Source: an optimization exercise on an open RTL-to-GDS flow (aim: small area and a short achievable clock period). Production flows keep margins and buffers that such runs may drop. Where RTL was checked, it was by simulation tests only, not by an equivalence proof against the original. The series may have gaps, and a smaller design here may also do less where the tests do not look. Function not checked in runs 2 to 8: the RTL went through the layout flow alone. No activity file was given, so power comes from the tool's default toggle rates.

[flow/config.mk]
export PLATFORM = sky130hd
export DESIGN_NAME = systolictop
export DESIGN_NICKNAME = systolictop
export VERILOG_FILES = /design/flow/design.v
export SDC_FILE = /design/flow/constraint.sdc
export NUM_CORES = 4
export LEC_CHECK = 0
export CAP_MARGIN = 20
export CORE_MARGIN = 2
export CORE_UTILIZATION = 40
export SLEW_MARGIN = 20
[flow/constraint.sdc]
create_clock -name core_clock -period 6.6 [get_ports {clk}]
set_input_delay 1.3200 -clock core_clock [delete_from_list [all_inputs] [get_ports {clk}]]
set_output_delay 1.3200 -clock core_clock [all_outputs]
set_load 0.01 [all_outputs]
[flow/run.sh]
#!/bin/bash
# synth_recipe.tcl (not shown) runs the flow's synth.tcl, then flattens the netlist and writes it again
# the make line also repeats each setting of config.mk as NAME=value (left out here)
make -C /OpenROAD-flow-scripts/flow DESIGN_CONFIG=/design/flow/config.mk WORK_HOME=/design/flow/orfs CLKGATE_MAP_FILE= SYNTH_SCRIPT=/design/flow/synth_recipe.tcl finish
[flow/design.v]
module processelement
(
  input  wire clk,
  input  wire [8-1:0] MUL_A_in,
  input  wire [8-1:0] MUL_B_in,
  input  wire reset,
  input  wire clear,
  output reg [2*8-1:0] MUL_C_out,
  output reg [2*8-1:0] MUL_A_out,
  output reg [2*8-1:0] MUL_B_out
);
  wire [63:0] RESULT;
  wire [63:0] NEXT_RESULT;
  assign RESULT = MUL_A_in * MUL_B_in;
  assign NEXT_RESULT = clear ? RESULT : RESULT + MUL_C_out;
  always @( posedge clk ) begin
    if ( reset ) begin
      MUL_C_out <= 64'b0;
      MUL_A_out <= 64'b0;
      MUL_B_out <= 64'b0;
	 end
    else begin
      MUL_C_out <= NEXT_RESULT;
      MUL_A_out <= MUL_A_in;
      MUL_B_out <= MUL_B_in;
	 end
   end
endmodule
module systolicCU
(
 input wire clk,reset,
 input wire [8-1:0] a1,a2,b1,b2,
 output reg clear1,clear2,clear3,clear4
);
localparam
	s0 = 0,
	s1 = 1,
	s2 = 2,
	s3 = 3,
	s4 = 4,
	s5 = 5,
	s6 = 6,
	s7 = 7,
	s8 = 8,
	s9 = 9,
	s10= 10;
	reg [4:0] state_reg,state_next;
always @(posedge clk) begin
    if (reset) begin
        state_reg <= s0;
    end
    else begin
        state_reg <= state_next;
    end
end 
always @(state_reg or a1) begin 
    state_next = s0;
    case (state_reg)
        s0 : begin
            if ( a1 != 0) begin   
                state_next = s1; 
            end
            else begin  
                state_next = s0; 
            end
        end
        s1 : begin
                state_next = s2; 
            end
        s2 : begin
                state_next = s3; 
            end
        s3 : begin
                state_next = s4; 
            end
        s4 : begin
                state_next = s5; 
            end
        s5 : begin
                state_next = s6; 
            end
        s6 : begin
                state_next = s7; 
            end
		  s7 : begin
                state_next = s8; 
            end
		  s8 : begin
                state_next = s9; 
            end
		  s9 : begin
                state_next = s10; 
            end
		  s10 : begin
                state_next = s3; 
            end
    endcase
end 
always @(state_reg) begin
    case (state_reg)  
        s0 : begin
				clear1 = 0;
				clear2 = 0;
				clear3 = 0;
				clear4 = 0;
        end
        s3 : begin
				clear1 = 0;
				clear2 = 0;
				clear3 = 0;
				clear4 = 0;
        end
        s8 : begin
				clear1 = 1;
				clear2 = 0;
				clear3 = 0;
				clear4 = 0;
        end
		  s9 : begin
				clear1 = 0;
				clear2 = 1;
				clear3 = 1;
				clear4 = 0;
        end
		  s10 : begin
				clear1 = 0;
				clear2 = 0;
				clear3 = 0;
				clear4 = 1;
        end
		  default: begin
				clear1 = 0;
				clear2 = 0;
				clear3 = 0;
				clear4 = 0;
		   end
    endcase
end 
endmodule
module systolictop
(
 input wire clk,reset,
 input wire [8-1:0] a1,a2,b1,b2,
 input wire [3-1:0] i,j,
 output wire [2*8-1:0] c1,c2,c3,c4
);
 wire [8-1:0] a12,a34,b13,b24;
 wire clear1,clear2,clear3,clear4;
 systolicCU ctrl1(.clk(clk), .reset(reset), .clear1(clear1), .clear2(clear2), .clear3(clear3), .clear4(clear4), .a1(a1), .a2(a2), .b1(b1), .b2(b2));
 processelement pe1 (.clk(clk), .reset(reset), .MUL_A_in(a1),  .MUL_B_in(b1),  .MUL_A_out(a12), .MUL_B_out(b13), .MUL_C_out(c1), .clear(clear1));
 processelement pe2 (.clk(clk), .reset(reset), .MUL_A_in(a12), .MUL_B_in(b2),  .MUL_A_out(),    .MUL_B_out(b24), .MUL_C_out(c2), .clear(clear2));
 processelement pe3 (.clk(clk), .reset(reset), .MUL_A_in(a2),  .MUL_B_in(b13), .MUL_A_out(a34), .MUL_B_out(),    .MUL_C_out(c3), .clear(clear3));
 processelement pe4 (.clk(clk), .reset(reset), .MUL_A_in(a34), .MUL_B_in(b24), .MUL_A_out(),    .MUL_B_out(),    .MUL_C_out(c4), .clear(clear4));
endmodule
==> run_1/port_nets.png <==
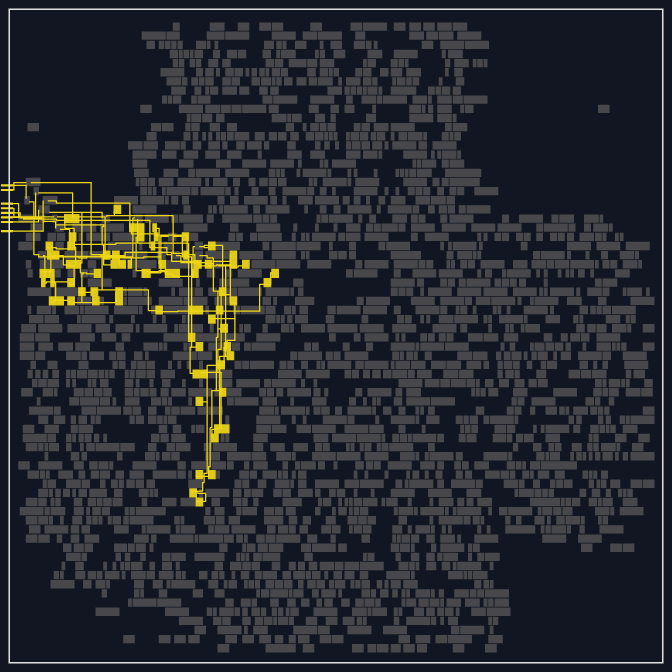
Key: a1 = yellow [bits 8, direction input, edge left, end cells 75, buffers 19, wire 1280 µm]
Top Ports: 104
I/O Buffers: 97

==> run_1/pins.png <==
Pins as bars across the die edge, other pins in grey.
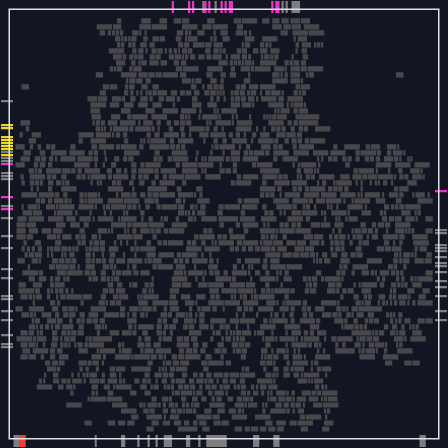
Key: j = red [pins 3, direction input, edge bottom]; a1 = yellow [pins 8, direction input, edge left]; c2 = magenta [pins 16, direction output, edge 12 top, 3 left, 1 right]
Die W: 194 µm
die height: 194 µm

==> results.py, run 1 <==
metrics = {
    "logic_synthesis": {
        "synth_edf_count": 0,
        "synth-compound-area-share": 0.144,
        "synth_xor_area_frac": 0.0473,
        "ys.flop_type": "dfxtp_1",
        "ys_async_sr_fraction": 0,
        "synth_top_family_by_area": "adder cells",
        "yosys.area.top_type": "fa_1",
        "synth_top_area_frac": 0.205,
        "yosysMostFrequentCell": "and2_1",
        "synth_simple_gate_area_frac": 0.216,
        "synth_top_cells_by_count": "and2_1, inv_1, ha_1",
        "ys_types": 65,
        "synth_mux_area_frac": 0.00581,
        "avgSynthCellArea_um2": 8.53,
        "ys_seq_elements": 100,
        "synth.yosys.seq_area_share": 0.139,
        "synth_cells": 1692,
    },
    "power": {
        "pg_comb_mw": 4.24,
        "p_total_mw": 5.73,
        "seqPwrFrac": 0.153,
        "seq_cell_power_mw": 0.879,
        "p_comb_frac": 0.741,
    },
    "final_layout": {
        "largest_class": "multi-input combinational cells",
        "buffer_area_frac": 0.130,
        "num-nonclk-buffers": 272,
        "syn2layout_area_growth_pct": 22.2,
        "final_common_cell": "and2_1",
        "final_cell_mix": "and2_1, inv_1, ha_1",
        "regArea_um2": 2000,
        "antenna_cells": 0,
        "seq_share": 0.113,
        "fin_util": 0.496,
        "multi_input_area_share": 0.660,
        "multiInputGateArea_um2": 11700,
        "fin_cells": 2414,
        "inv_count": 216,
        "fillCellCount": 3481,
        "num-nets-final": 2344,
    },
    "drt": {
        "drc": 0,
        "met2WireLength_um": 17200,
        "met1_length_um": 16500,
        "drt_iter0_drc": 401,
        "routed.top_layer": "met4",
        "route.met3.wl_um": 1020,
        "avgRoutedWirePerCell_um": 14.6,
        "dr.pass1.iters": 5,
        "antenna_left": 0,
    },
    "placement": {
        "placed_area_um2": 17200,
        "gp_congestion": 0.902,
        "dpl_worst_slack_ps": -707,
        "place_inst": 2396,
        "dp_hpwl_um": 29100,
    },
    "critical_path": {
        "cp-startpoint": "a2[1]",
        "critical_path.endpoint_type": "register",
        "path_depth": 24,
        "crit_end": "pe3.MUL_C_out[14]$_SDFF_PP0_",
        "path_class": "in -> reg",
        "cp.arrival_ps": 6700,
        "startpoint_type": "primary input",
        "slowest_delay_ps": 500,
        "reg2reg_depth": 21,
        "cp_slowest_cell": "fa_1",
        "cp.required_ps": 6920,
        "cp_top_family": "adder cells",
        "crit_buf_inv": 6,
        "cp_common_cell": "fa_1",
        "path_cells": "clkdlybuf4s50_1, buf_4, nand2_1, fa_1, fa_1, inv_1, fa_1, inv_1, fa_1, inv_1, ha_1, nand2_1, o21ai_2, buf_4, o21a_1, nor2_1, xnor2_1, ha_1, o21ai_0, a21oi_2, a21oi_1, a311o_1, or4_1, nand3_1",
    },
    "timing": {
        "setup_ws_ps": 215,
        "setup-tns-final_ps": 0,
        "hold_viol": 0,
        "max_freq_mhz": 157,
        "finalCritPeriodShare": 0.967,
        "holdWs_ps": 596,
        "slew_headroom": 0.443,
    },
    "hold_path": {
        "holdPathEnd": "ctrl1.state_reg[3]$_SDFF_PP0_",
        "hold_path_startpoint": "ctrl1.state_reg[1]$_SDFF_PP0_",
    },
    "global_routing": {
        "grt_max_degree": 69,
        "grt_pass1_vias": 12600,
        "use_met1": 0.253,
        "antenna_found_initial": 0,
    },
    "outcome": {
        "status": "complete, no violations",
    },
    "die": {
        "fp-row-count": 69,
        "dieArea_um2": 37600,
        "initial_core_util": 0.406,
    },
    "clock_network": {
        "clockBufferDepth": 2,
        "root_buffer": "clkbuf_16",
        "post_cts_resize_count": 17,
        "hold_buffers": 0,
        "cts_tree": "built",
        "cts_buffers": 9,
    },
    "flow_run": {
        "cap_violations": 0,
    },
}
==> run_1/met2.png <==
The bar under the picture is 50 µm long.
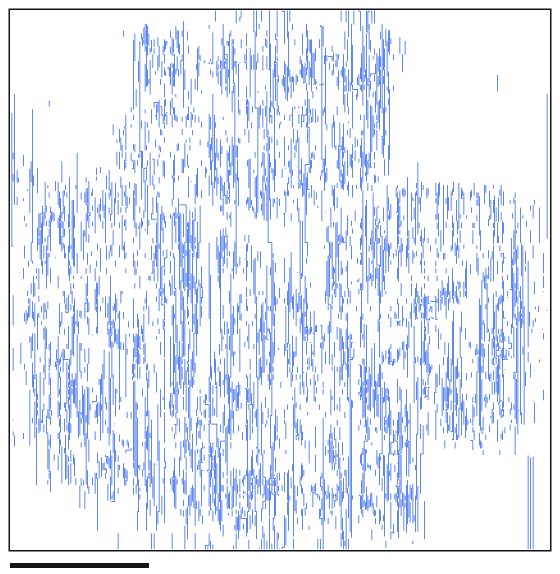
The longest straight run is 62.1 µm. The layer carries 17200 µm of wire. The wires run mostly vertical. The layer holds 49% of the routed length.
Vias: 12400
met2 Use GR: 0.337
final wirelength: 35400 µm

==> run_1/met3.png <==
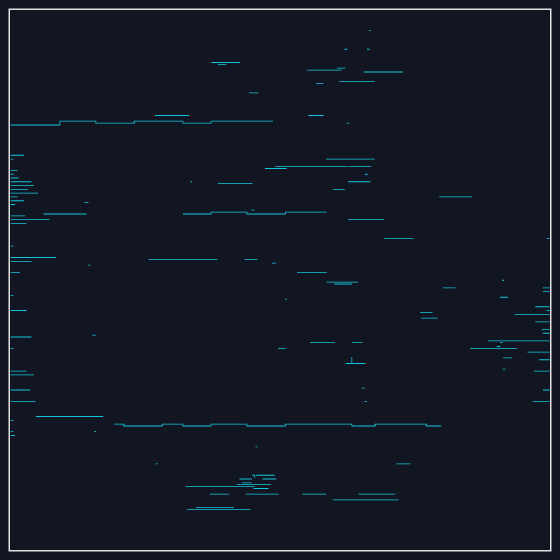
The longest straight run is 25.5 µm. The layer holds 2.9% of the routed length. The wires run mostly horizontal.
GR Util met3: 0.0252

==> run_1/final_congestion.png <==
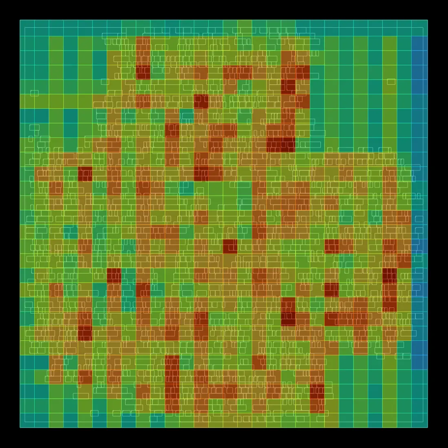

--- run 2 (diff from run 1) ---
--- a/flow/design.v
+++ b/flow/design.v
@@ -1,30 +1,17 @@
 module processelement
 (
-  input  wire clk,
-  input  wire [8-1:0] MUL_A_in,
-  input  wire [8-1:0] MUL_B_in,
-  input  wire reset,
-  input  wire clear,
-  output reg [2*8-1:0] MUL_C_out,
-  output reg [2*8-1:0] MUL_A_out,
-  output reg [2*8-1:0] MUL_B_out
+  input  wire        clk,
+  input  wire        reset,
+  input  wire        clear,
+  input  wire [7:0]  a,
+  input  wire [7:0]  b,
+  output reg  [15:0] c
 );
-  wire [63:0] RESULT;
-  wire [63:0] NEXT_RESULT;
-  assign RESULT = MUL_A_in * MUL_B_in;
-  assign NEXT_RESULT = clear ? RESULT : RESULT + MUL_C_out;
-  always @( posedge clk ) begin
-    if ( reset ) begin
-      MUL_C_out <= 64'b0;
-      MUL_A_out <= 64'b0;
-      MUL_B_out <= 64'b0;
-	 end
-    else begin
-      MUL_C_out <= NEXT_RESULT;
-      MUL_A_out <= MUL_A_in;
-      MUL_B_out <= MUL_B_in;
-	 end
-   end
+  wire [15:0] acc = clear ? 16'd0 : c;
+  always @(posedge clk) begin
+    if (reset) c <= 16'd0;
+    else       c <= acc + a * b;
+  end
 endmodule
 module systolicCU
 (
@@ -139,16 +126,24 @@
 endmodule
 module systolictop
 (
- input wire clk,reset,
- input wire [8-1:0] a1,a2,b1,b2,
- input wire [3-1:0] i,j,
- output wire [2*8-1:0] c1,c2,c3,c4
+ input  wire clk, reset,
+ input  wire [7:0] a1, a2, b1, b2,
+ input  wire [2:0] i, j,
+ output wire [15:0] c1, c2, c3, c4
 );
- wire [8-1:0] a12,a34,b13,b24;
- wire clear1,clear2,clear3,clear4;
- systolicCU ctrl1(.clk(clk), .reset(reset), .clear1(clear1), .clear2(clear2), .clear3(clear3), .clear4(clear4), .a1(a1), .a2(a2), .b1(b1), .b2(b2));
- processelement pe1 (.clk(clk), .reset(reset), .MUL_A_in(a1),  .MUL_B_in(b1),  .MUL_A_out(a12), .MUL_B_out(b13), .MUL_C_out(c1), .clear(clear1));
- processelement pe2 (.clk(clk), .reset(reset), .MUL_A_in(a12), .MUL_B_in(b2),  .MUL_A_out(),    .MUL_B_out(b24), .MUL_C_out(c2), .clear(clear2));
- processelement pe3 (.clk(clk), .reset(reset), .MUL_A_in(a2),  .MUL_B_in(b13), .MUL_A_out(a34), .MUL_B_out(),    .MUL_C_out(c3), .clear(clear3));
- processelement pe4 (.clk(clk), .reset(reset), .MUL_A_in(a34), .MUL_B_in(b24), .MUL_A_out(),    .MUL_B_out(),    .MUL_C_out(c4), .clear(clear4));
+  reg [7:0] a12, b13, a34, b24;
+  wire clear1, clear2, clear3, clear4;
+  always @(posedge clk) begin
+    if (reset) begin
+      a12 <= 8'd0; b13 <= 8'd0; a34 <= 8'd0; b24 <= 8'd0;
+    end else begin
+      a12 <= a1; b13 <= b1; a34 <= a2; b24 <= b2;
+    end
+  end
+  systolicCU ctrl1(.clk(clk), .reset(reset), .a1(a1), .a2(a2), .b1(b1), .b2(b2),
+                   .clear1(clear1), .clear2(clear2), .clear3(clear3), .clear4(clear4));
+  processelement pe1 (.clk(clk), .reset(reset), .clear(clear1), .a(a1),  .b(b1),  .c(c1));
+  processelement pe2 (.clk(clk), .reset(reset), .clear(clear2), .a(a12), .b(b2),  .c(c2));
+  processelement pe3 (.clk(clk), .reset(reset), .clear(clear3), .a(a2),  .b(b13), .c(c3));
+  processelement pe4 (.clk(clk), .reset(reset), .clear(clear4), .a(a34), .b(b24), .c(c4));
 endmodule
==> run_2/final_congestion.png <==
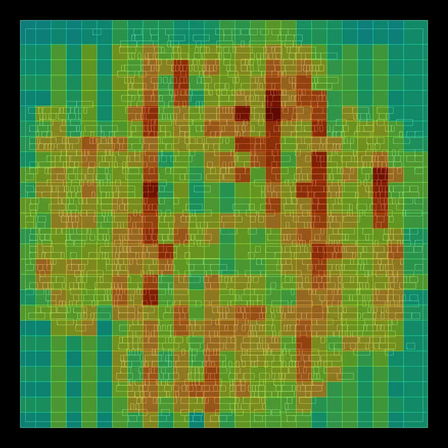
GR Util met3: 0.0185
gr usage total: 0.184
Wirelength per Cell: 14.5 µm

==> run_2/pins.png <==
Pins as bars across the die edge, other pins in grey.
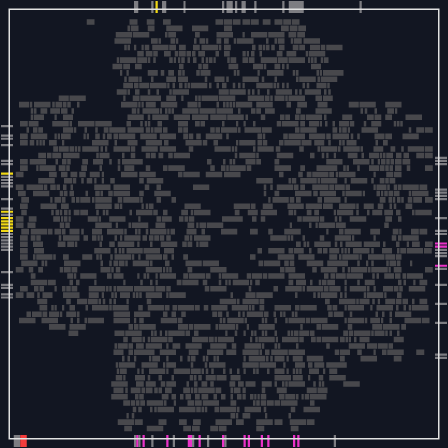
Key: c2 = magenta [pins 16, direction output, edge 13 bottom, 3 right]; j = red [pins 3, direction input, edge bottom]; a1 = yellow [pins 8, direction input, edge 7 left, 1 top]
All pins by edge: 31 left, 27 bottom, 24 top, 22 right.
Die W: 183 µm
die height: 183 µm

==> run_2/met2.png <==
The bar under the picture is 50 µm long.
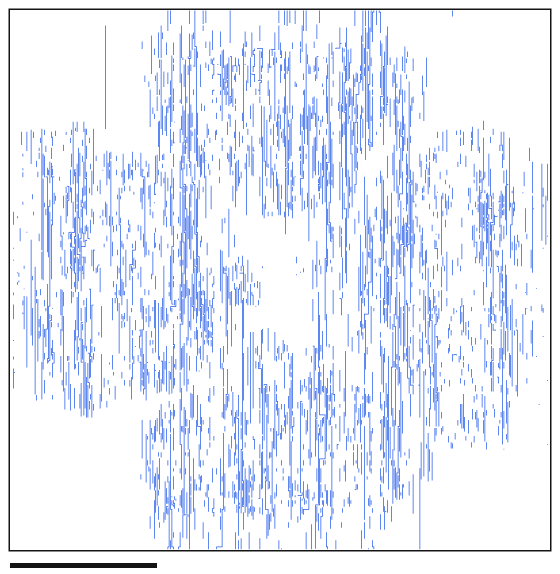
The layer carries 13800 µm of wire. The wires run mostly vertical.
Vias: 9370
final wirelength: 28200 µm

==> run 2 against run 1 <==
Still clean on timing, DRC and antenna. Hold slack worse by 45 ps. Worst setup slack better by 700 ps. Sequential cell count stayed put. Maximum frequency is 12% higher. Die area is 11% lower. Cell count is 19% lower. Clock skew is 3.1 ps lower. Global-route usage is 0.95 points lower. Final area is 18% lower. Highest routed layer unchanged.
==> results.py, run 2 <==
metrics = {
    "outcome": {
        "status": "complete, no violations",
    },
    "placement": {
        "dpl_worst_slack_ps": 556,
        "gp_congestion": 0.860,
        "placed_area_um2": 14200,
        "port_buffers": 97,
        "place_inst": 1928,
        "dp_hpwl_um": 23100,
    },
    "clock_network": {
        "cts_buffers": 9,
        "hold_buffers": 0,
        "clockBufferDepth": 2,
        "path_clk_slew_ps": 80,
        "post_cts_resize_count": 0,
        "root_buffer": "clkbuf_16",
        "cts_tree": "built",
    },
    "final_layout": {
        "final_common_cell": "inv_1",
        "buffer_area_frac": 0.0683,
        "regArea_um2": 2000,
        "num-nets-final": 1917,
        "fin_cells": 1944,
        "final_layout_size_suffix_gt1_frac": 0.0169,
        "num-nonclk-buffers": 100,
        "fin_util": 0.458,
        "fillCellCount": 3067,
        "inv_count": 328,
        "largest_class": "multi-input combinational cells",
        "antenna_cells": 0,
        "syn2layout_area_growth_pct": 12.8,
        "seq_share": 0.138,
        "multi_input_area_share": 0.655,
        "final_cell_mix": "inv_1, fa_1, and2_1",
        "multiInputGateArea_um2": 9510,
    },
    "logic_synthesis": {
        "yosysMostFrequentCell": "inv_1",
        "synth-compound-area-share": 0.0589,
        "synth_mux_area_frac": 0.00175,
        "ys_types": 52,
        "avgSynthCellArea_um2": 8.82,
        "synth_warnings": 3,
        "synth_top_area_frac": 0.311,
        "syn_nets": 1838,
        "synth_top_cells_by_count": "inv_1, fa_1, and2_1",
        "synth_xor_area_frac": 0.0252,
        "synth_edf_count": 0,
        "synth_simple_gate_area_frac": 0.206,
        "ys_seq_elements": 100,
        "ys.flop_type": "dfxtp_1",
        "ys_async_sr_fraction": 0,
        "yosys.area.top_type": "fa_1",
        "synth_top_family_by_area": "adder cells",
        "synth_cells": 1458,
        "synth_adder_area_share": 0.447,
        "synth.yosys.seq_area_share": 0.156,
        "syn_area_um2": 12900,
    },
    "drt": {
        "routed.top_layer": "met4",
        "antenna_left": 0,
        "met1_length_um": 13200,
        "dr.pass1.iters": 5,
        "drc": 0,
        "drt_iter0_drc": 330,
        "met2WireLength_um": 13800,
        "route.met3.wl_um": 835,
    },
    "hold_path": {
        "hold_class": "reg -> reg",
        "holdPathEnd": "ctrl1.state_reg[2]$_SDFF_PP0_",
        "hold_path_startpoint": "ctrl1.state_reg[3]$_SDFF_PP0_",
    },
    "die": {
        "fp-row-count": 65,
        "core_um2": 31600,
        "dieArea_um2": 33600,
        "initial_core_util": 0.407,
        "io_pins": 104,
    },
    "timing": {
        "skew_ps": 11.2,
        "finalCritPeriodShare": 0.862,
        "setup_viol": 0,
        "hold_viol": 0,
        "holdWs_ps": 551,
        "setup_ws_ps": 911,
        "slew_headroom": 0.410,
        "rsz0062_at_grt": "no",
        "setup-tns-final_ps": 0,
        "max_freq_mhz": 176,
    },
    "global_routing": {
        "grt_max_degree": 67,
        "use_met1": 0.245,
        "antenna_found_initial": 0,
        "grt_pass1_vias": 10100,
        "grt_pass1_wl_um": 49400,
        "global_route.usage.met2": 0.318,
    },
    "power": {
        "p_comb_frac": 0.710,
        "seqPwrFrac": 0.180,
        "p_clk_mw": 0.528,
        "powerDensity_nw_per_um2": 331,
        "pg_comb_mw": 3.41,
        "p_total_mw": 4.80,
        "seq_cell_power_mw": 0.867,
    },
    "critical_path": {
        "slowest_delay_ps": 690,
        "path_depth": 14,
        "cp_top_family": "adder cells",
        "cp.arrival_ps": 5950,
        "cp-startpoint": "a1[7]",
        "cp.required_ps": 6860,
        "cp_common_cell": "fa_1",
        "r2r-end": "pe3.c[15]$_SDFF_PP0_",
        "r2r_start": "ctrl1.state_reg[3]$_SDFF_PP0_",
        "reg2reg_depth": 19,
        "cp_slowest_cell": "clkdlybuf4s50_1",
        "crit_buf_inv": 3,
        "crit_end": "pe1.c[13]$_SDFF_PP0_",
        "path_cells": "clkdlybuf4s50_1, and2_1, fa_1, fa_1, fa_1, inv_1, fa_1, inv_1, ha_1, a21o_1, a21oi_1, o21ai_1, a31oi_1, mux2_1",
        "path_class": "in -> reg",
        "cp_max_fo": 10,
        "regToRegSetupSlack_ps": 1350,
        "startpoint_type": "primary input",
        "critical_path.endpoint_type": "register",
    },
    "flow_run": {
        "cap_violations": 0,
    },
}
==> run_2/port_nets.png <==
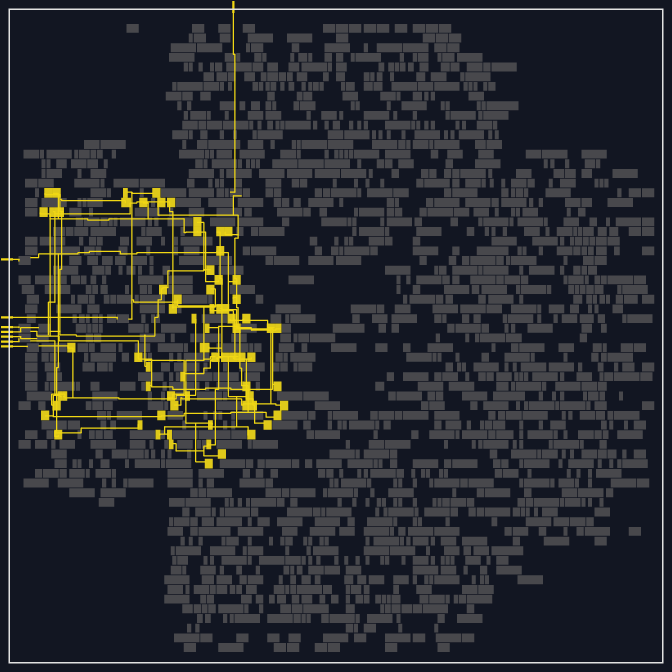

--- run 3 (changed files replaced; the others as in run 2) ---
==> flow/design.v <==
module processelement
(
  input  wire        clk,
  input  wire        reset,
  input  wire        clear,
  input  wire [7:0]  a,
  input  wire [7:0]  b,
  output reg  [15:0] c
);
  wire [63:0] pp;
  genvar gi, gj;
  generate for (gi = 0; gi < 8; gi = gi + 1) begin : g_pp_a
    for (gj = 0; gj < 8; gj = gj + 1) begin : g_pp_b
      assign pp[gi*8+gj] = a[gi] & b[gj];
    end
  end endgenerate
  wire [15:0] acc = clear ? 16'd0 : c;
  wire s1 = acc[1] ^ pp[1] ^ pp[8];
  wire k2 = (acc[1] & pp[1]) | (acc[1] & pp[8]) | (pp[1] & pp[8]);
  wire s3 = acc[2] ^ pp[2] ^ pp[9];
  wire k4 = (acc[2] & pp[2]) | (acc[2] & pp[9]) | (pp[2] & pp[9]);
  wire s5 = pp[16] ^ k2 ^ s3;
  wire k6 = (pp[16] & k2) | (pp[16] & s3) | (k2 & s3);
  wire s7 = acc[3] ^ pp[3] ^ pp[10];
  wire k8 = (acc[3] & pp[3]) | (acc[3] & pp[10]) | (pp[3] & pp[10]);
  wire s9 = pp[17] ^ pp[24] ^ k4;
  wire k10 = (pp[17] & pp[24]) | (pp[17] & k4) | (pp[24] & k4);
  wire s11 = s7 ^ k6 ^ s9;
  wire k12 = (s7 & k6) | (s7 & s9) | (k6 & s9);
  wire s13 = acc[4] ^ pp[4] ^ pp[11];
  wire k14 = (acc[4] & pp[4]) | (acc[4] & pp[11]) | (pp[4] & pp[11]);
  wire s15 = pp[18] ^ pp[25] ^ pp[32];
  wire k16 = (pp[18] & pp[25]) | (pp[18] & pp[32]) | (pp[25] & pp[32]);
  wire s17 = k8 ^ s13 ^ s15;
  wire k18 = (k8 & s13) | (k8 & s15) | (s13 & s15);
  wire s19 = k10 ^ s17 ^ k12;
  wire k20 = (k10 & s17) | (k10 & k12) | (s17 & k12);
  wire s21 = acc[5] ^ pp[5] ^ pp[12];
  wire k22 = (acc[5] & pp[5]) | (acc[5] & pp[12]) | (pp[5] & pp[12]);
  wire s23 = pp[19] ^ pp[26] ^ pp[33];
  wire k24 = (pp[19] & pp[26]) | (pp[19] & pp[33]) | (pp[26] & pp[33]);
  wire s25 = pp[40] ^ k14 ^ k16;
  wire k26 = (pp[40] & k14) | (pp[40] & k16) | (k14 & k16);
  wire s27 = s21 ^ s23 ^ k18;
  wire k28 = (s21 & s23) | (s21 & k18) | (s23 & k18);
  wire s29 = s25 ^ s27 ^ k20;
  wire k30 = (s25 & s27) | (s25 & k20) | (s27 & k20);
  wire s31 = acc[6] ^ pp[6] ^ pp[13];
  wire k32 = (acc[6] & pp[6]) | (acc[6] & pp[13]) | (pp[6] & pp[13]);
  wire s33 = pp[20] ^ pp[27] ^ pp[34];
  wire k34 = (pp[20] & pp[27]) | (pp[20] & pp[34]) | (pp[27] & pp[34]);
  wire s35 = pp[41] ^ pp[48] ^ k22;
  wire k36 = (pp[41] & pp[48]) | (pp[41] & k22) | (pp[48] & k22);
  wire s37 = k24 ^ s31 ^ s33;
  wire k38 = (k24 & s31) | (k24 & s33) | (s31 & s33);
  wire s39 = k26 ^ s35 ^ s37;
  wire k40 = (k26 & s35) | (k26 & s37) | (s35 & s37);
  wire s41 = k28 ^ s39 ^ k30;
  wire k42 = (k28 & s39) | (k28 & k30) | (s39 & k30);
  wire s43 = acc[7] ^ pp[7] ^ pp[14];
  wire k44 = (acc[7] & pp[7]) | (acc[7] & pp[14]) | (pp[7] & pp[14]);
  wire s45 = pp[21] ^ pp[28] ^ pp[35];
  wire k46 = (pp[21] & pp[28]) | (pp[21] & pp[35]) | (pp[28] & pp[35]);
  wire s47 = pp[42] ^ pp[49] ^ pp[56];
  wire k48 = (pp[42] & pp[49]) | (pp[42] & pp[56]) | (pp[49] & pp[56]);
  wire s49 = k32 ^ k34 ^ s43;
  wire k50 = (k32 & k34) | (k32 & s43) | (k34 & s43);
  wire s51 = s45 ^ s47 ^ k36;
  wire k52 = (s45 & s47) | (s45 & k36) | (s47 & k36);
  wire s53 = k38 ^ s49 ^ s51;
  wire k54 = (k38 & s49) | (k38 & s51) | (s49 & s51);
  wire s55 = k40 ^ s53 ^ k42;
  wire k56 = (k40 & s53) | (k40 & k42) | (s53 & k42);
  wire s57 = acc[8] ^ pp[15] ^ pp[22];
  wire k58 = (acc[8] & pp[15]) | (acc[8] & pp[22]) | (pp[15] & pp[22]);
  wire s59 = pp[29] ^ pp[36] ^ pp[43];
  wire k60 = (pp[29] & pp[36]) | (pp[29] & pp[43]) | (pp[36] & pp[43]);
  wire s61 = pp[50] ^ pp[57] ^ k44;
  wire k62 = (pp[50] & pp[57]) | (pp[50] & k44) | (pp[57] & k44);
  wire s63 = k46 ^ k48 ^ s57;
  wire k64 = (k46 & k48) | (k46 & s57) | (k48 & s57);
  wire s65 = s59 ^ k50 ^ s61;
  wire k66 = (s59 & k50) | (s59 & s61) | (k50 & s61);
  wire s67 = s63 ^ k52 ^ s65;
  wire k68 = (s63 & k52) | (s63 & s65) | (k52 & s65);
  wire s69 = k54 ^ s67 ^ k56;
  wire k70 = (k54 & s67) | (k54 & k56) | (s67 & k56);
  wire s71 = acc[9] ^ pp[23] ^ pp[30];
  wire k72 = (acc[9] & pp[23]) | (acc[9] & pp[30]) | (pp[23] & pp[30]);
  wire s73 = pp[37] ^ pp[44] ^ pp[51];
  wire k74 = (pp[37] & pp[44]) | (pp[37] & pp[51]) | (pp[44] & pp[51]);
  wire s75 = pp[58] ^ k58 ^ k60;
  wire k76 = (pp[58] & k58) | (pp[58] & k60) | (k58 & k60);
  wire s77 = s71 ^ s73 ^ k62;
  wire k78 = (s71 & s73) | (s71 & k62) | (s73 & k62);
  wire s79 = k64 ^ s75 ^ k66;
  wire k80 = (k64 & s75) | (k64 & k66) | (s75 & k66);
  wire s81 = s77 ^ k68 ^ s79;
  wire k82 = (s77 & k68) | (s77 & s79) | (k68 & s79);
  wire s83 = acc[10] ^ pp[31] ^ pp[38];
  wire k84 = (acc[10] & pp[31]) | (acc[10] & pp[38]) | (pp[31] & pp[38]);
  wire s85 = pp[45] ^ pp[52] ^ pp[59];
  wire k86 = (pp[45] & pp[52]) | (pp[45] & pp[59]) | (pp[52] & pp[59]);
  wire s87 = k72 ^ k74 ^ s83;
  wire k88 = (k72 & k74) | (k72 & s83) | (k74 & s83);
  wire s89 = s85 ^ k76 ^ s87;
  wire k90 = (s85 & k76) | (s85 & s87) | (k76 & s87);
  wire s91 = k78 ^ s89 ^ k80;
  wire k92 = (k78 & s89) | (k78 & k80) | (s89 & k80);
  wire s93 = acc[11] ^ pp[39] ^ pp[46];
  wire k94 = (acc[11] & pp[39]) | (acc[11] & pp[46]) | (pp[39] & pp[46]);
  wire s95 = pp[53] ^ pp[60] ^ k84;
  wire k96 = (pp[53] & pp[60]) | (pp[53] & k84) | (pp[60] & k84);
  wire s97 = k86 ^ s93 ^ k88;
  wire k98 = (k86 & s93) | (k86 & k88) | (s93 & k88);
  wire s99 = s95 ^ k90 ^ s97;
  wire k100 = (s95 & k90) | (s95 & s97) | (k90 & s97);
  wire s101 = acc[12] ^ pp[47] ^ pp[54];
  wire k102 = (acc[12] & pp[47]) | (acc[12] & pp[54]) | (pp[47] & pp[54]);
  wire s103 = pp[61] ^ k94 ^ s101;
  wire k104 = (pp[61] & k94) | (pp[61] & s101) | (k94 & s101);
  wire s105 = k96 ^ s103 ^ k98;
  wire k106 = (k96 & s103) | (k96 & k98) | (s103 & k98);
  wire s107 = acc[13] ^ pp[55] ^ pp[62];
  wire k108 = (acc[13] & pp[55]) | (acc[13] & pp[62]) | (pp[55] & pp[62]);
  wire s109 = k102 ^ s107 ^ k104;
  wire k110 = (k102 & s107) | (k102 & k104) | (s107 & k104);
  wire s111 = acc[14] ^ pp[63] ^ k108;
  wire k112 = (acc[14] & pp[63]) | (acc[14] & k108) | (pp[63] & k108);
  wire [15:0] r0 = {acc[15], s111, s109, k100, s99, s91, s81, s69, s55, s41, s29, s19, s11, s5, s1, acc[0]};
  wire [15:0] r1 = {k112, k110, k106, s105, k92, k82, k70, 1'b0, 1'b0, 1'b0, 1'b0, 1'b0, 1'b0, 1'b0, 1'b0, pp[0]};
  wire [15:0] sum = r0 + r1;
  always @(posedge clk) begin
    if (reset) c <= 16'd0;
    else       c <= sum;
  end
endmodule
module systolicCU
(
 input wire clk,reset,
 input wire [8-1:0] a1,a2,b1,b2,
 output reg clear1,clear2,clear3,clear4
);
localparam
	s0 = 0,
	s1 = 1,
	s2 = 2,
	s3 = 3,
	s4 = 4,
	s5 = 5,
	s6 = 6,
	s7 = 7,
	s8 = 8,
	s9 = 9,
	s10= 10;
	reg [4:0] state_reg,state_next;
always @(posedge clk) begin
    if (reset) begin
        state_reg <= s0;
    end
    else begin
        state_reg <= state_next;
    end
end 
always @(state_reg or a1) begin 
    state_next = s0;
    case (state_reg)
        s0 : begin
            if ( a1 != 0) begin   
                state_next = s1; 
            end
            else begin  
                state_next = s0; 
            end
        end
        s1 : begin
                state_next = s2; 
            end
        s2 : begin
                state_next = s3; 
            end
        s3 : begin
                state_next = s4; 
            end
        s4 : begin
                state_next = s5; 
            end
        s5 : begin
                state_next = s6; 
            end
        s6 : begin
                state_next = s7; 
            end
		  s7 : begin
                state_next = s8; 
            end
		  s8 : begin
                state_next = s9; 
            end
		  s9 : begin
                state_next = s10; 
            end
		  s10 : begin
                state_next = s3; 
            end
    endcase
end 
always @(state_reg) begin
    case (state_reg)  
        s0 : begin
				clear1 = 0;
				clear2 = 0;
				clear3 = 0;
				clear4 = 0;
        end
        s3 : begin
				clear1 = 0;
				clear2 = 0;
				clear3 = 0;
				clear4 = 0;
        end
        s8 : begin
				clear1 = 1;
				clear2 = 0;
				clear3 = 0;
				clear4 = 0;
        end
		  s9 : begin
				clear1 = 0;
				clear2 = 1;
				clear3 = 1;
				clear4 = 0;
        end
		  s10 : begin
				clear1 = 0;
				clear2 = 0;
				clear3 = 0;
				clear4 = 1;
        end
		  default: begin
				clear1 = 0;
				clear2 = 0;
				clear3 = 0;
				clear4 = 0;
		   end
    endcase
end 
endmodule
module systolictop
(
 input  wire clk, reset,
 input  wire [7:0] a1, a2, b1, b2,
 input  wire [2:0] i, j,
 output wire [15:0] c1, c2, c3, c4
);
  reg [7:0] a12, b13, a34, b24;
  wire clear1, clear2, clear3, clear4;
  always @(posedge clk) begin
    if (reset) begin
      a12 <= 8'd0; b13 <= 8'd0; a34 <= 8'd0; b24 <= 8'd0;
    end else begin
      a12 <= a1; b13 <= b1; a34 <= a2; b24 <= b2;
    end
  end
  systolicCU ctrl1(.clk(clk), .reset(reset), .a1(a1), .a2(a2), .b1(b1), .b2(b2),
                   .clear1(clear1), .clear2(clear2), .clear3(clear3), .clear4(clear4));
  processelement pe1 (.clk(clk), .reset(reset), .clear(clear1), .a(a1),  .b(b1),  .c(c1));
  processelement pe2 (.clk(clk), .reset(reset), .clear(clear2), .a(a12), .b(b2),  .c(c2));
  processelement pe3 (.clk(clk), .reset(reset), .clear(clear3), .a(a2),  .b(b13), .c(c3));
  processelement pe4 (.clk(clk), .reset(reset), .clear(clear4), .a(a34), .b(b24), .c(c4));
endmodule
==> run_3/port_nets.png <==
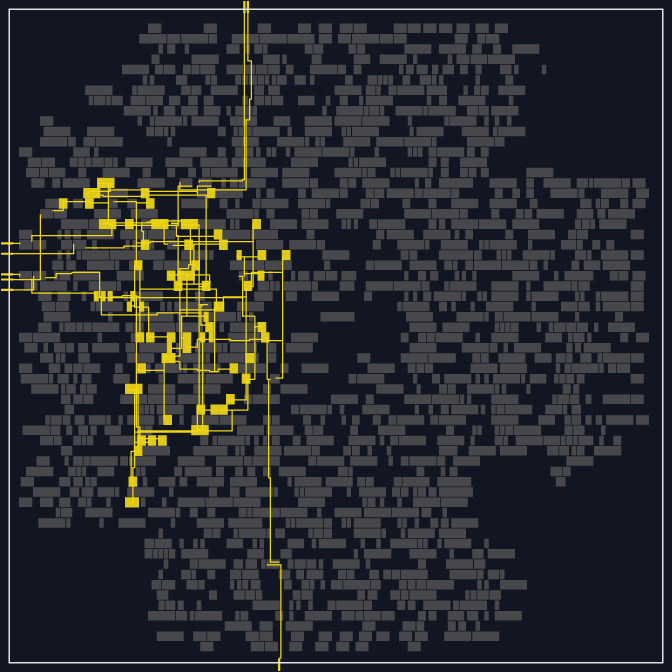
Key: a1 = yellow [bits 8, direction input, edge 5 left, 2 top, 1 bottom, end cells 75, buffers 16, wire 1460 µm]

==> run_3/met3.png <==
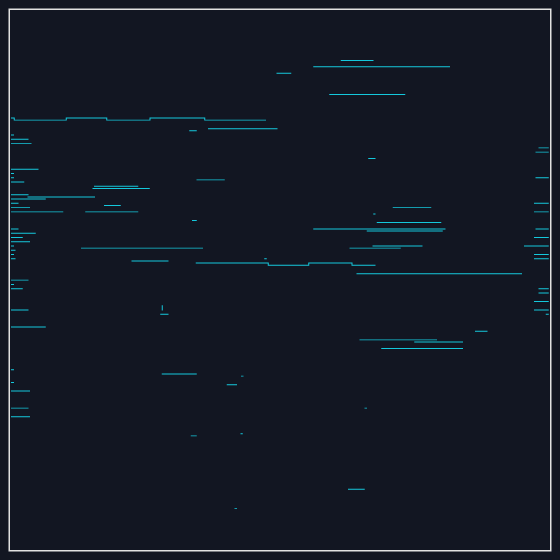
74 nets have wire on it. The layer holds 3.3% of the routed length. The layer carries 854 µm of wire. The longest straight run is 52.4 µm. The wires run mostly horizontal.
GR Util met3: 0.0179
final wirelength: 26200 µm
Vias: 7983

==> run_3/final_congestion.png <==
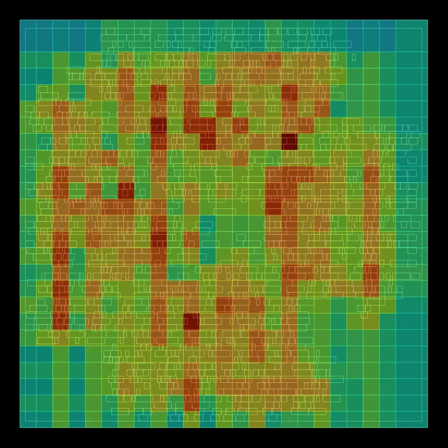
gr usage total: 0.191
GR peak layer: met2

==> run 3 against run 2 <==
Wire length shrank 7.0%. Final area shrank 8.5%. First-iteration DRC count grew 10%. Hold slack gained 16 ps. Via count shrank 15%. Still clean. Clock power shrank 2%. Sequential share of layout area grew 1.3 points. Register-to-register slack lost 780 ps. Die area shrank 12%. Maximum frequency shrank 9.9%. Clock-buffer cell count shrank 1. Critical endpoint is now pe3.c[14]$_SDFF_PP0_.
==> results.py, run 3 <==
metrics = {
    "final_layout": {
        "largest_class": "multi-input combinational cells",
        "num-nets-final": 1594,
        "fin_cells": 1681,
        "final_layout_size_suffix_gt1_frac": 0.0522,
        "final-clk-cell-share": 0.0205,
        "multiInputGateArea_um2": 8590,
        "buffer_area_frac": 0.0985,
        "inv_count": 165,
        "fillCellCount": 2733,
        "final_common_cell": "and2_1",
        "multi_input_area_share": 0.648,
        "multi_input_gates": 880,
        "seq_share": 0.151,
        "seq_cell_count": 100,
        "num-nonclk-buffers": 142,
        "regArea_um2": 2000,
        "finalInstanceArea_um2": 13300,
        "fin_util": 0.478,
        "final_cell_mix": "and2_1, fa_1, inv_1",
        "antenna_cells": 0,
        "clock_buffers": 12,
        "syn2layout_area_growth_pct": 17.3,
    },
    "critical_path": {
        "cp.required_ps": 6850,
        "r2r_start": "ctrl1.state_reg[2]$_SDFF_PP0_",
        "critical_path.endpoint_type": "register",
        "cp_top_family": "adder cells",
        "cp.arrival_ps": 6570,
        "r2r-end": "pe3.c[14]$_SDFF_PP0_",
        "path_cells": "clkdlybuf4s50_1, and2_1, fa_1, fa_1, fa_1, fa_1, inv_1, fa_1, inv_1, fa_1, fa_1, inv_1, fa_1, nand4b_1, o311ai_1, o211ai_1, mux2i_1, nand2_1",
        "reg2reg_depth": 18,
        "cp_common_cell": "fa_1",
        "path_class": "in -> reg",
        "crit_end": "pe3.c[14]$_SDFF_PP0_",
        "crit_buf_inv": 4,
        "startpoint_type": "primary input",
        "cp_max_fo": 4,
        "cp-startpoint": "a2[0]",
        "regToRegSetupSlack_ps": 570,
        "cp_slowest_cell": "fa_1",
        "path_depth": 18,
        "slowest_delay_ps": 520,
    },
    "timing": {
        "rsz0062_at_grt": "yes",
        "slew_headroom": 0.571,
        "setup-tns-final_ps": 0,
        "max_freq_mhz": 158,
        "finalCriticalPeriod_ps": 6320,
        "setup_ws_ps": 283,
        "holdWs_ps": 567,
        "hold_viol": 0,
        "skew_ps": 6.55,
        "drv_slew": 0,
        "finalCritPeriodShare": 0.957,
        "setup_viol": 0,
        "worst_slew_pin_slew_ps": 643,
    },
    "power": {
        "power.share.switching": 0.436,
        "p_total_mw": 4.74,
        "powerDensity_nw_per_um2": 357,
        "seqPwrFrac": 0.182,
        "p_clk_mw": 0.519,
        "seq_cell_power_mw": 0.864,
        "p_comb_frac": 0.708,
        "p_leak_nw": 5.97,
        "ir_drop_mv": 0.486,
        "clockPowerShare": 0.110,
        "maxPowerGroup": "combinational logic",
        "netSwitchingPower_mw": 2.06,
        "p_int_mw": 2.67,
        "pg_comb_mw": 3.35,
    },
    "hold_path": {
        "min_delay_path_depth": 1,
        "hold_path_startpoint": "ctrl1.state_reg[0]$_SDFF_PP0_",
        "holdPathEnd": "ctrl1.state_reg[0]$_SDFF_PP0_",
        "hold_class": "reg -> reg",
    },
    "placement": {
        "placed_area_um2": 13000,
        "dp_hpwl_um": 21100,
        "gp_congestion": 0.800,
        "dpl_worst_slack_ps": -107,
        "port_buffers": 97,
        "place_inst": 1665,
    },
    "logic_synthesis": {
        "synth.yosys.seq_area_share": 0.177,
        "syn_area_um2": 11300,
        "avgSynthCellArea_um2": 9.67,
        "synth_adder_area_share": 0.432,
        "synth_top_family_by_area": "adder cells",
        "synth_mux_area_frac": 0.00387,
        "yosys.area.top_type": "fa_1",
        "ys_seq_elements": 100,
        "synth_simple_gate_area_frac": 0.249,
        "synth_xor_area_frac": 0.0387,
        "synth_top_area_frac": 0.397,
        "synth_area_leaders": "fa_1, dfxtp_1, and2_1, inv_1, nand2_1",
        "synth_cells": 1169,
        "syn_nets": 1465,
        "synth-compound-area-share": 0.0363,
        "synth_top_cells_by_count": "and2_1, fa_1, inv_1",
        "ys.flop_type": "dfxtp_1",
        "synth_warnings": 3,
        "ys_types": 52,
        "synth_edf_count": 0,
        "ys_async_sr_fraction": 0,
        "yosysMostFrequentCell": "and2_1",
    },
    "outcome": {
        "status": "complete, no violations",
    },
    "drt": {
        "met2WireLength_um": 12500,
        "viasPerCell": 4.75,
        "dr.pass1.iters": 4,
        "drc": 0,
        "antenna_left": 0,
        "routed.top_layer": "met4",
        "drt_iter0_drc": 363,
        "avgRoutedWirePerCell_um": 15.6,
        "met1_length_um": 12500,
        "route.met3.wl_um": 854,
    },
    "flow_run": {
        "cap_violations": 0,
    },
    "clock_network": {
        "cts.sinks": 100,
        "path_clk_slew_ps": 70,
        "insertion_delay_ps": 360,
        "root_buffer": "clkbuf_16",
        "h-tree-depth": 3,
        "cts_tree": "built",
        "post_cts_resize_count": 0,
        "cts_buffers": 9,
        "hold_buffers": 0,
        "clockBufferDepth": 2,
        "post_cts_buffers": 0,
    },
    "die": {
        "fp.dieH_um": 172,
        "tap_cells": 378,
        "die_w_um": 172,
        "fp-row-count": 61,
        "dieArea_um2": 29600,
        "initial_core_util": 0.407,
        "io_pins": 104,
        "core_um2": 27800,
    },
    "global_routing": {
        "global_route.usage.met2": 0.314,
        "grt_pass1_vias": 8316,
        "grt_max_degree": 55,
        "use_met1": 0.275,
        "antenna_found_initial": 0,
        "grt_pass1_wl_um": 43800,
        "overflow": 0,
    },
}
==> run_3/pins.png <==
Pins as bars across the die edge, other pins in grey.
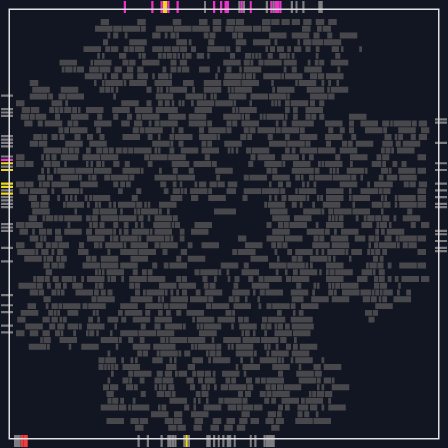

## Run 4: files that changed since run 3, shown whole
==> flow/design.v <==
module processelement
(
  input  wire        clk,
  input  wire        reset,
  input  wire        clear,
  input  wire [7:0]  a,
  input  wire [7:0]  b,
  output reg  [15:0] c
);
  wire [63:0] pp;
  genvar gi, gj;
  generate for (gi = 0; gi < 8; gi = gi + 1) begin : g_pp_a
    for (gj = 0; gj < 8; gj = gj + 1) begin : g_pp_b
      assign pp[gi*8+gj] = a[gi] & b[gj];
    end
  end endgenerate
  wire [15:0] acc = clear ? 16'd0 : c;
  wire s1 = acc[5] ^ pp[5];
  wire k2 = acc[5] & pp[5];
  wire s3 = acc[6] ^ pp[6] ^ pp[13];
  wire k4 = (acc[6] & pp[6]) | (acc[6] & pp[13]) | (pp[6] & pp[13]);
  wire s5 = pp[20] ^ pp[27];
  wire k6 = pp[20] & pp[27];
  wire s7 = acc[7] ^ pp[7] ^ pp[14];
  wire k8 = (acc[7] & pp[7]) | (acc[7] & pp[14]) | (pp[7] & pp[14]);
  wire s9 = pp[21] ^ pp[28] ^ pp[35];
  wire k10 = (pp[21] & pp[28]) | (pp[21] & pp[35]) | (pp[28] & pp[35]);
  wire s11 = pp[42] ^ pp[49];
  wire k12 = pp[42] & pp[49];
  wire s13 = acc[8] ^ pp[15] ^ pp[22];
  wire k14 = (acc[8] & pp[15]) | (acc[8] & pp[22]) | (pp[15] & pp[22]);
  wire s15 = pp[29] ^ pp[36] ^ pp[43];
  wire k16 = (pp[29] & pp[36]) | (pp[29] & pp[43]) | (pp[36] & pp[43]);
  wire s17 = pp[50] ^ pp[57];
  wire k18 = pp[50] & pp[57];
  wire s19 = acc[9] ^ pp[23] ^ pp[30];
  wire k20 = (acc[9] & pp[23]) | (acc[9] & pp[30]) | (pp[23] & pp[30]);
  wire s21 = pp[37] ^ pp[44] ^ pp[51];
  wire k22 = (pp[37] & pp[44]) | (pp[37] & pp[51]) | (pp[44] & pp[51]);
  wire s23 = acc[10] ^ pp[31] ^ pp[38];
  wire k24 = (acc[10] & pp[31]) | (acc[10] & pp[38]) | (pp[31] & pp[38]);
  wire s25 = acc[3] ^ pp[3];
  wire k26 = acc[3] & pp[3];
  wire s27 = acc[4] ^ pp[4] ^ pp[11];
  wire k28 = (acc[4] & pp[4]) | (acc[4] & pp[11]) | (pp[4] & pp[11]);
  wire s29 = pp[18] ^ pp[25];
  wire k30 = pp[18] & pp[25];
  wire s31 = pp[12] ^ pp[19] ^ pp[26];
  wire k32 = (pp[12] & pp[19]) | (pp[12] & pp[26]) | (pp[19] & pp[26]);
  wire s33 = pp[33] ^ pp[40] ^ s1;
  wire k34 = (pp[33] & pp[40]) | (pp[33] & s1) | (pp[40] & s1);
  wire s35 = pp[34] ^ pp[41] ^ pp[48];
  wire k36 = (pp[34] & pp[41]) | (pp[34] & pp[48]) | (pp[41] & pp[48]);
  wire s37 = k2 ^ s5 ^ s3;
  wire k38 = (k2 & s5) | (k2 & s3) | (s5 & s3);
  wire s39 = pp[56] ^ k6 ^ s11;
  wire k40 = (pp[56] & k6) | (pp[56] & s11) | (k6 & s11);
  wire s41 = k4 ^ s7 ^ s9;
  wire k42 = (k4 & s7) | (k4 & s9) | (s7 & s9);
  wire s43 = k12 ^ s17 ^ k8;
  wire k44 = (k12 & s17) | (k12 & k8) | (s17 & k8);
  wire s45 = k10 ^ s13 ^ s15;
  wire k46 = (k10 & s13) | (k10 & s15) | (s13 & s15);
  wire s47 = pp[58] ^ k18 ^ k14;
  wire k48 = (pp[58] & k18) | (pp[58] & k14) | (k18 & k14);
  wire s49 = k16 ^ s19 ^ s21;
  wire k50 = (k16 & s19) | (k16 & s21) | (s19 & s21);
  wire s51 = pp[45] ^ pp[52] ^ pp[59];
  wire k52 = (pp[45] & pp[52]) | (pp[45] & pp[59]) | (pp[52] & pp[59]);
  wire s53 = k20 ^ k22 ^ s23;
  wire k54 = (k20 & k22) | (k20 & s23) | (k22 & s23);
  wire s55 = acc[11] ^ pp[39] ^ pp[46];
  wire k56 = (acc[11] & pp[39]) | (acc[11] & pp[46]) | (pp[39] & pp[46]);
  wire s57 = pp[53] ^ pp[60] ^ k24;
  wire k58 = (pp[53] & pp[60]) | (pp[53] & k24) | (pp[60] & k24);
  wire s59 = acc[12] ^ pp[47] ^ pp[54];
  wire k60 = (acc[12] & pp[47]) | (acc[12] & pp[54]) | (pp[47] & pp[54]);
  wire s61 = acc[2] ^ pp[2];
  wire k62 = acc[2] & pp[2];
  wire s63 = pp[10] ^ pp[17] ^ pp[24];
  wire k64 = (pp[10] & pp[17]) | (pp[10] & pp[24]) | (pp[17] & pp[24]);
  wire s65 = pp[32] ^ k26 ^ s29;
  wire k66 = (pp[32] & k26) | (pp[32] & s29) | (k26 & s29);
  wire s67 = k30 ^ k28 ^ s31;
  wire k68 = (k30 & k28) | (k30 & s31) | (k28 & s31);
  wire s69 = k32 ^ s35 ^ k34;
  wire k70 = (k32 & s35) | (k32 & k34) | (s35 & k34);
  wire s71 = k36 ^ s39 ^ k38;
  wire k72 = (k36 & s39) | (k36 & k38) | (s39 & k38);
  wire s73 = k40 ^ k42 ^ s43;
  wire k74 = (k40 & k42) | (k40 & s43) | (k42 & s43);
  wire s75 = k44 ^ k46 ^ s47;
  wire k76 = (k44 & k46) | (k44 & s47) | (k46 & s47);
  wire s77 = s51 ^ k48 ^ k50;
  wire k78 = (s51 & k48) | (s51 & k50) | (k48 & k50);
  wire s79 = k52 ^ s55 ^ k54;
  wire k80 = (k52 & s55) | (k52 & k54) | (s55 & k54);
  wire s81 = pp[61] ^ k56 ^ s59;
  wire k82 = (pp[61] & k56) | (pp[61] & s59) | (k56 & s59);
  wire s83 = acc[13] ^ pp[55] ^ pp[62];
  wire k84 = (acc[13] & pp[55]) | (acc[13] & pp[62]) | (pp[55] & pp[62]);
  wire s85 = acc[1] ^ pp[1];
  wire k86 = acc[1] & pp[1];
  wire s87 = pp[9] ^ pp[16] ^ s61;
  wire k88 = (pp[9] & pp[16]) | (pp[9] & s61) | (pp[16] & s61);
  wire s89 = k62 ^ s25 ^ s63;
  wire k90 = (k62 & s25) | (k62 & s63) | (s25 & s63);
  wire s91 = k64 ^ s27 ^ s65;
  wire k92 = (k64 & s27) | (k64 & s65) | (s27 & s65);
  wire s93 = k66 ^ s33 ^ s67;
  wire k94 = (k66 & s33) | (k66 & s67) | (s33 & s67);
  wire s95 = k68 ^ s37 ^ s69;
  wire k96 = (k68 & s37) | (k68 & s69) | (s37 & s69);
  wire s97 = s41 ^ k70 ^ s71;
  wire k98 = (s41 & k70) | (s41 & s71) | (k70 & s71);
  wire s99 = s45 ^ k72 ^ s73;
  wire k100 = (s45 & k72) | (s45 & s73) | (k72 & s73);
  wire s101 = s49 ^ k74 ^ s75;
  wire k102 = (s49 & k74) | (s49 & s75) | (k74 & s75);
  wire s103 = s53 ^ k76 ^ s77;
  wire k104 = (s53 & k76) | (s53 & s77) | (k76 & s77);
  wire s105 = s57 ^ k78 ^ s79;
  wire k106 = (s57 & k78) | (s57 & s79) | (k78 & s79);
  wire s107 = k58 ^ s81 ^ k80;
  wire k108 = (k58 & s81) | (k58 & k80) | (s81 & k80);
  wire s109 = k60 ^ s83 ^ k82;
  wire k110 = (k60 & s83) | (k60 & k82) | (s83 & k82);
  wire s111 = acc[14] ^ pp[63] ^ k84;
  wire k112 = (acc[14] & pp[63]) | (acc[14] & k84) | (pp[63] & k84);
  wire [15:0] r0 = {acc[15], s111, s109, k106, k104, k102, k100, k98, k96, k94, k92, k90, k88, k86, pp[8], acc[0]};
  wire [15:0] r1 = {k112, k110, k108, s107, s105, s103, s101, s99, s97, s95, s93, s91, s89, s87, s85, pp[0]};
  wire [15:0] sum = r0 + r1;
  always @(posedge clk) begin
    if (reset) c <= 16'd0;
    else       c <= sum;
  end
endmodule
module systolicCU
(
 input wire clk,reset,
 input wire [8-1:0] a1,a2,b1,b2,
 output reg clear1,clear2,clear3,clear4
);
localparam
	s0 = 0,
	s1 = 1,
	s2 = 2,
	s3 = 3,
	s4 = 4,
	s5 = 5,
	s6 = 6,
	s7 = 7,
	s8 = 8,
	s9 = 9,
	s10= 10;
	reg [4:0] state_reg,state_next;
always @(posedge clk) begin
    if (reset) begin
        state_reg <= s0;
    end
    else begin
        state_reg <= state_next;
    end
end 
always @(state_reg or a1) begin 
    state_next = s0;
    case (state_reg)
        s0 : begin
            if ( a1 != 0) begin   
                state_next = s1; 
            end
            else begin  
                state_next = s0; 
            end
        end
        s1 : begin
                state_next = s2; 
            end
        s2 : begin
                state_next = s3; 
            end
        s3 : begin
                state_next = s4; 
            end
        s4 : begin
                state_next = s5; 
            end
        s5 : begin
                state_next = s6; 
            end
        s6 : begin
                state_next = s7; 
            end
		  s7 : begin
                state_next = s8; 
            end
		  s8 : begin
                state_next = s9; 
            end
		  s9 : begin
                state_next = s10; 
            end
		  s10 : begin
                state_next = s3; 
            end
    endcase
end 
always @(state_reg) begin
    case (state_reg)  
        s0 : begin
				clear1 = 0;
				clear2 = 0;
				clear3 = 0;
				clear4 = 0;
        end
        s3 : begin
				clear1 = 0;
				clear2 = 0;
				clear3 = 0;
				clear4 = 0;
        end
        s8 : begin
				clear1 = 1;
				clear2 = 0;
				clear3 = 0;
				clear4 = 0;
        end
		  s9 : begin
				clear1 = 0;
				clear2 = 1;
				clear3 = 1;
				clear4 = 0;
        end
		  s10 : begin
				clear1 = 0;
				clear2 = 0;
				clear3 = 0;
				clear4 = 1;
        end
		  default: begin
				clear1 = 0;
				clear2 = 0;
				clear3 = 0;
				clear4 = 0;
		   end
    endcase
end 
endmodule
module systolictop
(
 input  wire clk, reset,
 input  wire [7:0] a1, a2, b1, b2,
 input  wire [2:0] i, j,
 output wire [15:0] c1, c2, c3, c4
);
  reg [7:0] a12, b13, a34, b24;
  wire clear1, clear2, clear3, clear4;
  always @(posedge clk) begin
    if (reset) begin
      a12 <= 8'd0; b13 <= 8'd0; a34 <= 8'd0; b24 <= 8'd0;
    end else begin
      a12 <= a1; b13 <= b1; a34 <= a2; b24 <= b2;
    end
  end
  systolicCU ctrl1(.clk(clk), .reset(reset), .a1(a1), .a2(a2), .b1(b1), .b2(b2),
                   .clear1(clear1), .clear2(clear2), .clear3(clear3), .clear4(clear4));
  processelement pe1 (.clk(clk), .reset(reset), .clear(clear1), .a(a1),  .b(b1),  .c(c1));
  processelement pe2 (.clk(clk), .reset(reset), .clear(clear2), .a(a12), .b(b2),  .c(c2));
  processelement pe3 (.clk(clk), .reset(reset), .clear(clear3), .a(a2),  .b(b13), .c(c3));
  processelement pe4 (.clk(clk), .reset(reset), .clear(clear4), .a(a34), .b(b24), .c(c4));
endmodule
==> run_4/pins.png <==
Pins as bars across the die edge, other pins in grey.
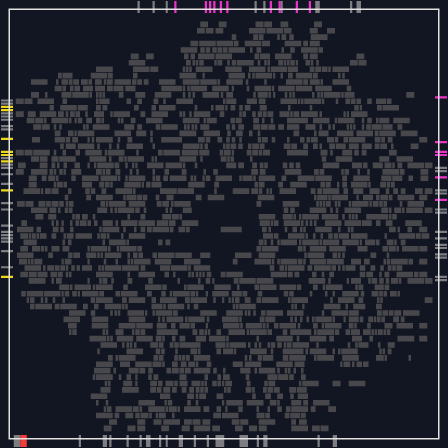
Key: j = red [pins 3, direction input, edge bottom]; a1 = yellow [pins 8, direction input, edge left]; c2 = magenta [pins 16, direction output, edge 10 top, 6 right]
Die W: 182 µm
die height: 182 µm

==> run_4/met2.png <==
The bar under the picture is 50 µm long.
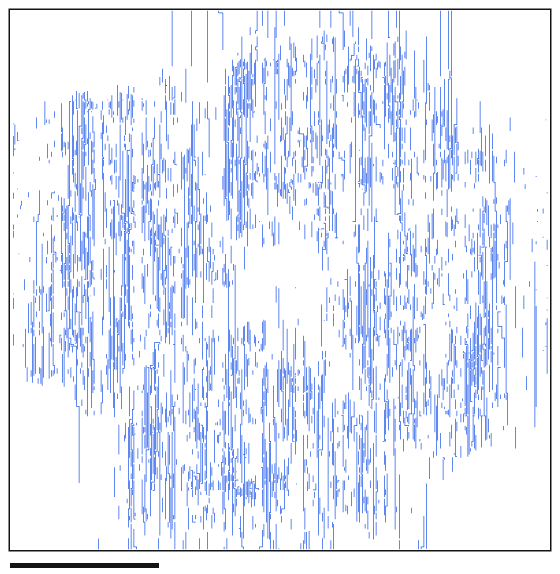
The layer holds 49% of the routed length. The longest straight run is 58.8 µm. The wires run mostly vertical. The layer carries 15000 µm of wire. 1549 nets have wire on it.
met2 Use GR: 0.335
final wirelength: 30800 µm

==> run 4 against run 3 <==
Maximum frequency grew 8.2%. Cell count grew 14%. Total power grew 7.6%. Via count is 22% higher. Largest power group unchanged. Highest routed layer unchanged.
==> results.py, run 4 <==
metrics = {
    "drt": {
        "route.met3.wl_um": 763,
        "met1_length_um": 14600,
        "drt_iter0_drc": 426,
        "drc": 0,
        "dr.pass1.iters": 5,
    },
    "final_layout": {
        "seq_share": 0.140,
        "final_cell_mix": "inv_1, and2_1, fa_1",
        "fin_cells": 1914,
        "final_common_cell": "inv_1",
        "largest_class": "multi-input combinational cells",
        "fin_util": 0.464,
        "clock_buffers": 13,
        "multi_input_gates": 1041,
        "multiInputGateArea_um2": 9520,
        "seq_cell_count": 100,
        "inv_count": 248,
        "syn2layout_area_growth_pct": 13.5,
    },
    "timing": {
        "drv_slew": 0,
        "skew_ps": 7.13,
        "setup_viol": 0,
        "rsz0062_at_grt": "no",
        "worst_slew_pin_slew_ps": 914,
        "slew_headroom": 0.387,
        "finalCritPeriodShare": 0.884,
        "max_freq_mhz": 171,
        "finalCriticalPeriod_ps": 5840,
    },
    "hold_path": {
        "holdPathEnd": "ctrl1.state_reg[0]$_SDFF_PP0_",
        "min_delay_path_depth": 1,
    },
    "outcome": {
        "status": "complete, no violations",
    },
    "power": {
        "p_leak_nw": 6.77,
        "clockPowerShare": 0.103,
        "seq_cell_power_mw": 0.885,
        "power.share.switching": 0.477,
        "p_clk_mw": 0.524,
        "p_int_mw": 2.67,
        "netSwitchingPower_mw": 2.43,
    },
    "logic_synthesis": {
        "synth-compound-area-share": 0.0799,
        "yosys.area.top_type": "fa_1",
        "synth_mux_area_frac": 0.0102,
        "synth_xor_area_frac": 0.0228,
        "ys_seq_elements": 100,
        "synth_top_cells_by_count": "inv_1, and2_1, fa_1",
        "syn_nets": 1756,
        "synth_top_family_by_area": "adder cells",
        "avgSynthCellArea_um2": 8.83,
        "synth_simple_gate_area_frac": 0.239,
        "synth_adder_area_share": 0.403,
        "ys_types": 68,
        "ys.flop_type": "dfxtp_1",
        "synth_top_area_frac": 0.311,
        "yosysMostFrequentCell": "inv_1",
    },
    "clock_network": {
        "insertion_delay_ps": 360,
        "cts.sinks": 100,
        "hold_buffers": 0,
        "path_clk_slew_ps": 80,
    },
    "critical_path": {
        "cp_slowest_cell": "clkdlybuf4s50_1",
        "cp_common_cell": "fa_1",
        "path_depth": 14,
        "cp.arrival_ps": 6080,
        "path_cells": "clkdlybuf4s50_1, and2_1, fa_1, fa_1, fa_1, inv_1, fa_1, inv_1, ha_1, a21oi_1, o21ai_0, o211a_1, a311oi_1, mux2_2",
        "regToRegSetupSlack_ps": 990,
        "slowest_delay_ps": 640,
        "cp_top_family": "adder cells",
        "r2r-end": "pe4.c[14]$_SDFF_PP0_",
        "path_class": "in -> reg",
    },
    "die": {
        "io_pins": 104,
        "tap_cells": 396,
        "dieArea_um2": 32900,
    },
    "placement": {
        "placed_area_um2": 14000,
        "place_inst": 1897,
        "dp_hpwl_um": 24800,
        "gp_congestion": 0.865,
    },
    "global_routing": {
        "use_met1": 0.272,
        "antenna_found_initial": 0,
        "grt-busiest-layer": "met2",
        "track_usage": 0.197,
        "overflow": 0,
        "grt_use_met3": 0.0195,
    },
}
==> run_4/port_nets.png <==
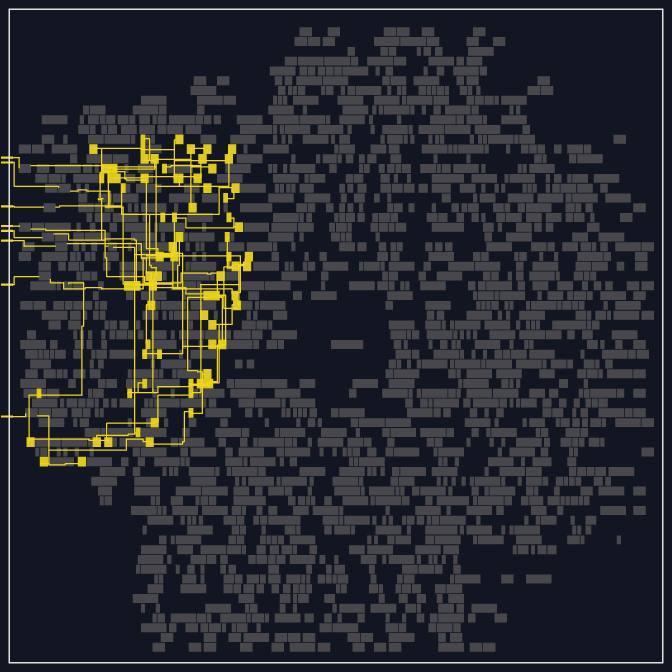
Key: a1 = yellow [bits 8, direction input, edge left, end cells 75, buffers 14, wire 1540 µm]

==> run_4/final_congestion.png <==
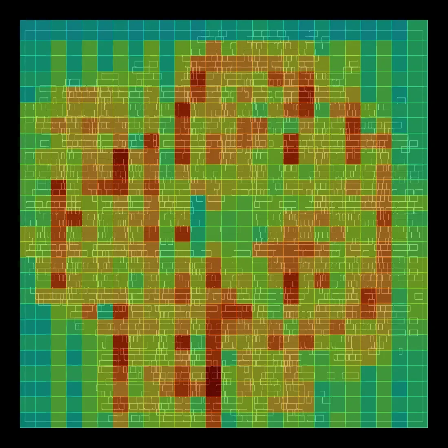

--- run 5 (diff from run 4) ---
--- a/flow/config.mk
+++ b/flow/config.mk
@@ -8,4 +8,5 @@
 export CAP_MARGIN = 20
 export CORE_MARGIN = 2
 export CORE_UTILIZATION = 40
+export SETUP_SLACK_MARGIN = 1.5
 export SLEW_MARGIN = 20
==> run_5/final_congestion.png <==
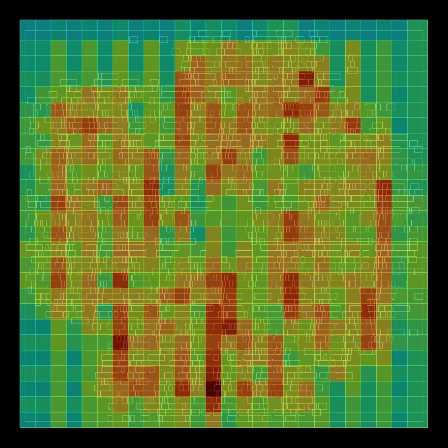
Core Util, Final: 0.470
gr usage total: 0.197

==> run_5/port_nets.png <==
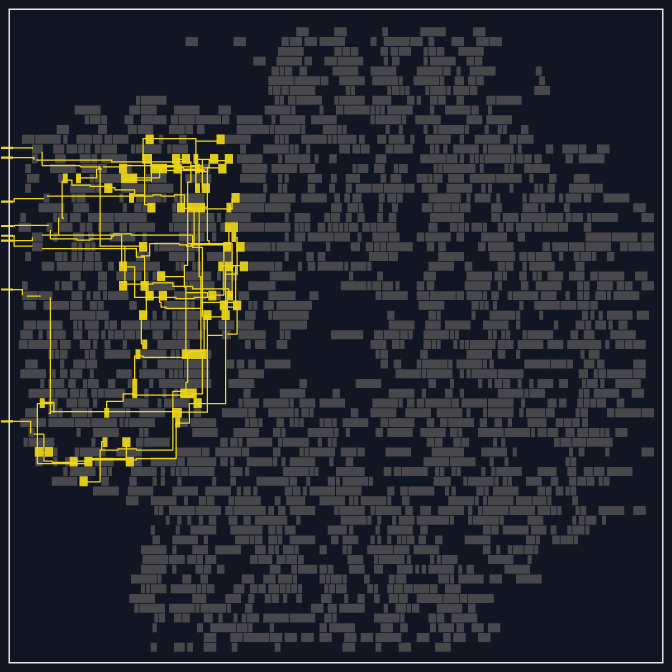
Key: a1 = yellow [bits 8, direction input, edge left, end cells 75, buffers 17, wire 1440 µm]

==> run_5/pins.png <==
Pins as bars across the die edge, other pins in grey.
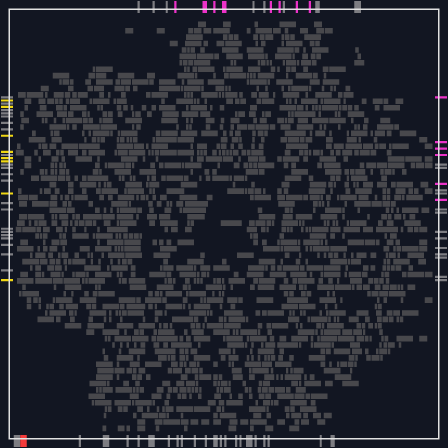
Key: a1 = yellow [pins 8, direction input, edge left]; c2 = magenta [pins 16, direction output, edge 10 top, 6 right]; j = red [pins 3, direction input, edge bottom]
All pins by edge: 35 bottom, 29 left, 21 top, 19 right.

==> run 5 against run 4 <==
Combinational power is 9.8% higher. Cell count is 0.16% higher. Clock power is 3% higher. Largest cell class unchanged. Sequential power is 0.7% lower. Clock-buffer cell count is 2 lower. Largest power group unchanged.
==> results.py, run 5 <==
metrics = {
    "outcome": {
        "status": "complete, no violations",
    },
    "die": {
        "initial_core_util": 0.409,
        "io_pins": 104,
        "fp-row-count": 64,
        "dieArea_um2": 32900,
        "fp.dieH_um": 182,
        "tap_cells": 396,
        "die_w_um": 182,
    },
    "power": {
        "p_leak_nw": 6.84,
        "p_int_mw": 2.88,
        "pg_comb_mw": 4.05,
        "seq_cell_power_mw": 0.879,
        "p_clk_mw": 0.542,
        "p_total_mw": 5.47,
        "power.share.switching": 0.474,
        "netSwitchingPower_mw": 2.59,
        "clockPowerShare": 0.099,
        "seqPwrFrac": 0.161,
    },
    "logic_synthesis": {
        "synth_top_area_frac": 0.311,
        "ys_seq_elements": 100,
        "yosysMostFrequentCell": "inv_1",
        "avgSynthCellArea_um2": 8.83,
        "synth_mux_area_frac": 0.0102,
        "syn_area_um2": 12600,
        "synth_top_family_by_area": "adder cells",
        "ys_types": 68,
        "synth_cells": 1428,
        "synth_top_cells_by_count": "inv_1, and2_1, fa_1",
        "yosys.area.top_type": "fa_1",
        "synth-compound-area-share": 0.0799,
        "synth_simple_gate_area_frac": 0.239,
        "ys_async_sr_fraction": 0,
        "synth_xor_area_frac": 0.0228,
        "syn_nets": 1756,
        "ys.flop_type": "dfxtp_1",
        "synth_adder_area_share": 0.403,
    },
    "global_routing": {
        "global_route.usage.met2": 0.334,
        "grt_pass1_vias": 10100,
        "grt-busiest-layer": "met2",
        "use_met1": 0.274,
        "overflow": 0,
        "grt_pass1_wl_um": 52200,
        "grt_use_met3": 0.0235,
        "antenna_found_initial": 0,
    },
    "timing": {
        "drv_slew": 0,
        "finalCritPeriodShare": 0.761,
        "max_freq_mhz": 199,
        "hold_viol": 0,
        "rsz0062_at_grt": "no",
        "worst_slew_pin_slew_ps": 766,
        "setup_viol": 0,
        "setup-tns-final_ps": 0,
        "finalCriticalPeriod_ps": 5020,
        "slew_headroom": 0.489,
        "skew_ps": 10.9,
    },
    "placement": {
        "dp_hpwl_um": 24800,
        "gp_congestion": 0.845,
        "place_inst": 1895,
        "port_buffers": 97,
        "placed_area_um2": 14000,
    },
    "critical_path": {
        "cp.arrival_ps": 5260,
        "path_class": "in -> reg",
        "startpoint_type": "primary input",
        "r2r_start": "ctrl1.state_reg[0]$_SDFF_PP0_",
        "cp_common_cell": "inv_1",
        "regToRegSetupSlack_ps": 1770,
        "cp_top_family": "adder cells",
        "crit_buf_inv": 5,
        "path_cells": "dlygate4sd2_1, and2_1, ha_1, inv_1, fa_1, inv_1, fa_1, inv_1, fa_1, inv_1, ha_2, and4_4, nor2b_1, o211a_1, a311oi_2, mux2_2",
        "r2r-end": "pe4.c[14]$_SDFF_PP0_",
        "slowest_delay_ps": 540,
        "path_depth": 16,
        "cp-startpoint": "a2[7]",
        "cp_slowest_cell": "fa_1",
    },
    "hold_path": {
        "holdPathEnd": "ctrl1.state_reg[0]$_SDFF_PP0_",
        "hold_path_startpoint": "ctrl1.state_reg[0]$_SDFF_PP0_",
        "min_delay_path_depth": 1,
    },
    "final_layout": {
        "final_layout_size_suffix_gt1_frac": 0.0776,
        "seq_share": 0.139,
        "largest_class": "multi-input combinational cells",
        "syn2layout_area_growth_pct": 14.9,
        "regArea_um2": 2010,
        "final_common_cell": "inv_1",
        "inv_count": 248,
        "multiInputGateArea_um2": 9750,
        "final_cell_mix": "inv_1, and2_1, fa_1",
        "num-nonclk-buffers": 116,
        "seq_cell_count": 100,
        "clock_buffers": 11,
        "multi_input_gates": 1041,
        "fin_cells": 1917,
    },
    "drt": {
        "antenna_left": 0,
        "dr.pass1.iters": 5,
        "route.met3.wl_um": 1010,
        "viasPerCell": 5.05,
        "drt_iter0_drc": 407,
        "drc": 0,
        "vias": 9688,
        "drt-total-wl_um": 31000,
        "met1_length_um": 14700,
    },
    "clock_network": {
        "insertion_delay_ps": 360,
        "post_cts_buffers": 1,
        "cts.sinks": 100,
        "post_cts_resize_count": 83,
        "path_clk_slew_ps": 80,
        "hold_buffers": 0,
        "root_buffer": "clkbuf_16",
    },
}
==> run_5/met3.png <==
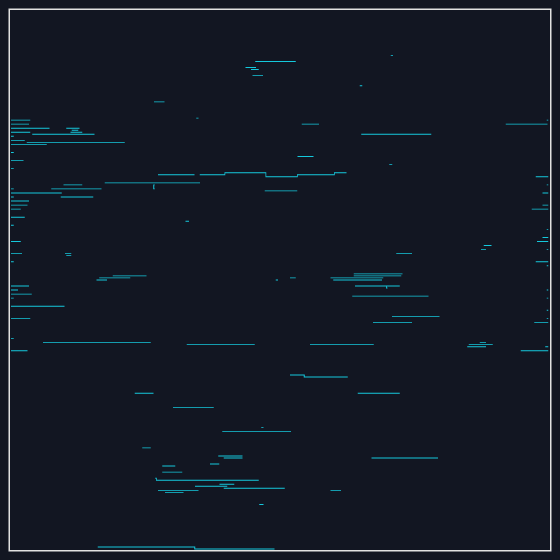

==> run 6: a larger rewrite; changed files in full <==
==> flow/design.v <==
module processelement
(
  input  wire        clk,
  input  wire        reset,
  input  wire        clear,
  input  wire [7:0]  a,
  input  wire [7:0]  b,
  output reg  [15:0] c
);
  wire [63:0] pp;
  genvar gi, gj;
  generate for (gi = 0; gi < 8; gi = gi + 1) begin : g_pp_a
    for (gj = 0; gj < 8; gj = gj + 1) begin : g_pp_b
      assign pp[gi*8+gj] = a[gi] & b[gj];
    end
  end endgenerate
  wire [15:0] acc = clear ? 16'd0 : c;
  wire s1 = acc[5] ^ pp[5];
  wire k2 = acc[5] & pp[5];
  wire s3, k4;
  fa_cell u_s3 (.a(acc[6]), .b(pp[6]), .c(pp[13]), .s(s3), .co(k4));
  wire s5 = pp[20] ^ pp[27];
  wire k6 = pp[20] & pp[27];
  wire s7, k8;
  fa_cell u_s7 (.a(acc[7]), .b(pp[7]), .c(pp[14]), .s(s7), .co(k8));
  wire s9, k10;
  fa_cell u_s9 (.a(pp[21]), .b(pp[28]), .c(pp[35]), .s(s9), .co(k10));
  wire s11 = pp[42] ^ pp[49];
  wire k12 = pp[42] & pp[49];
  wire s13, k14;
  fa_cell u_s13 (.a(acc[8]), .b(pp[15]), .c(pp[22]), .s(s13), .co(k14));
  wire s15, k16;
  fa_cell u_s15 (.a(pp[29]), .b(pp[36]), .c(pp[43]), .s(s15), .co(k16));
  wire s17 = pp[50] ^ pp[57];
  wire k18 = pp[50] & pp[57];
  wire s19, k20;
  fa_cell u_s19 (.a(acc[9]), .b(pp[23]), .c(pp[30]), .s(s19), .co(k20));
  wire s21, k22;
  fa_cell u_s21 (.a(pp[37]), .b(pp[44]), .c(pp[51]), .s(s21), .co(k22));
  wire s23, k24;
  fa_cell u_s23 (.a(acc[10]), .b(pp[31]), .c(pp[38]), .s(s23), .co(k24));
  wire s25 = acc[3] ^ pp[3];
  wire k26 = acc[3] & pp[3];
  wire s27, k28;
  fa_cell u_s27 (.a(acc[4]), .b(pp[4]), .c(pp[11]), .s(s27), .co(k28));
  wire s29 = pp[18] ^ pp[25];
  wire k30 = pp[18] & pp[25];
  wire s31, k32;
  fa_cell u_s31 (.a(pp[12]), .b(pp[19]), .c(pp[26]), .s(s31), .co(k32));
  wire s33, k34;
  fa_cell u_s33 (.a(pp[33]), .b(pp[40]), .c(s1), .s(s33), .co(k34));
  wire s35, k36;
  fa_cell u_s35 (.a(pp[34]), .b(pp[41]), .c(pp[48]), .s(s35), .co(k36));
  wire s37, k38;
  fa_cell u_s37 (.a(k2), .b(s5), .c(s3), .s(s37), .co(k38));
  wire s39, k40;
  fa_cell u_s39 (.a(pp[56]), .b(k6), .c(s11), .s(s39), .co(k40));
  wire s41, k42;
  fa_cell u_s41 (.a(k4), .b(s7), .c(s9), .s(s41), .co(k42));
  wire s43, k44;
  fa_cell u_s43 (.a(k12), .b(s17), .c(k8), .s(s43), .co(k44));
  wire s45, k46;
  fa_cell u_s45 (.a(k10), .b(s13), .c(s15), .s(s45), .co(k46));
  wire s47, k48;
  fa_cell u_s47 (.a(pp[58]), .b(k18), .c(k14), .s(s47), .co(k48));
  wire s49, k50;
  fa_cell u_s49 (.a(k16), .b(s19), .c(s21), .s(s49), .co(k50));
  wire s51, k52;
  fa_cell u_s51 (.a(pp[45]), .b(pp[52]), .c(pp[59]), .s(s51), .co(k52));
  wire s53, k54;
  fa_cell u_s53 (.a(k20), .b(k22), .c(s23), .s(s53), .co(k54));
  wire s55, k56;
  fa_cell u_s55 (.a(acc[11]), .b(pp[39]), .c(pp[46]), .s(s55), .co(k56));
  wire s57, k58;
  fa_cell u_s57 (.a(pp[53]), .b(pp[60]), .c(k24), .s(s57), .co(k58));
  wire s59, k60;
  fa_cell u_s59 (.a(acc[12]), .b(pp[47]), .c(pp[54]), .s(s59), .co(k60));
  wire s61 = acc[2] ^ pp[2];
  wire k62 = acc[2] & pp[2];
  wire s63, k64;
  fa_cell u_s63 (.a(pp[10]), .b(pp[17]), .c(pp[24]), .s(s63), .co(k64));
  wire s65, k66;
  fa_cell u_s65 (.a(pp[32]), .b(k26), .c(s29), .s(s65), .co(k66));
  wire s67, k68;
  fa_cell u_s67 (.a(k30), .b(k28), .c(s31), .s(s67), .co(k68));
  wire s69, k70;
  fa_cell u_s69 (.a(k32), .b(s35), .c(k34), .s(s69), .co(k70));
  wire s71, k72;
  fa_cell u_s71 (.a(k36), .b(s39), .c(k38), .s(s71), .co(k72));
  wire s73, k74;
  fa_cell u_s73 (.a(k40), .b(k42), .c(s43), .s(s73), .co(k74));
  wire s75, k76;
  fa_cell u_s75 (.a(k44), .b(k46), .c(s47), .s(s75), .co(k76));
  wire s77, k78;
  fa_cell u_s77 (.a(s51), .b(k48), .c(k50), .s(s77), .co(k78));
  wire s79, k80;
  fa_cell u_s79 (.a(k52), .b(s55), .c(k54), .s(s79), .co(k80));
  wire s81, k82;
  fa_cell u_s81 (.a(pp[61]), .b(k56), .c(s59), .s(s81), .co(k82));
  wire s83, k84;
  fa_cell u_s83 (.a(acc[13]), .b(pp[55]), .c(pp[62]), .s(s83), .co(k84));
  wire s85 = acc[1] ^ pp[1];
  wire k86 = acc[1] & pp[1];
  wire s87, k88;
  fa_cell u_s87 (.a(pp[9]), .b(pp[16]), .c(s61), .s(s87), .co(k88));
  wire s89, k90;
  fa_cell u_s89 (.a(k62), .b(s25), .c(s63), .s(s89), .co(k90));
  wire s91, k92;
  fa_cell u_s91 (.a(k64), .b(s27), .c(s65), .s(s91), .co(k92));
  wire s93, k94;
  fa_cell u_s93 (.a(k66), .b(s33), .c(s67), .s(s93), .co(k94));
  wire s95, k96;
  fa_cell u_s95 (.a(k68), .b(s37), .c(s69), .s(s95), .co(k96));
  wire s97, k98;
  fa_cell u_s97 (.a(s41), .b(k70), .c(s71), .s(s97), .co(k98));
  wire s99, k100;
  fa_cell u_s99 (.a(s45), .b(k72), .c(s73), .s(s99), .co(k100));
  wire s101, k102;
  fa_cell u_s101 (.a(s49), .b(k74), .c(s75), .s(s101), .co(k102));
  wire s103, k104;
  fa_cell u_s103 (.a(s53), .b(k76), .c(s77), .s(s103), .co(k104));
  wire s105, k106;
  fa_cell u_s105 (.a(s57), .b(k78), .c(s79), .s(s105), .co(k106));
  wire s107, k108;
  fa_cell u_s107 (.a(k58), .b(s81), .c(k80), .s(s107), .co(k108));
  wire s109, k110;
  fa_cell u_s109 (.a(k60), .b(s83), .c(k82), .s(s109), .co(k110));
  wire s111, k112;
  fa_cell u_s111 (.a(acc[14]), .b(pp[63]), .c(k84), .s(s111), .co(k112));
  wire [15:0] r0 = {acc[15], s111, s109, k106, k104, k102, k100, k98, k96, k94, k92, k90, k88, k86, pp[8], acc[0]};
  wire [15:0] r1 = {k112, k110, k108, s107, s105, s103, s101, s99, s97, s95, s93, s91, s89, s87, s85, pp[0]};
  wire [15:0] sum = r0 + r1;
  always @(posedge clk) begin
    if (reset) c <= 16'd0;
    else       c <= sum;
  end
endmodule
module fa_cell (input wire a, input wire b, input wire c, output wire s, output wire co);
  assign s = a ^ b ^ c;
  assign co = (a & b) | (a & c) | (b & c);
endmodule
module systolicCU
(
 input wire clk,reset,
 input wire [8-1:0] a1,a2,b1,b2,
 output reg clear1,clear2,clear3,clear4
);
localparam
	s0 = 0,
	s1 = 1,
	s2 = 2,
	s3 = 3,
	s4 = 4,
	s5 = 5,
	s6 = 6,
	s7 = 7,
	s8 = 8,
	s9 = 9,
	s10= 10;
	reg [4:0] state_reg,state_next;
always @(posedge clk) begin
    if (reset) begin
        state_reg <= s0;
    end
    else begin
        state_reg <= state_next;
    end
end 
always @(state_reg or a1) begin 
    state_next = s0;
    case (state_reg)
        s0 : begin
            if ( a1 != 0) begin   
                state_next = s1; 
            end
            else begin  
                state_next = s0; 
            end
        end
        s1 : begin
                state_next = s2; 
            end
        s2 : begin
                state_next = s3; 
            end
        s3 : begin
                state_next = s4; 
            end
        s4 : begin
                state_next = s5; 
            end
        s5 : begin
                state_next = s6; 
            end
        s6 : begin
                state_next = s7; 
            end
		  s7 : begin
                state_next = s8; 
            end
		  s8 : begin
                state_next = s9; 
            end
		  s9 : begin
                state_next = s10; 
            end
		  s10 : begin
                state_next = s3; 
            end
    endcase
end 
always @(state_reg) begin
    case (state_reg)  
        s0 : begin
				clear1 = 0;
				clear2 = 0;
				clear3 = 0;
				clear4 = 0;
        end
        s3 : begin
				clear1 = 0;
				clear2 = 0;
				clear3 = 0;
				clear4 = 0;
        end
        s8 : begin
				clear1 = 1;
				clear2 = 0;
				clear3 = 0;
				clear4 = 0;
        end
		  s9 : begin
				clear1 = 0;
				clear2 = 1;
				clear3 = 1;
				clear4 = 0;
        end
		  s10 : begin
				clear1 = 0;
				clear2 = 0;
				clear3 = 0;
				clear4 = 1;
        end
		  default: begin
				clear1 = 0;
				clear2 = 0;
				clear3 = 0;
				clear4 = 0;
		   end
    endcase
end 
endmodule
module systolictop
(
 input  wire clk, reset,
 input  wire [7:0] a1, a2, b1, b2,
 input  wire [2:0] i, j,
 output wire [15:0] c1, c2, c3, c4
);
  reg [7:0] a12, b13, a34, b24;
  wire clear1, clear2, clear3, clear4;
  always @(posedge clk) begin
    if (reset) begin
      a12 <= 8'd0; b13 <= 8'd0; a34 <= 8'd0; b24 <= 8'd0;
    end else begin
      a12 <= a1; b13 <= b1; a34 <= a2; b24 <= b2;
    end
  end
  systolicCU ctrl1(.clk(clk), .reset(reset), .a1(a1), .a2(a2), .b1(b1), .b2(b2),
                   .clear1(clear1), .clear2(clear2), .clear3(clear3), .clear4(clear4));
  processelement pe1 (.clk(clk), .reset(reset), .clear(clear1), .a(a1),  .b(b1),  .c(c1));
  processelement pe2 (.clk(clk), .reset(reset), .clear(clear2), .a(a12), .b(b2),  .c(c2));
  processelement pe3 (.clk(clk), .reset(reset), .clear(clear3), .a(a2),  .b(b13), .c(c3));
  processelement pe4 (.clk(clk), .reset(reset), .clear(clear4), .a(a34), .b(b24), .c(c4));
endmodule
==> flow/config.mk <==
export PLATFORM = sky130hd
export DESIGN_NAME = systolictop
export DESIGN_NICKNAME = systolictop
export VERILOG_FILES = /design/flow/design.v
export SDC_FILE = /design/flow/constraint.sdc
export NUM_CORES = 4
export LEC_CHECK = 0
export CAP_MARGIN = 20
export CORE_MARGIN = 2
export CORE_UTILIZATION = 40
export SLEW_MARGIN = 20
export SYNTH_HIERARCHICAL = 1
export SYNTH_MINIMUM_KEEP_SIZE = 0
==> run_6/met3.png <==
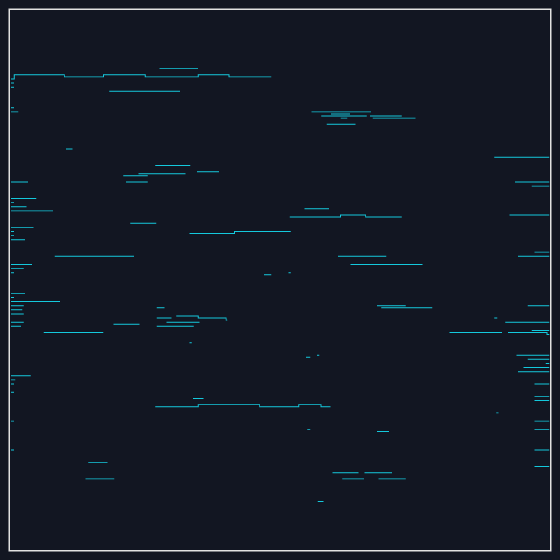
The wires run mostly horizontal. 90 nets have wire on it. The layer holds 3.2% of the routed length.
GR Util met3: 0.0258
final wirelength: 29100 µm
Vias: 8808

==> run_6/final_congestion.png <==
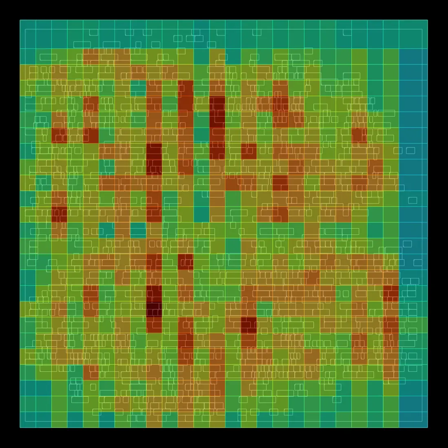
met2 Use GR: 0.336
met1 usage: 0.267
gr usage total: 0.196

==> run 6 against run 5 <==
First-iteration DRC count fell by 16%. Critical path depth shrank 4. Synthesized cell count fell by 16%. Register-to-register slack got worse by 370 ps. Highest routed layer unchanged. Synthesized area down 3.8%. Die area is 3.7% lower. Clock-buffer cell count is 2 lower. Total power decreased by 7.9%. Sequential power decreased by 1%. Still clean on timing, DRC and antenna. Global-route usage fell by 0.12 points. Clock skew is 9.2 ps higher. Sequential share of layout area up 0.65 points. Largest cell class unchanged.
==> results.py, run 6 <==
metrics = {
    "outcome": {
        "status": "complete, no violations",
    },
    "timing": {
        "setup_viol": 0,
        "slew_headroom": 0.363,
        "holdWs_ps": 530,
        "hold_viol": 0,
        "finalCritPeriodShare": 0.803,
        "rsz0062_at_grt": "no",
        "finalCriticalPeriod_ps": 5300,
        "skew_ps": 20.1,
        "max_freq_mhz": 189,
        "drv_slew": 0,
        "worst_slew_pin_slew_ps": 951,
        "setup-tns-final_ps": 0,
        "setup_ws_ps": 1300,
    },
    "drt": {
        "met1_length_um": 13600,
        "drt_iter0_drc": 343,
        "met2WireLength_um": 14300,
        "dr.pass1.iters": 4,
        "antenna_left": 0,
        "routed.top_layer": "met4",
        "viasPerCell": 5.21,
        "drc": 0,
        "route.met3.wl_um": 923,
        "avgRoutedWirePerCell_um": 17.2,
    },
    "final_layout": {
        "buffer_area_frac": 0.0724,
        "multi_input_area_share": 0.726,
        "finalInstanceArea_um2": 13800,
        "fin_util": 0.464,
        "multiInputGateArea_um2": 10000,
        "final_cell_mix": "and2_1, fa_1, nor2b_1",
        "multi_input_gates": 1080,
        "seq_share": 0.145,
        "final_common_cell": "and2_1",
        "num-nets-final": 1625,
        "seq_cell_count": 100,
        "fin_cells": 1690,
        "regArea_um2": 2000,
        "final-clk-cell-share": 0.0202,
        "inv_count": 5,
        "num-nonclk-buffers": 101,
        "syn2layout_area_growth_pct": 13.8,
        "fillCellCount": 2818,
        "final_layout_size_suffix_gt1_frac": 0.0346,
        "clock_buffers": 9,
        "largest_class": "multi-input combinational cells",
        "antenna_cells": 0,
    },
    "clock_network": {
        "post_cts_resize_count": 0,
        "root_buffer": "clkbuf_16",
        "clockBufferDepth": 2,
        "cts_tree": "built",
        "insertion_delay_ps": 370,
        "path_clk_slew_ps": 80,
        "cts.sinks": 100,
        "h-tree-depth": 3,
        "hold_buffers": 0,
        "post_cts_buffers": 0,
        "cts_buffers": 9,
    },
    "logic_synthesis": {
        "syn_area_um2": 12100,
        "syn_nets": 1534,
        "synth_mux_area_frac": 0.0144,
        "yosysMostFrequentCell": "and2_1",
        "synth.yosys.seq_area_share": 0.165,
        "synth_edf_count": 0,
        "ys_seq_elements": 100,
        "synth_area_leaders": "fa_1, dfxtp_1, and2_1, ha_1, nor2b_1",
        "synth_xor_area_frac": 0.0209,
        "synth_top_cells_by_count": "and2_1, fa_1, nor2b_1",
        "avgSynthCellArea_um2": 10.1,
        "ys.flop_type": "dfxtp_1",
        "ys_async_sr_fraction": 0,
        "yosys.area.top_type": "fa_1",
        "synth_cells": 1206,
        "synth_warnings": 9,
        "synth_top_family_by_area": "adder cells",
        "synth_adder_area_share": 0.418,
        "synth_top_area_frac": 0.324,
        "ys_types": 47,
        "synth_simple_gate_area_frac": 0.283,
        "synth-compound-area-share": 0.0878,
    },
    "hold_path": {
        "min_delay_path_depth": 1,
        "hold_path_startpoint": "ctrl1.state_reg[3]$_SDFF_PP0_",
        "hold_class": "reg -> reg",
        "holdPathEnd": "ctrl1.state_reg[2]$_SDFF_PP0_",
    },
    "power": {
        "seqPwrFrac": 0.173,
        "clockPowerShare": 0.109,
        "seq_cell_power_mw": 0.869,
        "maxPowerGroup": "combinational logic",
        "netSwitchingPower_mw": 2.30,
        "p_clk_mw": 0.550,
        "p_total_mw": 5.03,
        "p_comb_frac": 0.718,
        "p_leak_nw": 6.19,
        "pg_comb_mw": 3.61,
        "power.share.switching": 0.458,
        "p_int_mw": 2.73,
        "ir_drop_mv": 0.239,
        "powerDensity_nw_per_um2": 365,
    },
    "placement": {
        "dp_hpwl_um": 22800,
        "gp_congestion": 0.836,
        "place_inst": 1676,
        "dpl_worst_slack_ps": 917,
        "placed_area_um2": 13500,
        "port_buffers": 97,
    },
    "die": {
        "dieArea_um2": 31700,
        "die_w_um": 178,
        "initial_core_util": 0.408,
        "core_um2": 29700,
        "tap_cells": 390,
        "fp-row-count": 63,
        "fp.dieH_um": 178,
        "io_pins": 104,
    },
    "critical_path": {
        "cp-startpoint": "b2[5]",
        "startpoint_type": "primary input",
        "cp.required_ps": 6860,
        "cp_max_fo": 9,
        "crit_end": "pe2.c[14]$_SDFF_PP0_",
        "path_depth": 12,
        "critical_path.endpoint_type": "register",
        "crit_buf_inv": 1,
        "regToRegSetupSlack_ps": 1400,
        "cp_common_cell": "fa_1",
        "cp.arrival_ps": 5560,
        "reg2reg_depth": 14,
        "slowest_delay_ps": 610,
        "cp_top_family": "adder cells",
        "path_cells": "clkdlybuf4s50_1, and2_1, fa_1, fa_1, fa_1, fa_1, ha_1, a21oi_1, o21ai_0, a31oi_1, a21boi_0, mux2_2",
        "r2r_start": "ctrl1.state_reg[3]$_SDFF_PP0_",
        "r2r-end": "pe3.c[14]$_SDFF_PP0_",
        "path_class": "in -> reg",
        "cp_slowest_cell": "clkdlybuf4s50_1",
    },
    "global_routing": {
        "grt-busiest-layer": "met2",
        "antenna_found_initial": 0,
        "overflow": 0,
        "grt_max_degree": 79,
        "grt_pass1_wl_um": 49100,
        "grt_pass1_vias": 9456,
    },
    "flow_run": {
        "cap_violations": 0,
    },
}
==> run_6/port_nets.png <==
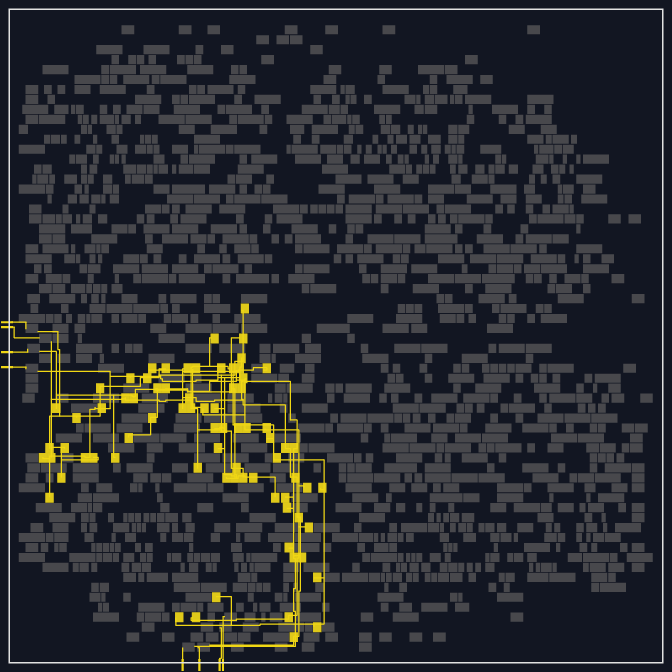
Key: a1 = yellow [bits 8, direction input, edge 4 bottom, 4 left, end cells 75, buffers 8, wire 1330 µm]

==> run_6/met2.png <==
The bar under the picture is 50 µm long.
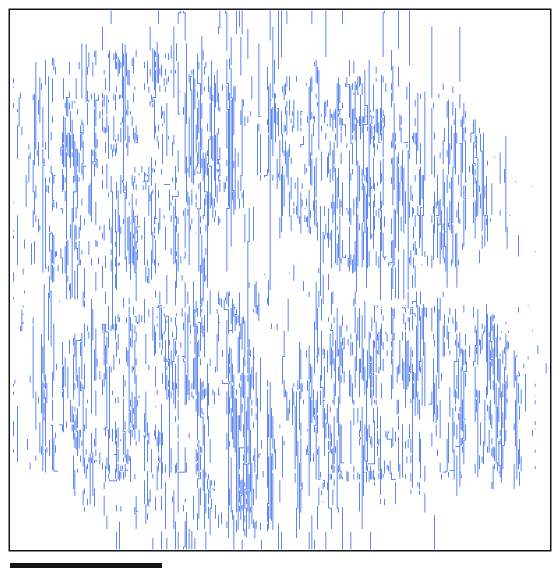

==> run 7: too many edits to list; what changed since run 6 <==
flow/design.v: 275 -> 570 lines; modules unchanged: 0
  processelement: edited, 137 -> 481 lines
  g_aoi21: new, 3 lines
  g_fa: new, 4 lines
  g_inv: new, 3 lines
  g_nand2: new, 3 lines
  g_nand3: new, 3 lines
  g_nor2: new, 3 lines
  g_or2: new, 3 lines
  g_xnor2: new, 3 lines
  g_xor2: new, 3 lines
  systolicCU: edited, 111 -> 25 lines
  systolictop: edited, 23 -> 36 lines
  removed: fa_cell
==> module g_xnor2 as of run 7 <==
module g_xnor2 (input wire a, b, output wire y);
  assign y = ~(a ^ b);
endmodule
==> module g_aoi21 as of run 7 <==
module g_aoi21 (input wire a1, a2, b1, output wire y);
  assign y = ~((a1 & a2) | b1);
endmodule
==> module systolictop as of run 7 <==
module systolictop
(
 input  wire clk, reset,
 input  wire [7:0] a1, a2, b1, b2,
 input  wire [2:0] i, j,
 output wire [15:0] c1, c2, c3, c4
);
  reg  [7:0]  a12, b13, a34, b24;
  reg  [15:0] acc1, acc2, acc3, acc4;
  wire [15:0] d1, d2, d3, d4;
  wire clear1, clear2, clear4;    
  wire en = ~reset;
  wire keep1 = ~(clear1 | reset);
  wire keep2 = ~(clear2 | reset);
  wire keep4 = ~(clear4 | reset);
  systolicCU ctrl1 (.clk(clk), .reset(reset), .a1(a1),
                    .clear1(clear1), .clear2(clear2), .clear4(clear4));
  always @(posedge clk) begin
    if (reset) begin
      a12 <= 8'd0; b13 <= 8'd0; a34 <= 8'd0; b24 <= 8'd0;
    end else begin
      a12 <= a1; b13 <= b1; a34 <= a2; b24 <= b2;
    end
  end
  processelement pe1 (.a(a1),  .b(b1),  .en(en), .keep(keep1), .c(acc1), .d(d1));
  processelement pe2 (.a(a12), .b(b2),  .en(en), .keep(keep2), .c(acc2), .d(d2));
  processelement pe3 (.a(a2),  .b(b13), .en(en), .keep(keep2), .c(acc3), .d(d3));
  processelement pe4 (.a(a34), .b(b24), .en(en), .keep(keep4), .c(acc4), .d(d4));
  always @(posedge clk) begin
    acc1 <= d1; acc2 <= d2; acc3 <= d3; acc4 <= d4;
  end
  assign c1 = acc1;
  assign c2 = acc2;
  assign c3 = acc3;
  assign c4 = acc4;
endmodule
==> module g_fa as of run 7 <==
module g_fa (input wire a, b, c, output wire s, co);
  assign s = a ^ b ^ c;
  assign co = (a & b) | (a & c) | (b & c);
endmodule
==> module g_inv as of run 7 <==
module g_inv (input wire a, output wire y);
  assign y = ~a;
endmodule
==> module g_nand2 as of run 7 <==
module g_nand2 (input wire a, b, output wire y);
  assign y = ~(a & b);
endmodule
==> module g_xor2 as of run 7 <==
module g_xor2 (input wire a, b, output wire y);
  assign y = a ^ b;
endmodule
==> module g_or2 as of run 7 <==
module g_or2 (input wire a, b, output wire y);
  assign y = a | b;
endmodule
==> module systolicCU as of run 7 <==
module systolicCU
(
 input  wire clk, reset,
 input  wire [7:0] a1,
 output wire clear1, clear2, clear4
);
  localparam s0 = 4'd0, s1 = 4'd1, s2 = 4'd2, s3 = 4'd3, s4 = 4'd4, s5 = 4'd5,
             s6 = 4'd6, s7 = 4'd7, s8 = 4'd8, s9 = 4'd9, s10 = 4'd10;
  reg [3:0] state_reg;
  reg [3:0] state_next;
  always @(*) begin
    case (state_reg)
      s0:      state_next = (a1 != 8'd0) ? s1 : s0;
      s10:     state_next = s3;
      default: state_next = (state_reg > s10) ? s0 : state_reg + 4'd1;
    endcase
  end
  always @(posedge clk) begin
    if (reset) state_reg <= s0;
    else       state_reg <= state_next;
  end
  assign clear1 = (state_reg == s8);
  assign clear2 = (state_reg == s9);
  assign clear4 = (state_reg == s10);
endmodule
==> module g_nand3 as of run 7 <==
module g_nand3 (input wire a, b, c, output wire y);
  assign y = ~(a & b & c);
endmodule
==> module g_nor2 as of run 7 <==
module g_nor2 (input wire a, b, output wire y);
  assign y = ~(a | b);
endmodule
==> run_7/met2.png <==
The bar under the picture is 50 µm long.
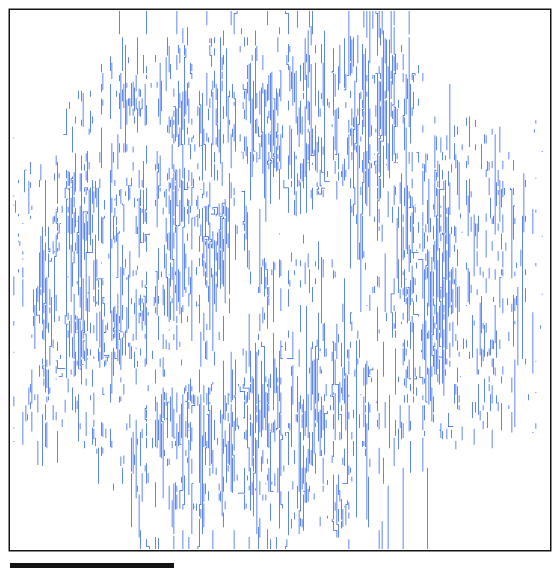
The longest straight run is 53.7 µm. 1258 nets have wire on it. The layer holds 48% of the routed length.
met2 Use GR: 0.327
final wirelength: 25000 µm
Vias: 7960

==> run_7/port_nets.png <==
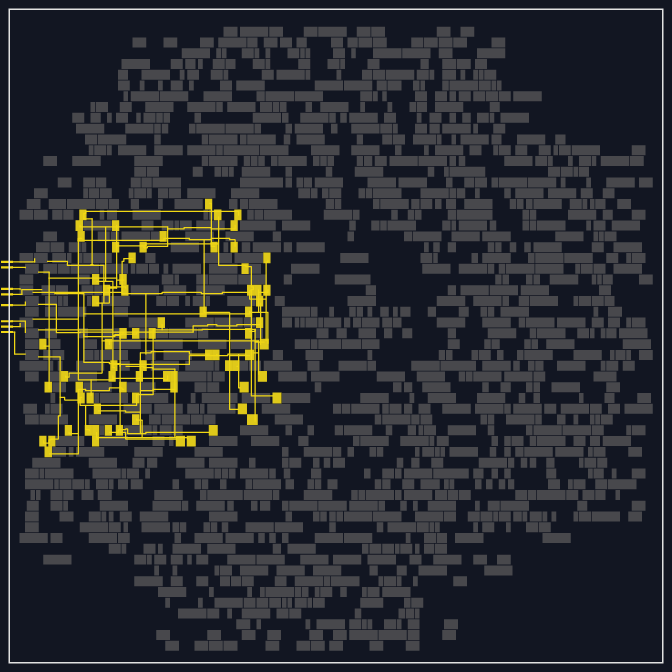
Key: a1 = yellow [bits 8, direction input, edge left, end cells 74, buffers 11, wire 1390 µm]

==> run 7 against run 6 <==
Still clean. Hold slack got worse by 15 ps. Clock power decreased by 1%. Final area is 8.6% lower. Synthesized cell count shrank 14%. Worst setup slack worse by 670 ps. Non-clock buffer count is 72 higher. Cell count fell by 8.3%. Core utilization rose by 3.5 points. Critical path depth grew 14. Combinational power shrank 51%. Via count decreased by 9.6%. Die area down 15%. Critical path type unchanged.
==> results.py, run 7 <==
metrics = {
    "outcome": {
        "status": "complete, no violations",
    },
    "power": {
        "p_int_mw": 1.99,
        "maxPowerGroup": "combinational logic",
        "p_total_mw": 3.23,
        "p_leak_nw": 3.91,
        "seqPwrFrac": 0.282,
        "netSwitchingPower_mw": 1.24,
        "pg_comb_mw": 1.78,
        "seq_cell_power_mw": 0.911,
        "powerDensity_nw_per_um2": 256,
        "clockPowerShare": 0.168,
        "p_clk_mw": 0.544,
        "p_comb_frac": 0.550,
    },
    "critical_path": {
        "critical_path.endpoint_type": "register",
        "regToRegSetupSlack_ps": 1380,
        "cp_max_fo": 10,
        "r2r-end": "acc3[15]$_DFF_P_",
        "path_class": "in -> reg",
        "cp_slowest_cell": "clkdlybuf4s50_1",
        "slowest_delay_ps": 830,
        "cp_top_family": "adder cells",
        "path_depth": 26,
        "reg2reg_depth": 32,
        "cp.arrival_ps": 6250,
        "r2r_start": "ctrl1.state_reg[1]$_SDFF_PP0_",
        "cp-startpoint": "a1[1]",
        "crit_buf_inv": 10,
        "cp_common_cell": "a21oi_2",
        "startpoint_type": "primary input",
        "cp.required_ps": 6880,
        "crit_end": "acc1[15]$_DFF_P_",
    },
    "logic_synthesis": {
        "synth_top_area_frac": 0.373,
        "synth_simple_gate_area_frac": 0.218,
        "synth_mux_area_frac": 0,
        "synth_warnings": 8,
        "ys_seq_elements": 100,
        "synth_top_family_by_area": "adder cells",
        "ys_types": 25,
        "yosys.area.top_type": "fa_1",
        "synth_edf_count": 0,
        "synth_area_leaders": "fa_1, dfxtp_1, nand3_1, xnor2_1, xor2_1",
        "synth_adder_area_share": 0.377,
        "synth_top_cells_by_count": "nand3_1, fa_1, dfxtp_1",
        "synth_cells": 1035,
        "synth-compound-area-share": 0.0524,
        "ys.flop_type": "dfxtp_1",
        "avgSynthCellArea_um2": 9.97,
        "synth_xor_area_frac": 0.134,
        "ys_async_sr_fraction": 0,
        "syn_area_um2": 10300,
        "syn_nets": 1271,
        "synth.yosys.seq_area_share": 0.194,
        "yosysMostFrequentCell": "nand3_1",
    },
    "final_layout": {
        "largest_class": "multi-input combinational cells",
        "antenna_cells": 0,
        "buffer_area_frac": 0.126,
        "final_common_cell": "nand3_1",
        "fin_cells": 1550,
        "inv_count": 56,
        "final-clk-cell-share": 0.0226,
        "final_layout_size_suffix_gt1_frac": 0.126,
        "num-nets-final": 1452,
        "fillCellCount": 2379,
        "multiInputGateArea_um2": 8100,
        "regArea_um2": 2000,
        "final_cell_mix": "nand3_1, fa_1, dfxtp_1",
        "multi_input_gates": 876,
        "num-nonclk-buffers": 173,
        "fin_util": 0.499,
        "finalInstanceArea_um2": 12600,
        "seq_cell_count": 100,
        "syn2layout_area_growth_pct": 22.2,
        "clock_buffers": 13,
        "multi_input_area_share": 0.642,
        "seq_share": 0.159,
    },
    "global_routing": {
        "grt_max_degree": 56,
        "grt_use_met3": 0.0266,
        "track_usage": 0.197,
        "antenna_found_initial": 0,
        "grt_pass1_wl_um": 42300,
        "overflow": 0,
        "use_met1": 0.272,
        "grt-busiest-layer": "met2",
        "grt_pass1_vias": 8422,
    },
    "die": {
        "dieArea_um2": 27100,
        "core_um2": 25300,
        "initial_core_util": 0.408,
        "io_pins": 104,
        "tap_cells": 330,
        "fp-row-count": 58,
    },
    "clock_network": {
        "clockBufferDepth": 2,
        "hold_buffers": 0,
        "cts_tree": "built",
        "post_cts_resize_count": 0,
        "h-tree-depth": 3,
        "post_cts_buffers": 0,
        "cts_buffers": 9,
        "cts.sinks": 100,
        "root_buffer": "clkbuf_16",
        "insertion_delay_ps": 350,
        "path_clk_slew_ps": 70,
    },
    "timing": {
        "setup_ws_ps": 633,
        "holdWs_ps": 515,
        "finalCritPeriodShare": 0.904,
        "worst_slew_pin_slew_ps": 573,
        "skew_ps": 5.00,
        "drv_slew": 0,
        "setup-tns-final_ps": 0,
        "slew_headroom": 0.617,
        "setup_viol": 0,
        "finalCriticalPeriod_ps": 5970,
        "max_freq_mhz": 168,
        "rsz0062_at_grt": "no",
        "hold_viol": 0,
    },
    "drt": {
        "route.met3.wl_um": 1210,
        "drc": 0,
        "dr.pass1.iters": 5,
        "antenna_left": 0,
        "avgRoutedWirePerCell_um": 16.1,
        "met2WireLength_um": 12100,
        "routed.top_layer": "met4",
        "met1_length_um": 11300,
        "drt_iter0_drc": 474,
        "viasPerCell": 5.14,
    },
    "hold_path": {
        "hold_class": "reg -> reg",
        "min_delay_path_depth": 2,
        "hold_path_startpoint": "acc1[0]$_DFF_P_",
        "holdPathEnd": "acc1[0]$_DFF_P_",
    },
    "placement": {
        "dp_hpwl_um": 19400,
        "port_buffers": 97,
        "dpl_worst_slack_ps": 33.7,
        "placed_area_um2": 12300,
        "gp_congestion": 0.801,
    },
    "flow_run": {
        "cap_violations": 0,
    },
}
==> run_7/pins.png <==
Pins as bars across the die edge, other pins in grey.
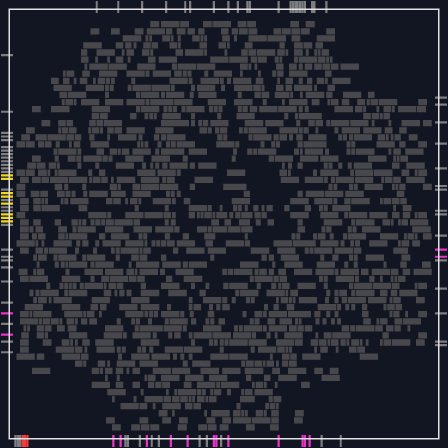
Key: c2 = magenta [pins 16, direction output, edge 12 bottom, 2 left, 2 right]; j = red [pins 3, direction input, edge bottom]; a1 = yellow [pins 8, direction input, edge left]
All pins by edge: 37 left, 28 bottom, 22 top, 17 right.
Die W: 165 µm
die height: 165 µm

==> run_7/final_congestion.png <==
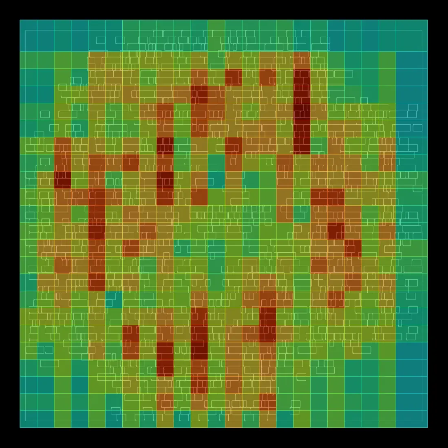

--- run 8 (diff from run 7) ---
--- a/flow/design.v
+++ b/flow/design.v
@@ -408,76 +408,138 @@
   wire n225;
   g_aoi21 u225 (.a1(n195), .a2(n194), .b1(n196), .y(n225));
   wire n226;
-  g_inv u226 (.a(n225), .y(n226));
+  g_aoi21 u226 (.a1(n199), .a2(n198), .b1(n200), .y(n226));
   wire n227;
-  g_aoi21 u227 (.a1(n197), .a2(n226), .b1(n198), .y(n227));
+  g_nand2 u227 (.a(n199), .b(n197), .y(n227));
   wire n228;
-  g_inv u228 (.a(n227), .y(n228));
+  g_aoi21 u228 (.a1(n203), .a2(n202), .b1(n204), .y(n228));
   wire n229;
-  g_aoi21 u229 (.a1(n199), .a2(n228), .b1(n200), .y(n229));
+  g_nand2 u229 (.a(n203), .b(n201), .y(n229));
   wire n230;
-  g_inv u230 (.a(n229), .y(n230));
+  g_aoi21 u230 (.a1(n207), .a2(n206), .b1(n208), .y(n230));
   wire n231;
-  g_aoi21 u231 (.a1(n201), .a2(n230), .b1(n202), .y(n231));
+  g_nand2 u231 (.a(n207), .b(n205), .y(n231));
   wire n232;
-  g_inv u232 (.a(n231), .y(n232));
+  g_aoi21 u232 (.a1(n211), .a2(n210), .b1(n212), .y(n232));
   wire n233;
-  g_aoi21 u233 (.a1(n203), .a2(n232), .b1(n204), .y(n233));
+  g_nand2 u233 (.a(n211), .b(n209), .y(n233));
   wire n234;
-  g_inv u234 (.a(n233), .y(n234));
+  g_aoi21 u234 (.a1(n215), .a2(n214), .b1(n216), .y(n234));
   wire n235;
-  g_aoi21 u235 (.a1(n205), .a2(n234), .b1(n206), .y(n235));
+  g_nand2 u235 (.a(n215), .b(n213), .y(n235));
   wire n236;
-  g_inv u236 (.a(n235), .y(n236));
+  g_aoi21 u236 (.a1(n219), .a2(n218), .b1(n220), .y(n236));
   wire n237;
-  g_aoi21 u237 (.a1(n207), .a2(n236), .b1(n208), .y(n237));
+  g_nand2 u237 (.a(n219), .b(n217), .y(n237));
   wire n238;
-  g_inv u238 (.a(n237), .y(n238));
+  g_aoi21 u238 (.a1(n223), .a2(n222), .b1(n224), .y(n238));
   wire n239;
-  g_aoi21 u239 (.a1(n209), .a2(n238), .b1(n210), .y(n239));
+  g_nand2 u239 (.a(n223), .b(n221), .y(n239));
   wire n240;
-  g_inv u240 (.a(n239), .y(n240));
+  g_inv u240 (.a(n225), .y(n240));
   wire n241;
-  g_aoi21 u241 (.a1(n211), .a2(n240), .b1(n212), .y(n241));
+  g_aoi21 u241 (.a1(n197), .a2(n240), .b1(n198), .y(n241));
   wire n242;
-  g_inv u242 (.a(n241), .y(n242));
+  g_oai21 u242 (.a1(n227), .a2(n225), .b1(n226), .y(n242));
   wire n243;
-  g_aoi21 u243 (.a1(n213), .a2(n242), .b1(n214), .y(n243));
+  g_inv u243 (.a(n228), .y(n243));
   wire n244;
-  g_inv u244 (.a(n243), .y(n244));
+  g_inv u244 (.a(n229), .y(n244));
   wire n245;
-  g_aoi21 u245 (.a1(n215), .a2(n244), .b1(n216), .y(n245));
+  g_aoi21 u245 (.a1(n205), .a2(n243), .b1(n206), .y(n245));
   wire n246;
-  g_inv u246 (.a(n245), .y(n246));
+  g_nand2 u246 (.a(n205), .b(n244), .y(n246));
   wire n247;
-  g_aoi21 u247 (.a1(n217), .a2(n246), .b1(n218), .y(n247));
+  g_oai21 u247 (.a1(n231), .a2(n228), .b1(n230), .y(n247));
   wire n248;
-  g_inv u248 (.a(n247), .y(n248));
+  g_nor2 u248 (.a(n231), .b(n229), .y(n248));
   wire n249;
-  g_aoi21 u249 (.a1(n219), .a2(n248), .b1(n220), .y(n249));
+  g_inv u249 (.a(n232), .y(n249));
   wire n250;
-  g_inv u250 (.a(n249), .y(n250));
+  g_inv u250 (.a(n233), .y(n250));
   wire n251;
-  g_aoi21 u251 (.a1(n221), .a2(n250), .b1(n222), .y(n251));
+  g_aoi21 u251 (.a1(n213), .a2(n249), .b1(n214), .y(n251));
   wire n252;
-  g_inv u252 (.a(n251), .y(n252));
+  g_nand2 u252 (.a(n213), .b(n250), .y(n252));
   wire n253;
-  g_aoi21 u253 (.a1(n223), .a2(n252), .b1(n224), .y(n253));
-  g_xor2 u254 (.a(n195), .b(n194), .y(d[1]));
-  g_xnor2 u255 (.a(n197), .b(n225), .y(d[2]));
-  g_xnor2 u256 (.a(n199), .b(n227), .y(d[3]));
-  g_xnor2 u257 (.a(n201), .b(n229), .y(d[4]));
-  g_xnor2 u258 (.a(n203), .b(n231), .y(d[5]));
-  g_xnor2 u259 (.a(n205), .b(n233), .y(d[6]));
-  g_xnor2 u260 (.a(n207), .b(n235), .y(d[7]));
-  g_xnor2 u261 (.a(n209), .b(n237), .y(d[8]));
-  g_xnor2 u262 (.a(n211), .b(n239), .y(d[9]));
-  g_xnor2 u263 (.a(n213), .b(n241), .y(d[10]));
-  g_xnor2 u264 (.a(n215), .b(n243), .y(d[11]));
-  g_xnor2 u265 (.a(n217), .b(n245), .y(d[12]));
-  g_xnor2 u266 (.a(n219), .b(n247), .y(d[13]));
-  g_xnor2 u267 (.a(n221), .b(n249), .y(d[14]));
-  g_xnor2 u268 (.a(n223), .b(n251), .y(d[15]));
+  g_oai21 u253 (.a1(n235), .a2(n232), .b1(n234), .y(n253));
+  wire n254;
+  g_nor2 u254 (.a(n235), .b(n233), .y(n254));
+  wire n255;
+  g_inv u255 (.a(n236), .y(n255));
+  wire n256;
+  g_inv u256 (.a(n237), .y(n256));
+  wire n257;
+  g_aoi21 u257 (.a1(n221), .a2(n255), .b1(n222), .y(n257));
+  wire n258;
+  g_nand2 u258 (.a(n221), .b(n256), .y(n258));
+  wire n259;
+  g_oai21 u259 (.a1(n239), .a2(n236), .b1(n238), .y(n259));
+  wire n260;
+  g_nor2 u260 (.a(n239), .b(n237), .y(n260));
+  wire n261;
+  g_aoi21 u261 (.a1(n201), .a2(n242), .b1(n202), .y(n261));
+  wire n262;
+  g_inv u262 (.a(n242), .y(n262));
+  wire n263;
+  g_oai21 u263 (.a1(n229), .a2(n262), .b1(n228), .y(n263));
+  wire n264;
+  g_oai21 u264 (.a1(n246), .a2(n262), .b1(n245), .y(n264));
+  wire n265;
+  g_aoi21 u265 (.a1(n248), .a2(n242), .b1(n247), .y(n265));
+  wire n266;
+  g_aoi21 u266 (.a1(n217), .a2(n253), .b1(n218), .y(n266));
+  wire n267;
+  g_nand2 u267 (.a(n217), .b(n254), .y(n267));
+  wire n268;
+  g_inv u268 (.a(n253), .y(n268));
+  wire n269;
+  g_inv u269 (.a(n254), .y(n269));
+  wire n270;
+  g_oai21 u270 (.a1(n237), .a2(n268), .b1(n236), .y(n270));
+  wire n271;
+  g_nor2 u271 (.a(n237), .b(n269), .y(n271));
+  wire n272;
+  g_oai21 u272 (.a1(n258), .a2(n268), .b1(n257), .y(n272));
+  wire n273;
+  g_nor2 u273 (.a(n258), .b(n269), .y(n273));
+  wire n274;
+  g_aoi21 u274 (.a1(n260), .a2(n253), .b1(n259), .y(n274));
+  wire n275;
+  g_nand2 u275 (.a(n260), .b(n254), .y(n275));
+  wire n276;
+  g_inv u276 (.a(n265), .y(n276));
+  wire n277;
+  g_aoi21 u277 (.a1(n209), .a2(n276), .b1(n210), .y(n277));
+  wire n278;
+  g_oai21 u278 (.a1(n233), .a2(n265), .b1(n232), .y(n278));
+  wire n279;
+  g_oai21 u279 (.a1(n252), .a2(n265), .b1(n251), .y(n279));
+  wire n280;
+  g_aoi21 u280 (.a1(n254), .a2(n276), .b1(n253), .y(n280));
+  wire n281;
+  g_oai21 u281 (.a1(n267), .a2(n265), .b1(n266), .y(n281));
+  wire n282;
+  g_aoi21 u282 (.a1(n271), .a2(n276), .b1(n270), .y(n282));
+  wire n283;
+  g_aoi21 u283 (.a1(n273), .a2(n276), .b1(n272), .y(n283));
+  wire n284;
+  g_oai21 u284 (.a1(n275), .a2(n265), .b1(n274), .y(n284));
+  g_xor2 u285 (.a(n195), .b(n194), .y(d[1]));
+  g_xnor2 u286 (.a(n197), .b(n225), .y(d[2]));
+  g_xnor2 u287 (.a(n199), .b(n241), .y(d[3]));
+  g_xor2 u288 (.a(n201), .b(n242), .y(d[4]));
+  g_xnor2 u289 (.a(n203), .b(n261), .y(d[5]));
+  g_xor2 u290 (.a(n205), .b(n263), .y(d[6]));
+  g_xor2 u291 (.a(n207), .b(n264), .y(d[7]));
+  g_xnor2 u292 (.a(n209), .b(n265), .y(d[8]));
+  g_xnor2 u293 (.a(n211), .b(n277), .y(d[9]));
+  g_xor2 u294 (.a(n213), .b(n278), .y(d[10]));
+  g_xor2 u295 (.a(n215), .b(n279), .y(d[11]));
+  g_xnor2 u296 (.a(n217), .b(n280), .y(d[12]));
+  g_xor2 u297 (.a(n219), .b(n281), .y(d[13]));
+  g_xnor2 u298 (.a(n221), .b(n282), .y(d[14]));
+  g_xnor2 u299 (.a(n223), .b(n283), .y(d[15]));
 endmodule
 module g_aoi21 (input wire a1, a2, b1, output wire y);
   assign y = ~((a1 & a2) | b1);
@@ -498,6 +560,9 @@
 module g_nor2 (input wire a, b, output wire y);
   assign y = ~(a | b);
 endmodule
+module g_oai21 (input wire a1, a2, b1, output wire y);
+  assign y = ~((a1 | a2) & b1);
+endmodule
 module g_or2 (input wire a, b, output wire y);
   assign y = a | b;
 endmodule
==> run_8/final_congestion.png <==
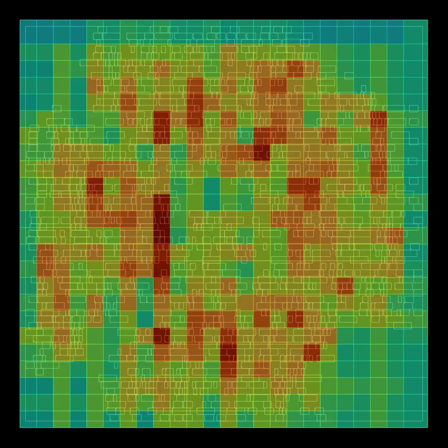
met2 Use GR: 0.328
met1 usage: 0.263

==> run_8/port_nets.png <==
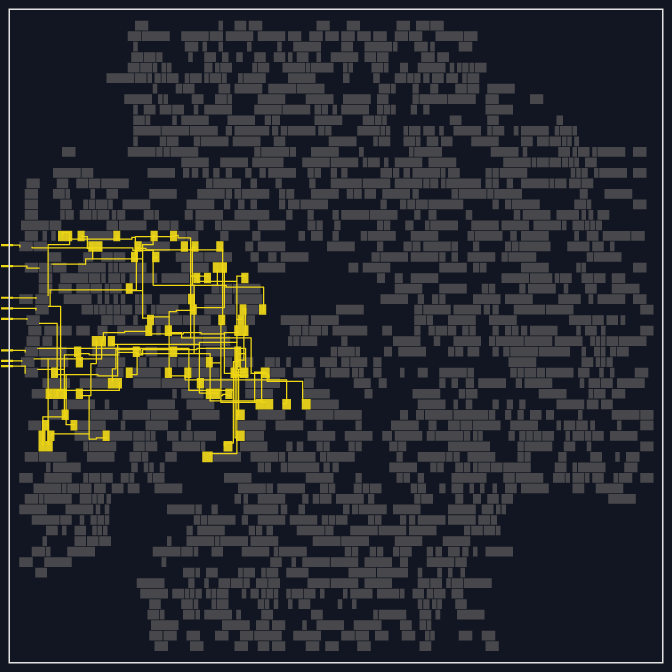
Key: a1 = yellow [bits 8, direction input, edge left, end cells 74, buffers 8, wire 1250 µm]

==> run_8/met3.png <==
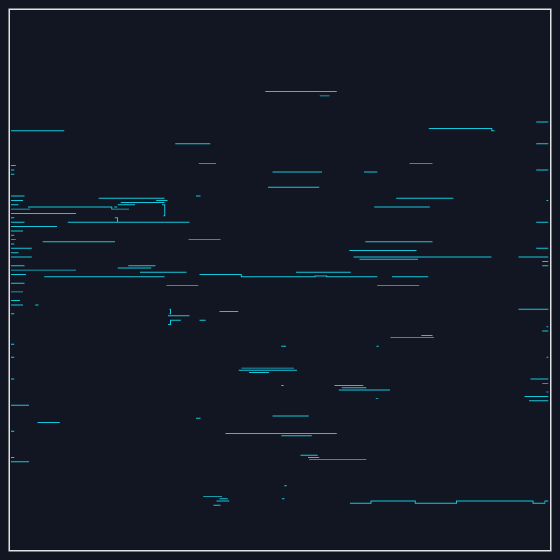
103 nets have wire on it. The layer holds 4.1% of the routed length. The wires run mostly horizontal.
final wirelength: 26000 µm
GR Util met3: 0.0215
Vias: 8433

==> run 8 against run 7 <==
Critical endpoint is now acc2[14]$_DFF_P_. Clock-buffer cell count is the same. Via count grew 5.9%. Sequential power is essentially flat. Still clean. Maximum frequency grew 9.2%. Register-to-register slack gained 660 ps. Global-route usage shrank 0.45 points. Sequential cell count is the same. Critical path type unchanged. Clock power is essentially flat. Clock skew grew 9.3 ps. First-iteration DRC count grew 14%.
==> results.py, run 8 <==
metrics = {
    "drt": {
        "viasPerCell": 5.28,
        "met1_length_um": 11800,
        "routed.top_layer": "met4",
        "antenna_left": 0,
        "drt_iter0_drc": 542,
        "drc": 0,
        "route.met3.wl_um": 1060,
    },
    "critical_path": {
        "cp.required_ps": 6850,
        "cp_slowest_cell": "fa_1",
        "startpoint_type": "primary input",
        "crit_end": "acc2[14]$_DFF_P_",
        "cp_top_family": "adder cells",
        "cp_common_cell": "fa_1",
        "critical_path.endpoint_type": "register",
        "cp.arrival_ps": 5710,
        "slowest_delay_ps": 550,
        "regToRegSetupSlack_ps": 2040,
        "reg2reg_depth": 17,
        "r2r_start": "ctrl1.state_reg[0]$_SDFF_PP0_",
        "crit_buf_inv": 4,
        "cp-startpoint": "reset",
        "path_class": "in -> reg",
        "r2r-end": "acc4[15]$_DFF_P_",
    },
    "clock_network": {
        "clockBufferDepth": 2,
        "h-tree-depth": 3,
        "cts_tree": "built",
        "root_buffer": "clkbuf_16",
        "post_cts_resize_count": 0,
        "post_cts_buffers": 0,
        "path_clk_slew_ps": 80,
        "hold_buffers": 0,
        "insertion_delay_ps": 360,
        "cts.sinks": 100,
        "cts_buffers": 9,
    },
    "timing": {
        "holdWs_ps": 519,
        "hold_viol": 0,
        "skew_ps": 14.3,
        "finalCriticalPeriod_ps": 5470,
        "drv_slew": 0,
        "setup_viol": 0,
        "worst_slew_pin_slew_ps": 533,
        "max_freq_mhz": 183,
        "slew_headroom": 0.644,
        "rsz0062_at_grt": "no",
    },
    "logic_synthesis": {
        "ys.flop_type": "dfxtp_1",
        "avgSynthCellArea_um2": 9.51,
        "yosysMostFrequentCell": "nand3_1",
        "synth.yosys.seq_area_share": 0.185,
        "synth_simple_gate_area_frac": 0.227,
        "synth_top_area_frac": 0.355,
        "syn_nets": 1375,
        "synth_xor_area_frac": 0.128,
        "ys_async_sr_fraction": 0,
        "ys_seq_elements": 100,
        "synth_mux_area_frac": 0,
        "yosys.area.top_type": "fa_1",
        "synth_edf_count": 0,
        "syn_area_um2": 10800,
    },
    "power": {
        "p_leak_nw": 3.62,
        "netSwitchingPower_mw": 1.39,
        "p_clk_mw": 0.547,
        "seqPwrFrac": 0.274,
        "maxPowerGroup": "combinational logic",
        "clockPowerShare": 0.164,
        "pg_comb_mw": 1.87,
        "powerDensity_nw_per_um2": 261,
        "p_total_mw": 3.33,
        "seq_cell_power_mw": 0.912,
    },
    "placement": {
        "dp_hpwl_um": 19800,
        "dpl_worst_slack_ps": 741,
        "gp_congestion": 0.818,
    },
    "die": {
        "initial_core_util": 0.404,
        "dieArea_um2": 28400,
        "tap_cells": 341,
        "fp.dieH_um": 169,
    },
    "final_layout": {
        "inv_count": 48,
        "multiInputGateArea_um2": 8800,
        "num-nets-final": 1488,
        "seq_cell_count": 100,
        "multi_input_gates": 988,
        "fillCellCount": 2547,
        "regArea_um2": 2000,
        "seq_share": 0.157,
        "fin_util": 0.476,
        "multi_input_area_share": 0.690,
        "final_layout_size_suffix_gt1_frac": 0.109,
        "syn2layout_area_growth_pct": 17.7,
        "buffer_area_frac": 0.0828,
        "num-nonclk-buffers": 105,
        "finalInstanceArea_um2": 12800,
    },
    "hold_path": {
        "hold_path_startpoint": "acc4[0]$_DFF_P_",
        "hold_class": "reg -> reg",
        "min_delay_path_depth": 2,
        "holdPathEnd": "acc4[0]$_DFF_P_",
    },
    "outcome": {
        "status": "complete, no violations",
    },
    "global_routing": {
        "grt_pass1_wl_um": 44200,
        "overflow": 0,
        "track_usage": 0.193,
    },
    "flow_run": {
        "cap_violations": 0,
    },
}

## Gallery

Metal 2.
The bar under the picture is 50 µm long.
image #1
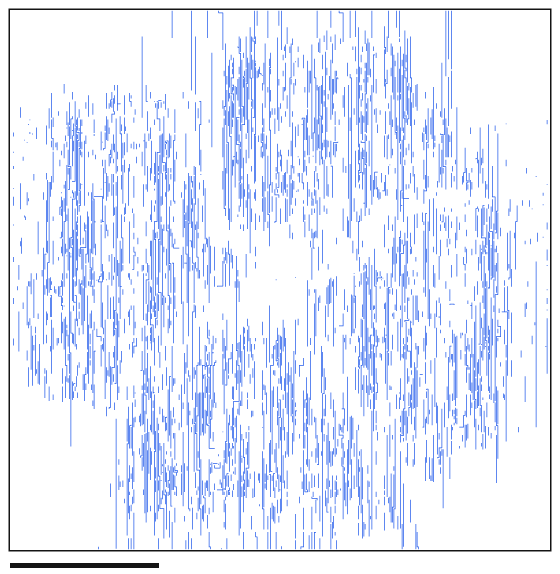
image #2
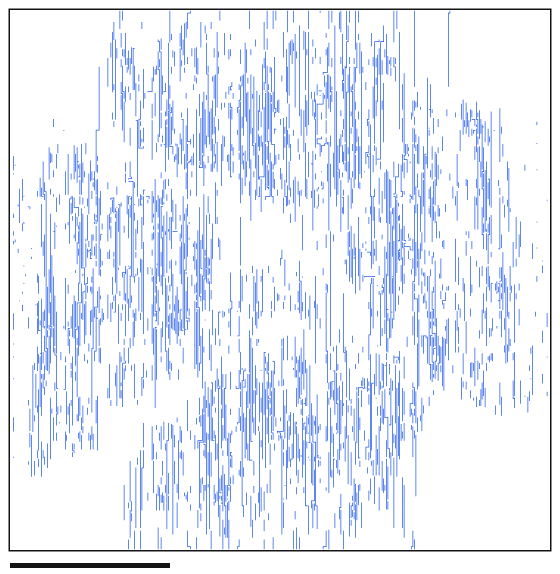
- largest die: image #1
Image #1 comes from run 5.
Image #2 comes from run 8.

[re-timing with driven ports]
Ports are ideal in the flow. The routed layouts listed here were re-timed in OpenROAD.
Step 1, drivers: a clkbuf_16 drives clk and a buf_2 each remaining input, both assumed.
Step 2 moves the port delays by t, midway between the first and last clock arrival at a register: inputs arrive t later, outputs are due t later. That takes back most of the time a late clock gives input paths.
Slacks: ideal ports / drivers / drivers and shift; pairs: ideal ports / drivers.
| run | t (ns) | setup slack, ns | hold slack, ns | worst setup path at the end | slew at the worst register clock pin (ns) |
|---|---|---|---|---|---|
| run 1 | 0.417 | 0.215 / 0.233 / -0.185 | 0.596 / 0.596 / 0.596 | input to register | 0.08 / 0.08 |
| run 2 | 0.417 | 0.911 / 0.939 / 0.522 | 0.551 / 0.551 / 0.551 | input to register | 0.08 / 0.08 |
| run 3 | 0.400 | 0.283 / 0.307 / -0.093 | 0.567 / 0.567 / 0.567 | input to register | 0.08 / 0.08 |
| run 4 | 0.401 | 0.764 / 0.789 / 0.388 | 0.567 / 0.567 / 0.567 | input to register | 0.08 / 0.08 |
| run 5 | 0.399 | 1.579 / 1.607 / 1.208 | 0.533 / 0.533 / 0.533 | input to register | 0.08 / 0.08 |
| run 6 | 0.408 | 1.299 / 1.327 / 0.918 | 0.530 / 0.530 / 0.530 | input to register | 0.08 / 0.08 |
| run 7 | 0.396 | 0.633 / 0.654 / 0.258 | 0.515 / 0.515 / 0.515 | input to register | 0.07 / 0.07 |
| run 8 | 0.402 | 1.134 / 1.159 / 0.757 | 0.519 / 0.519 / 0.519 | input to register | 0.08 / 0.08 |
With both steps, setup timing fails in run 1 and run 3, where it was met with ideal ports. For run 1, which loses most, drivers alone change the setup slack by +0.018 ns; drivers and shift together by -0.400 ns.
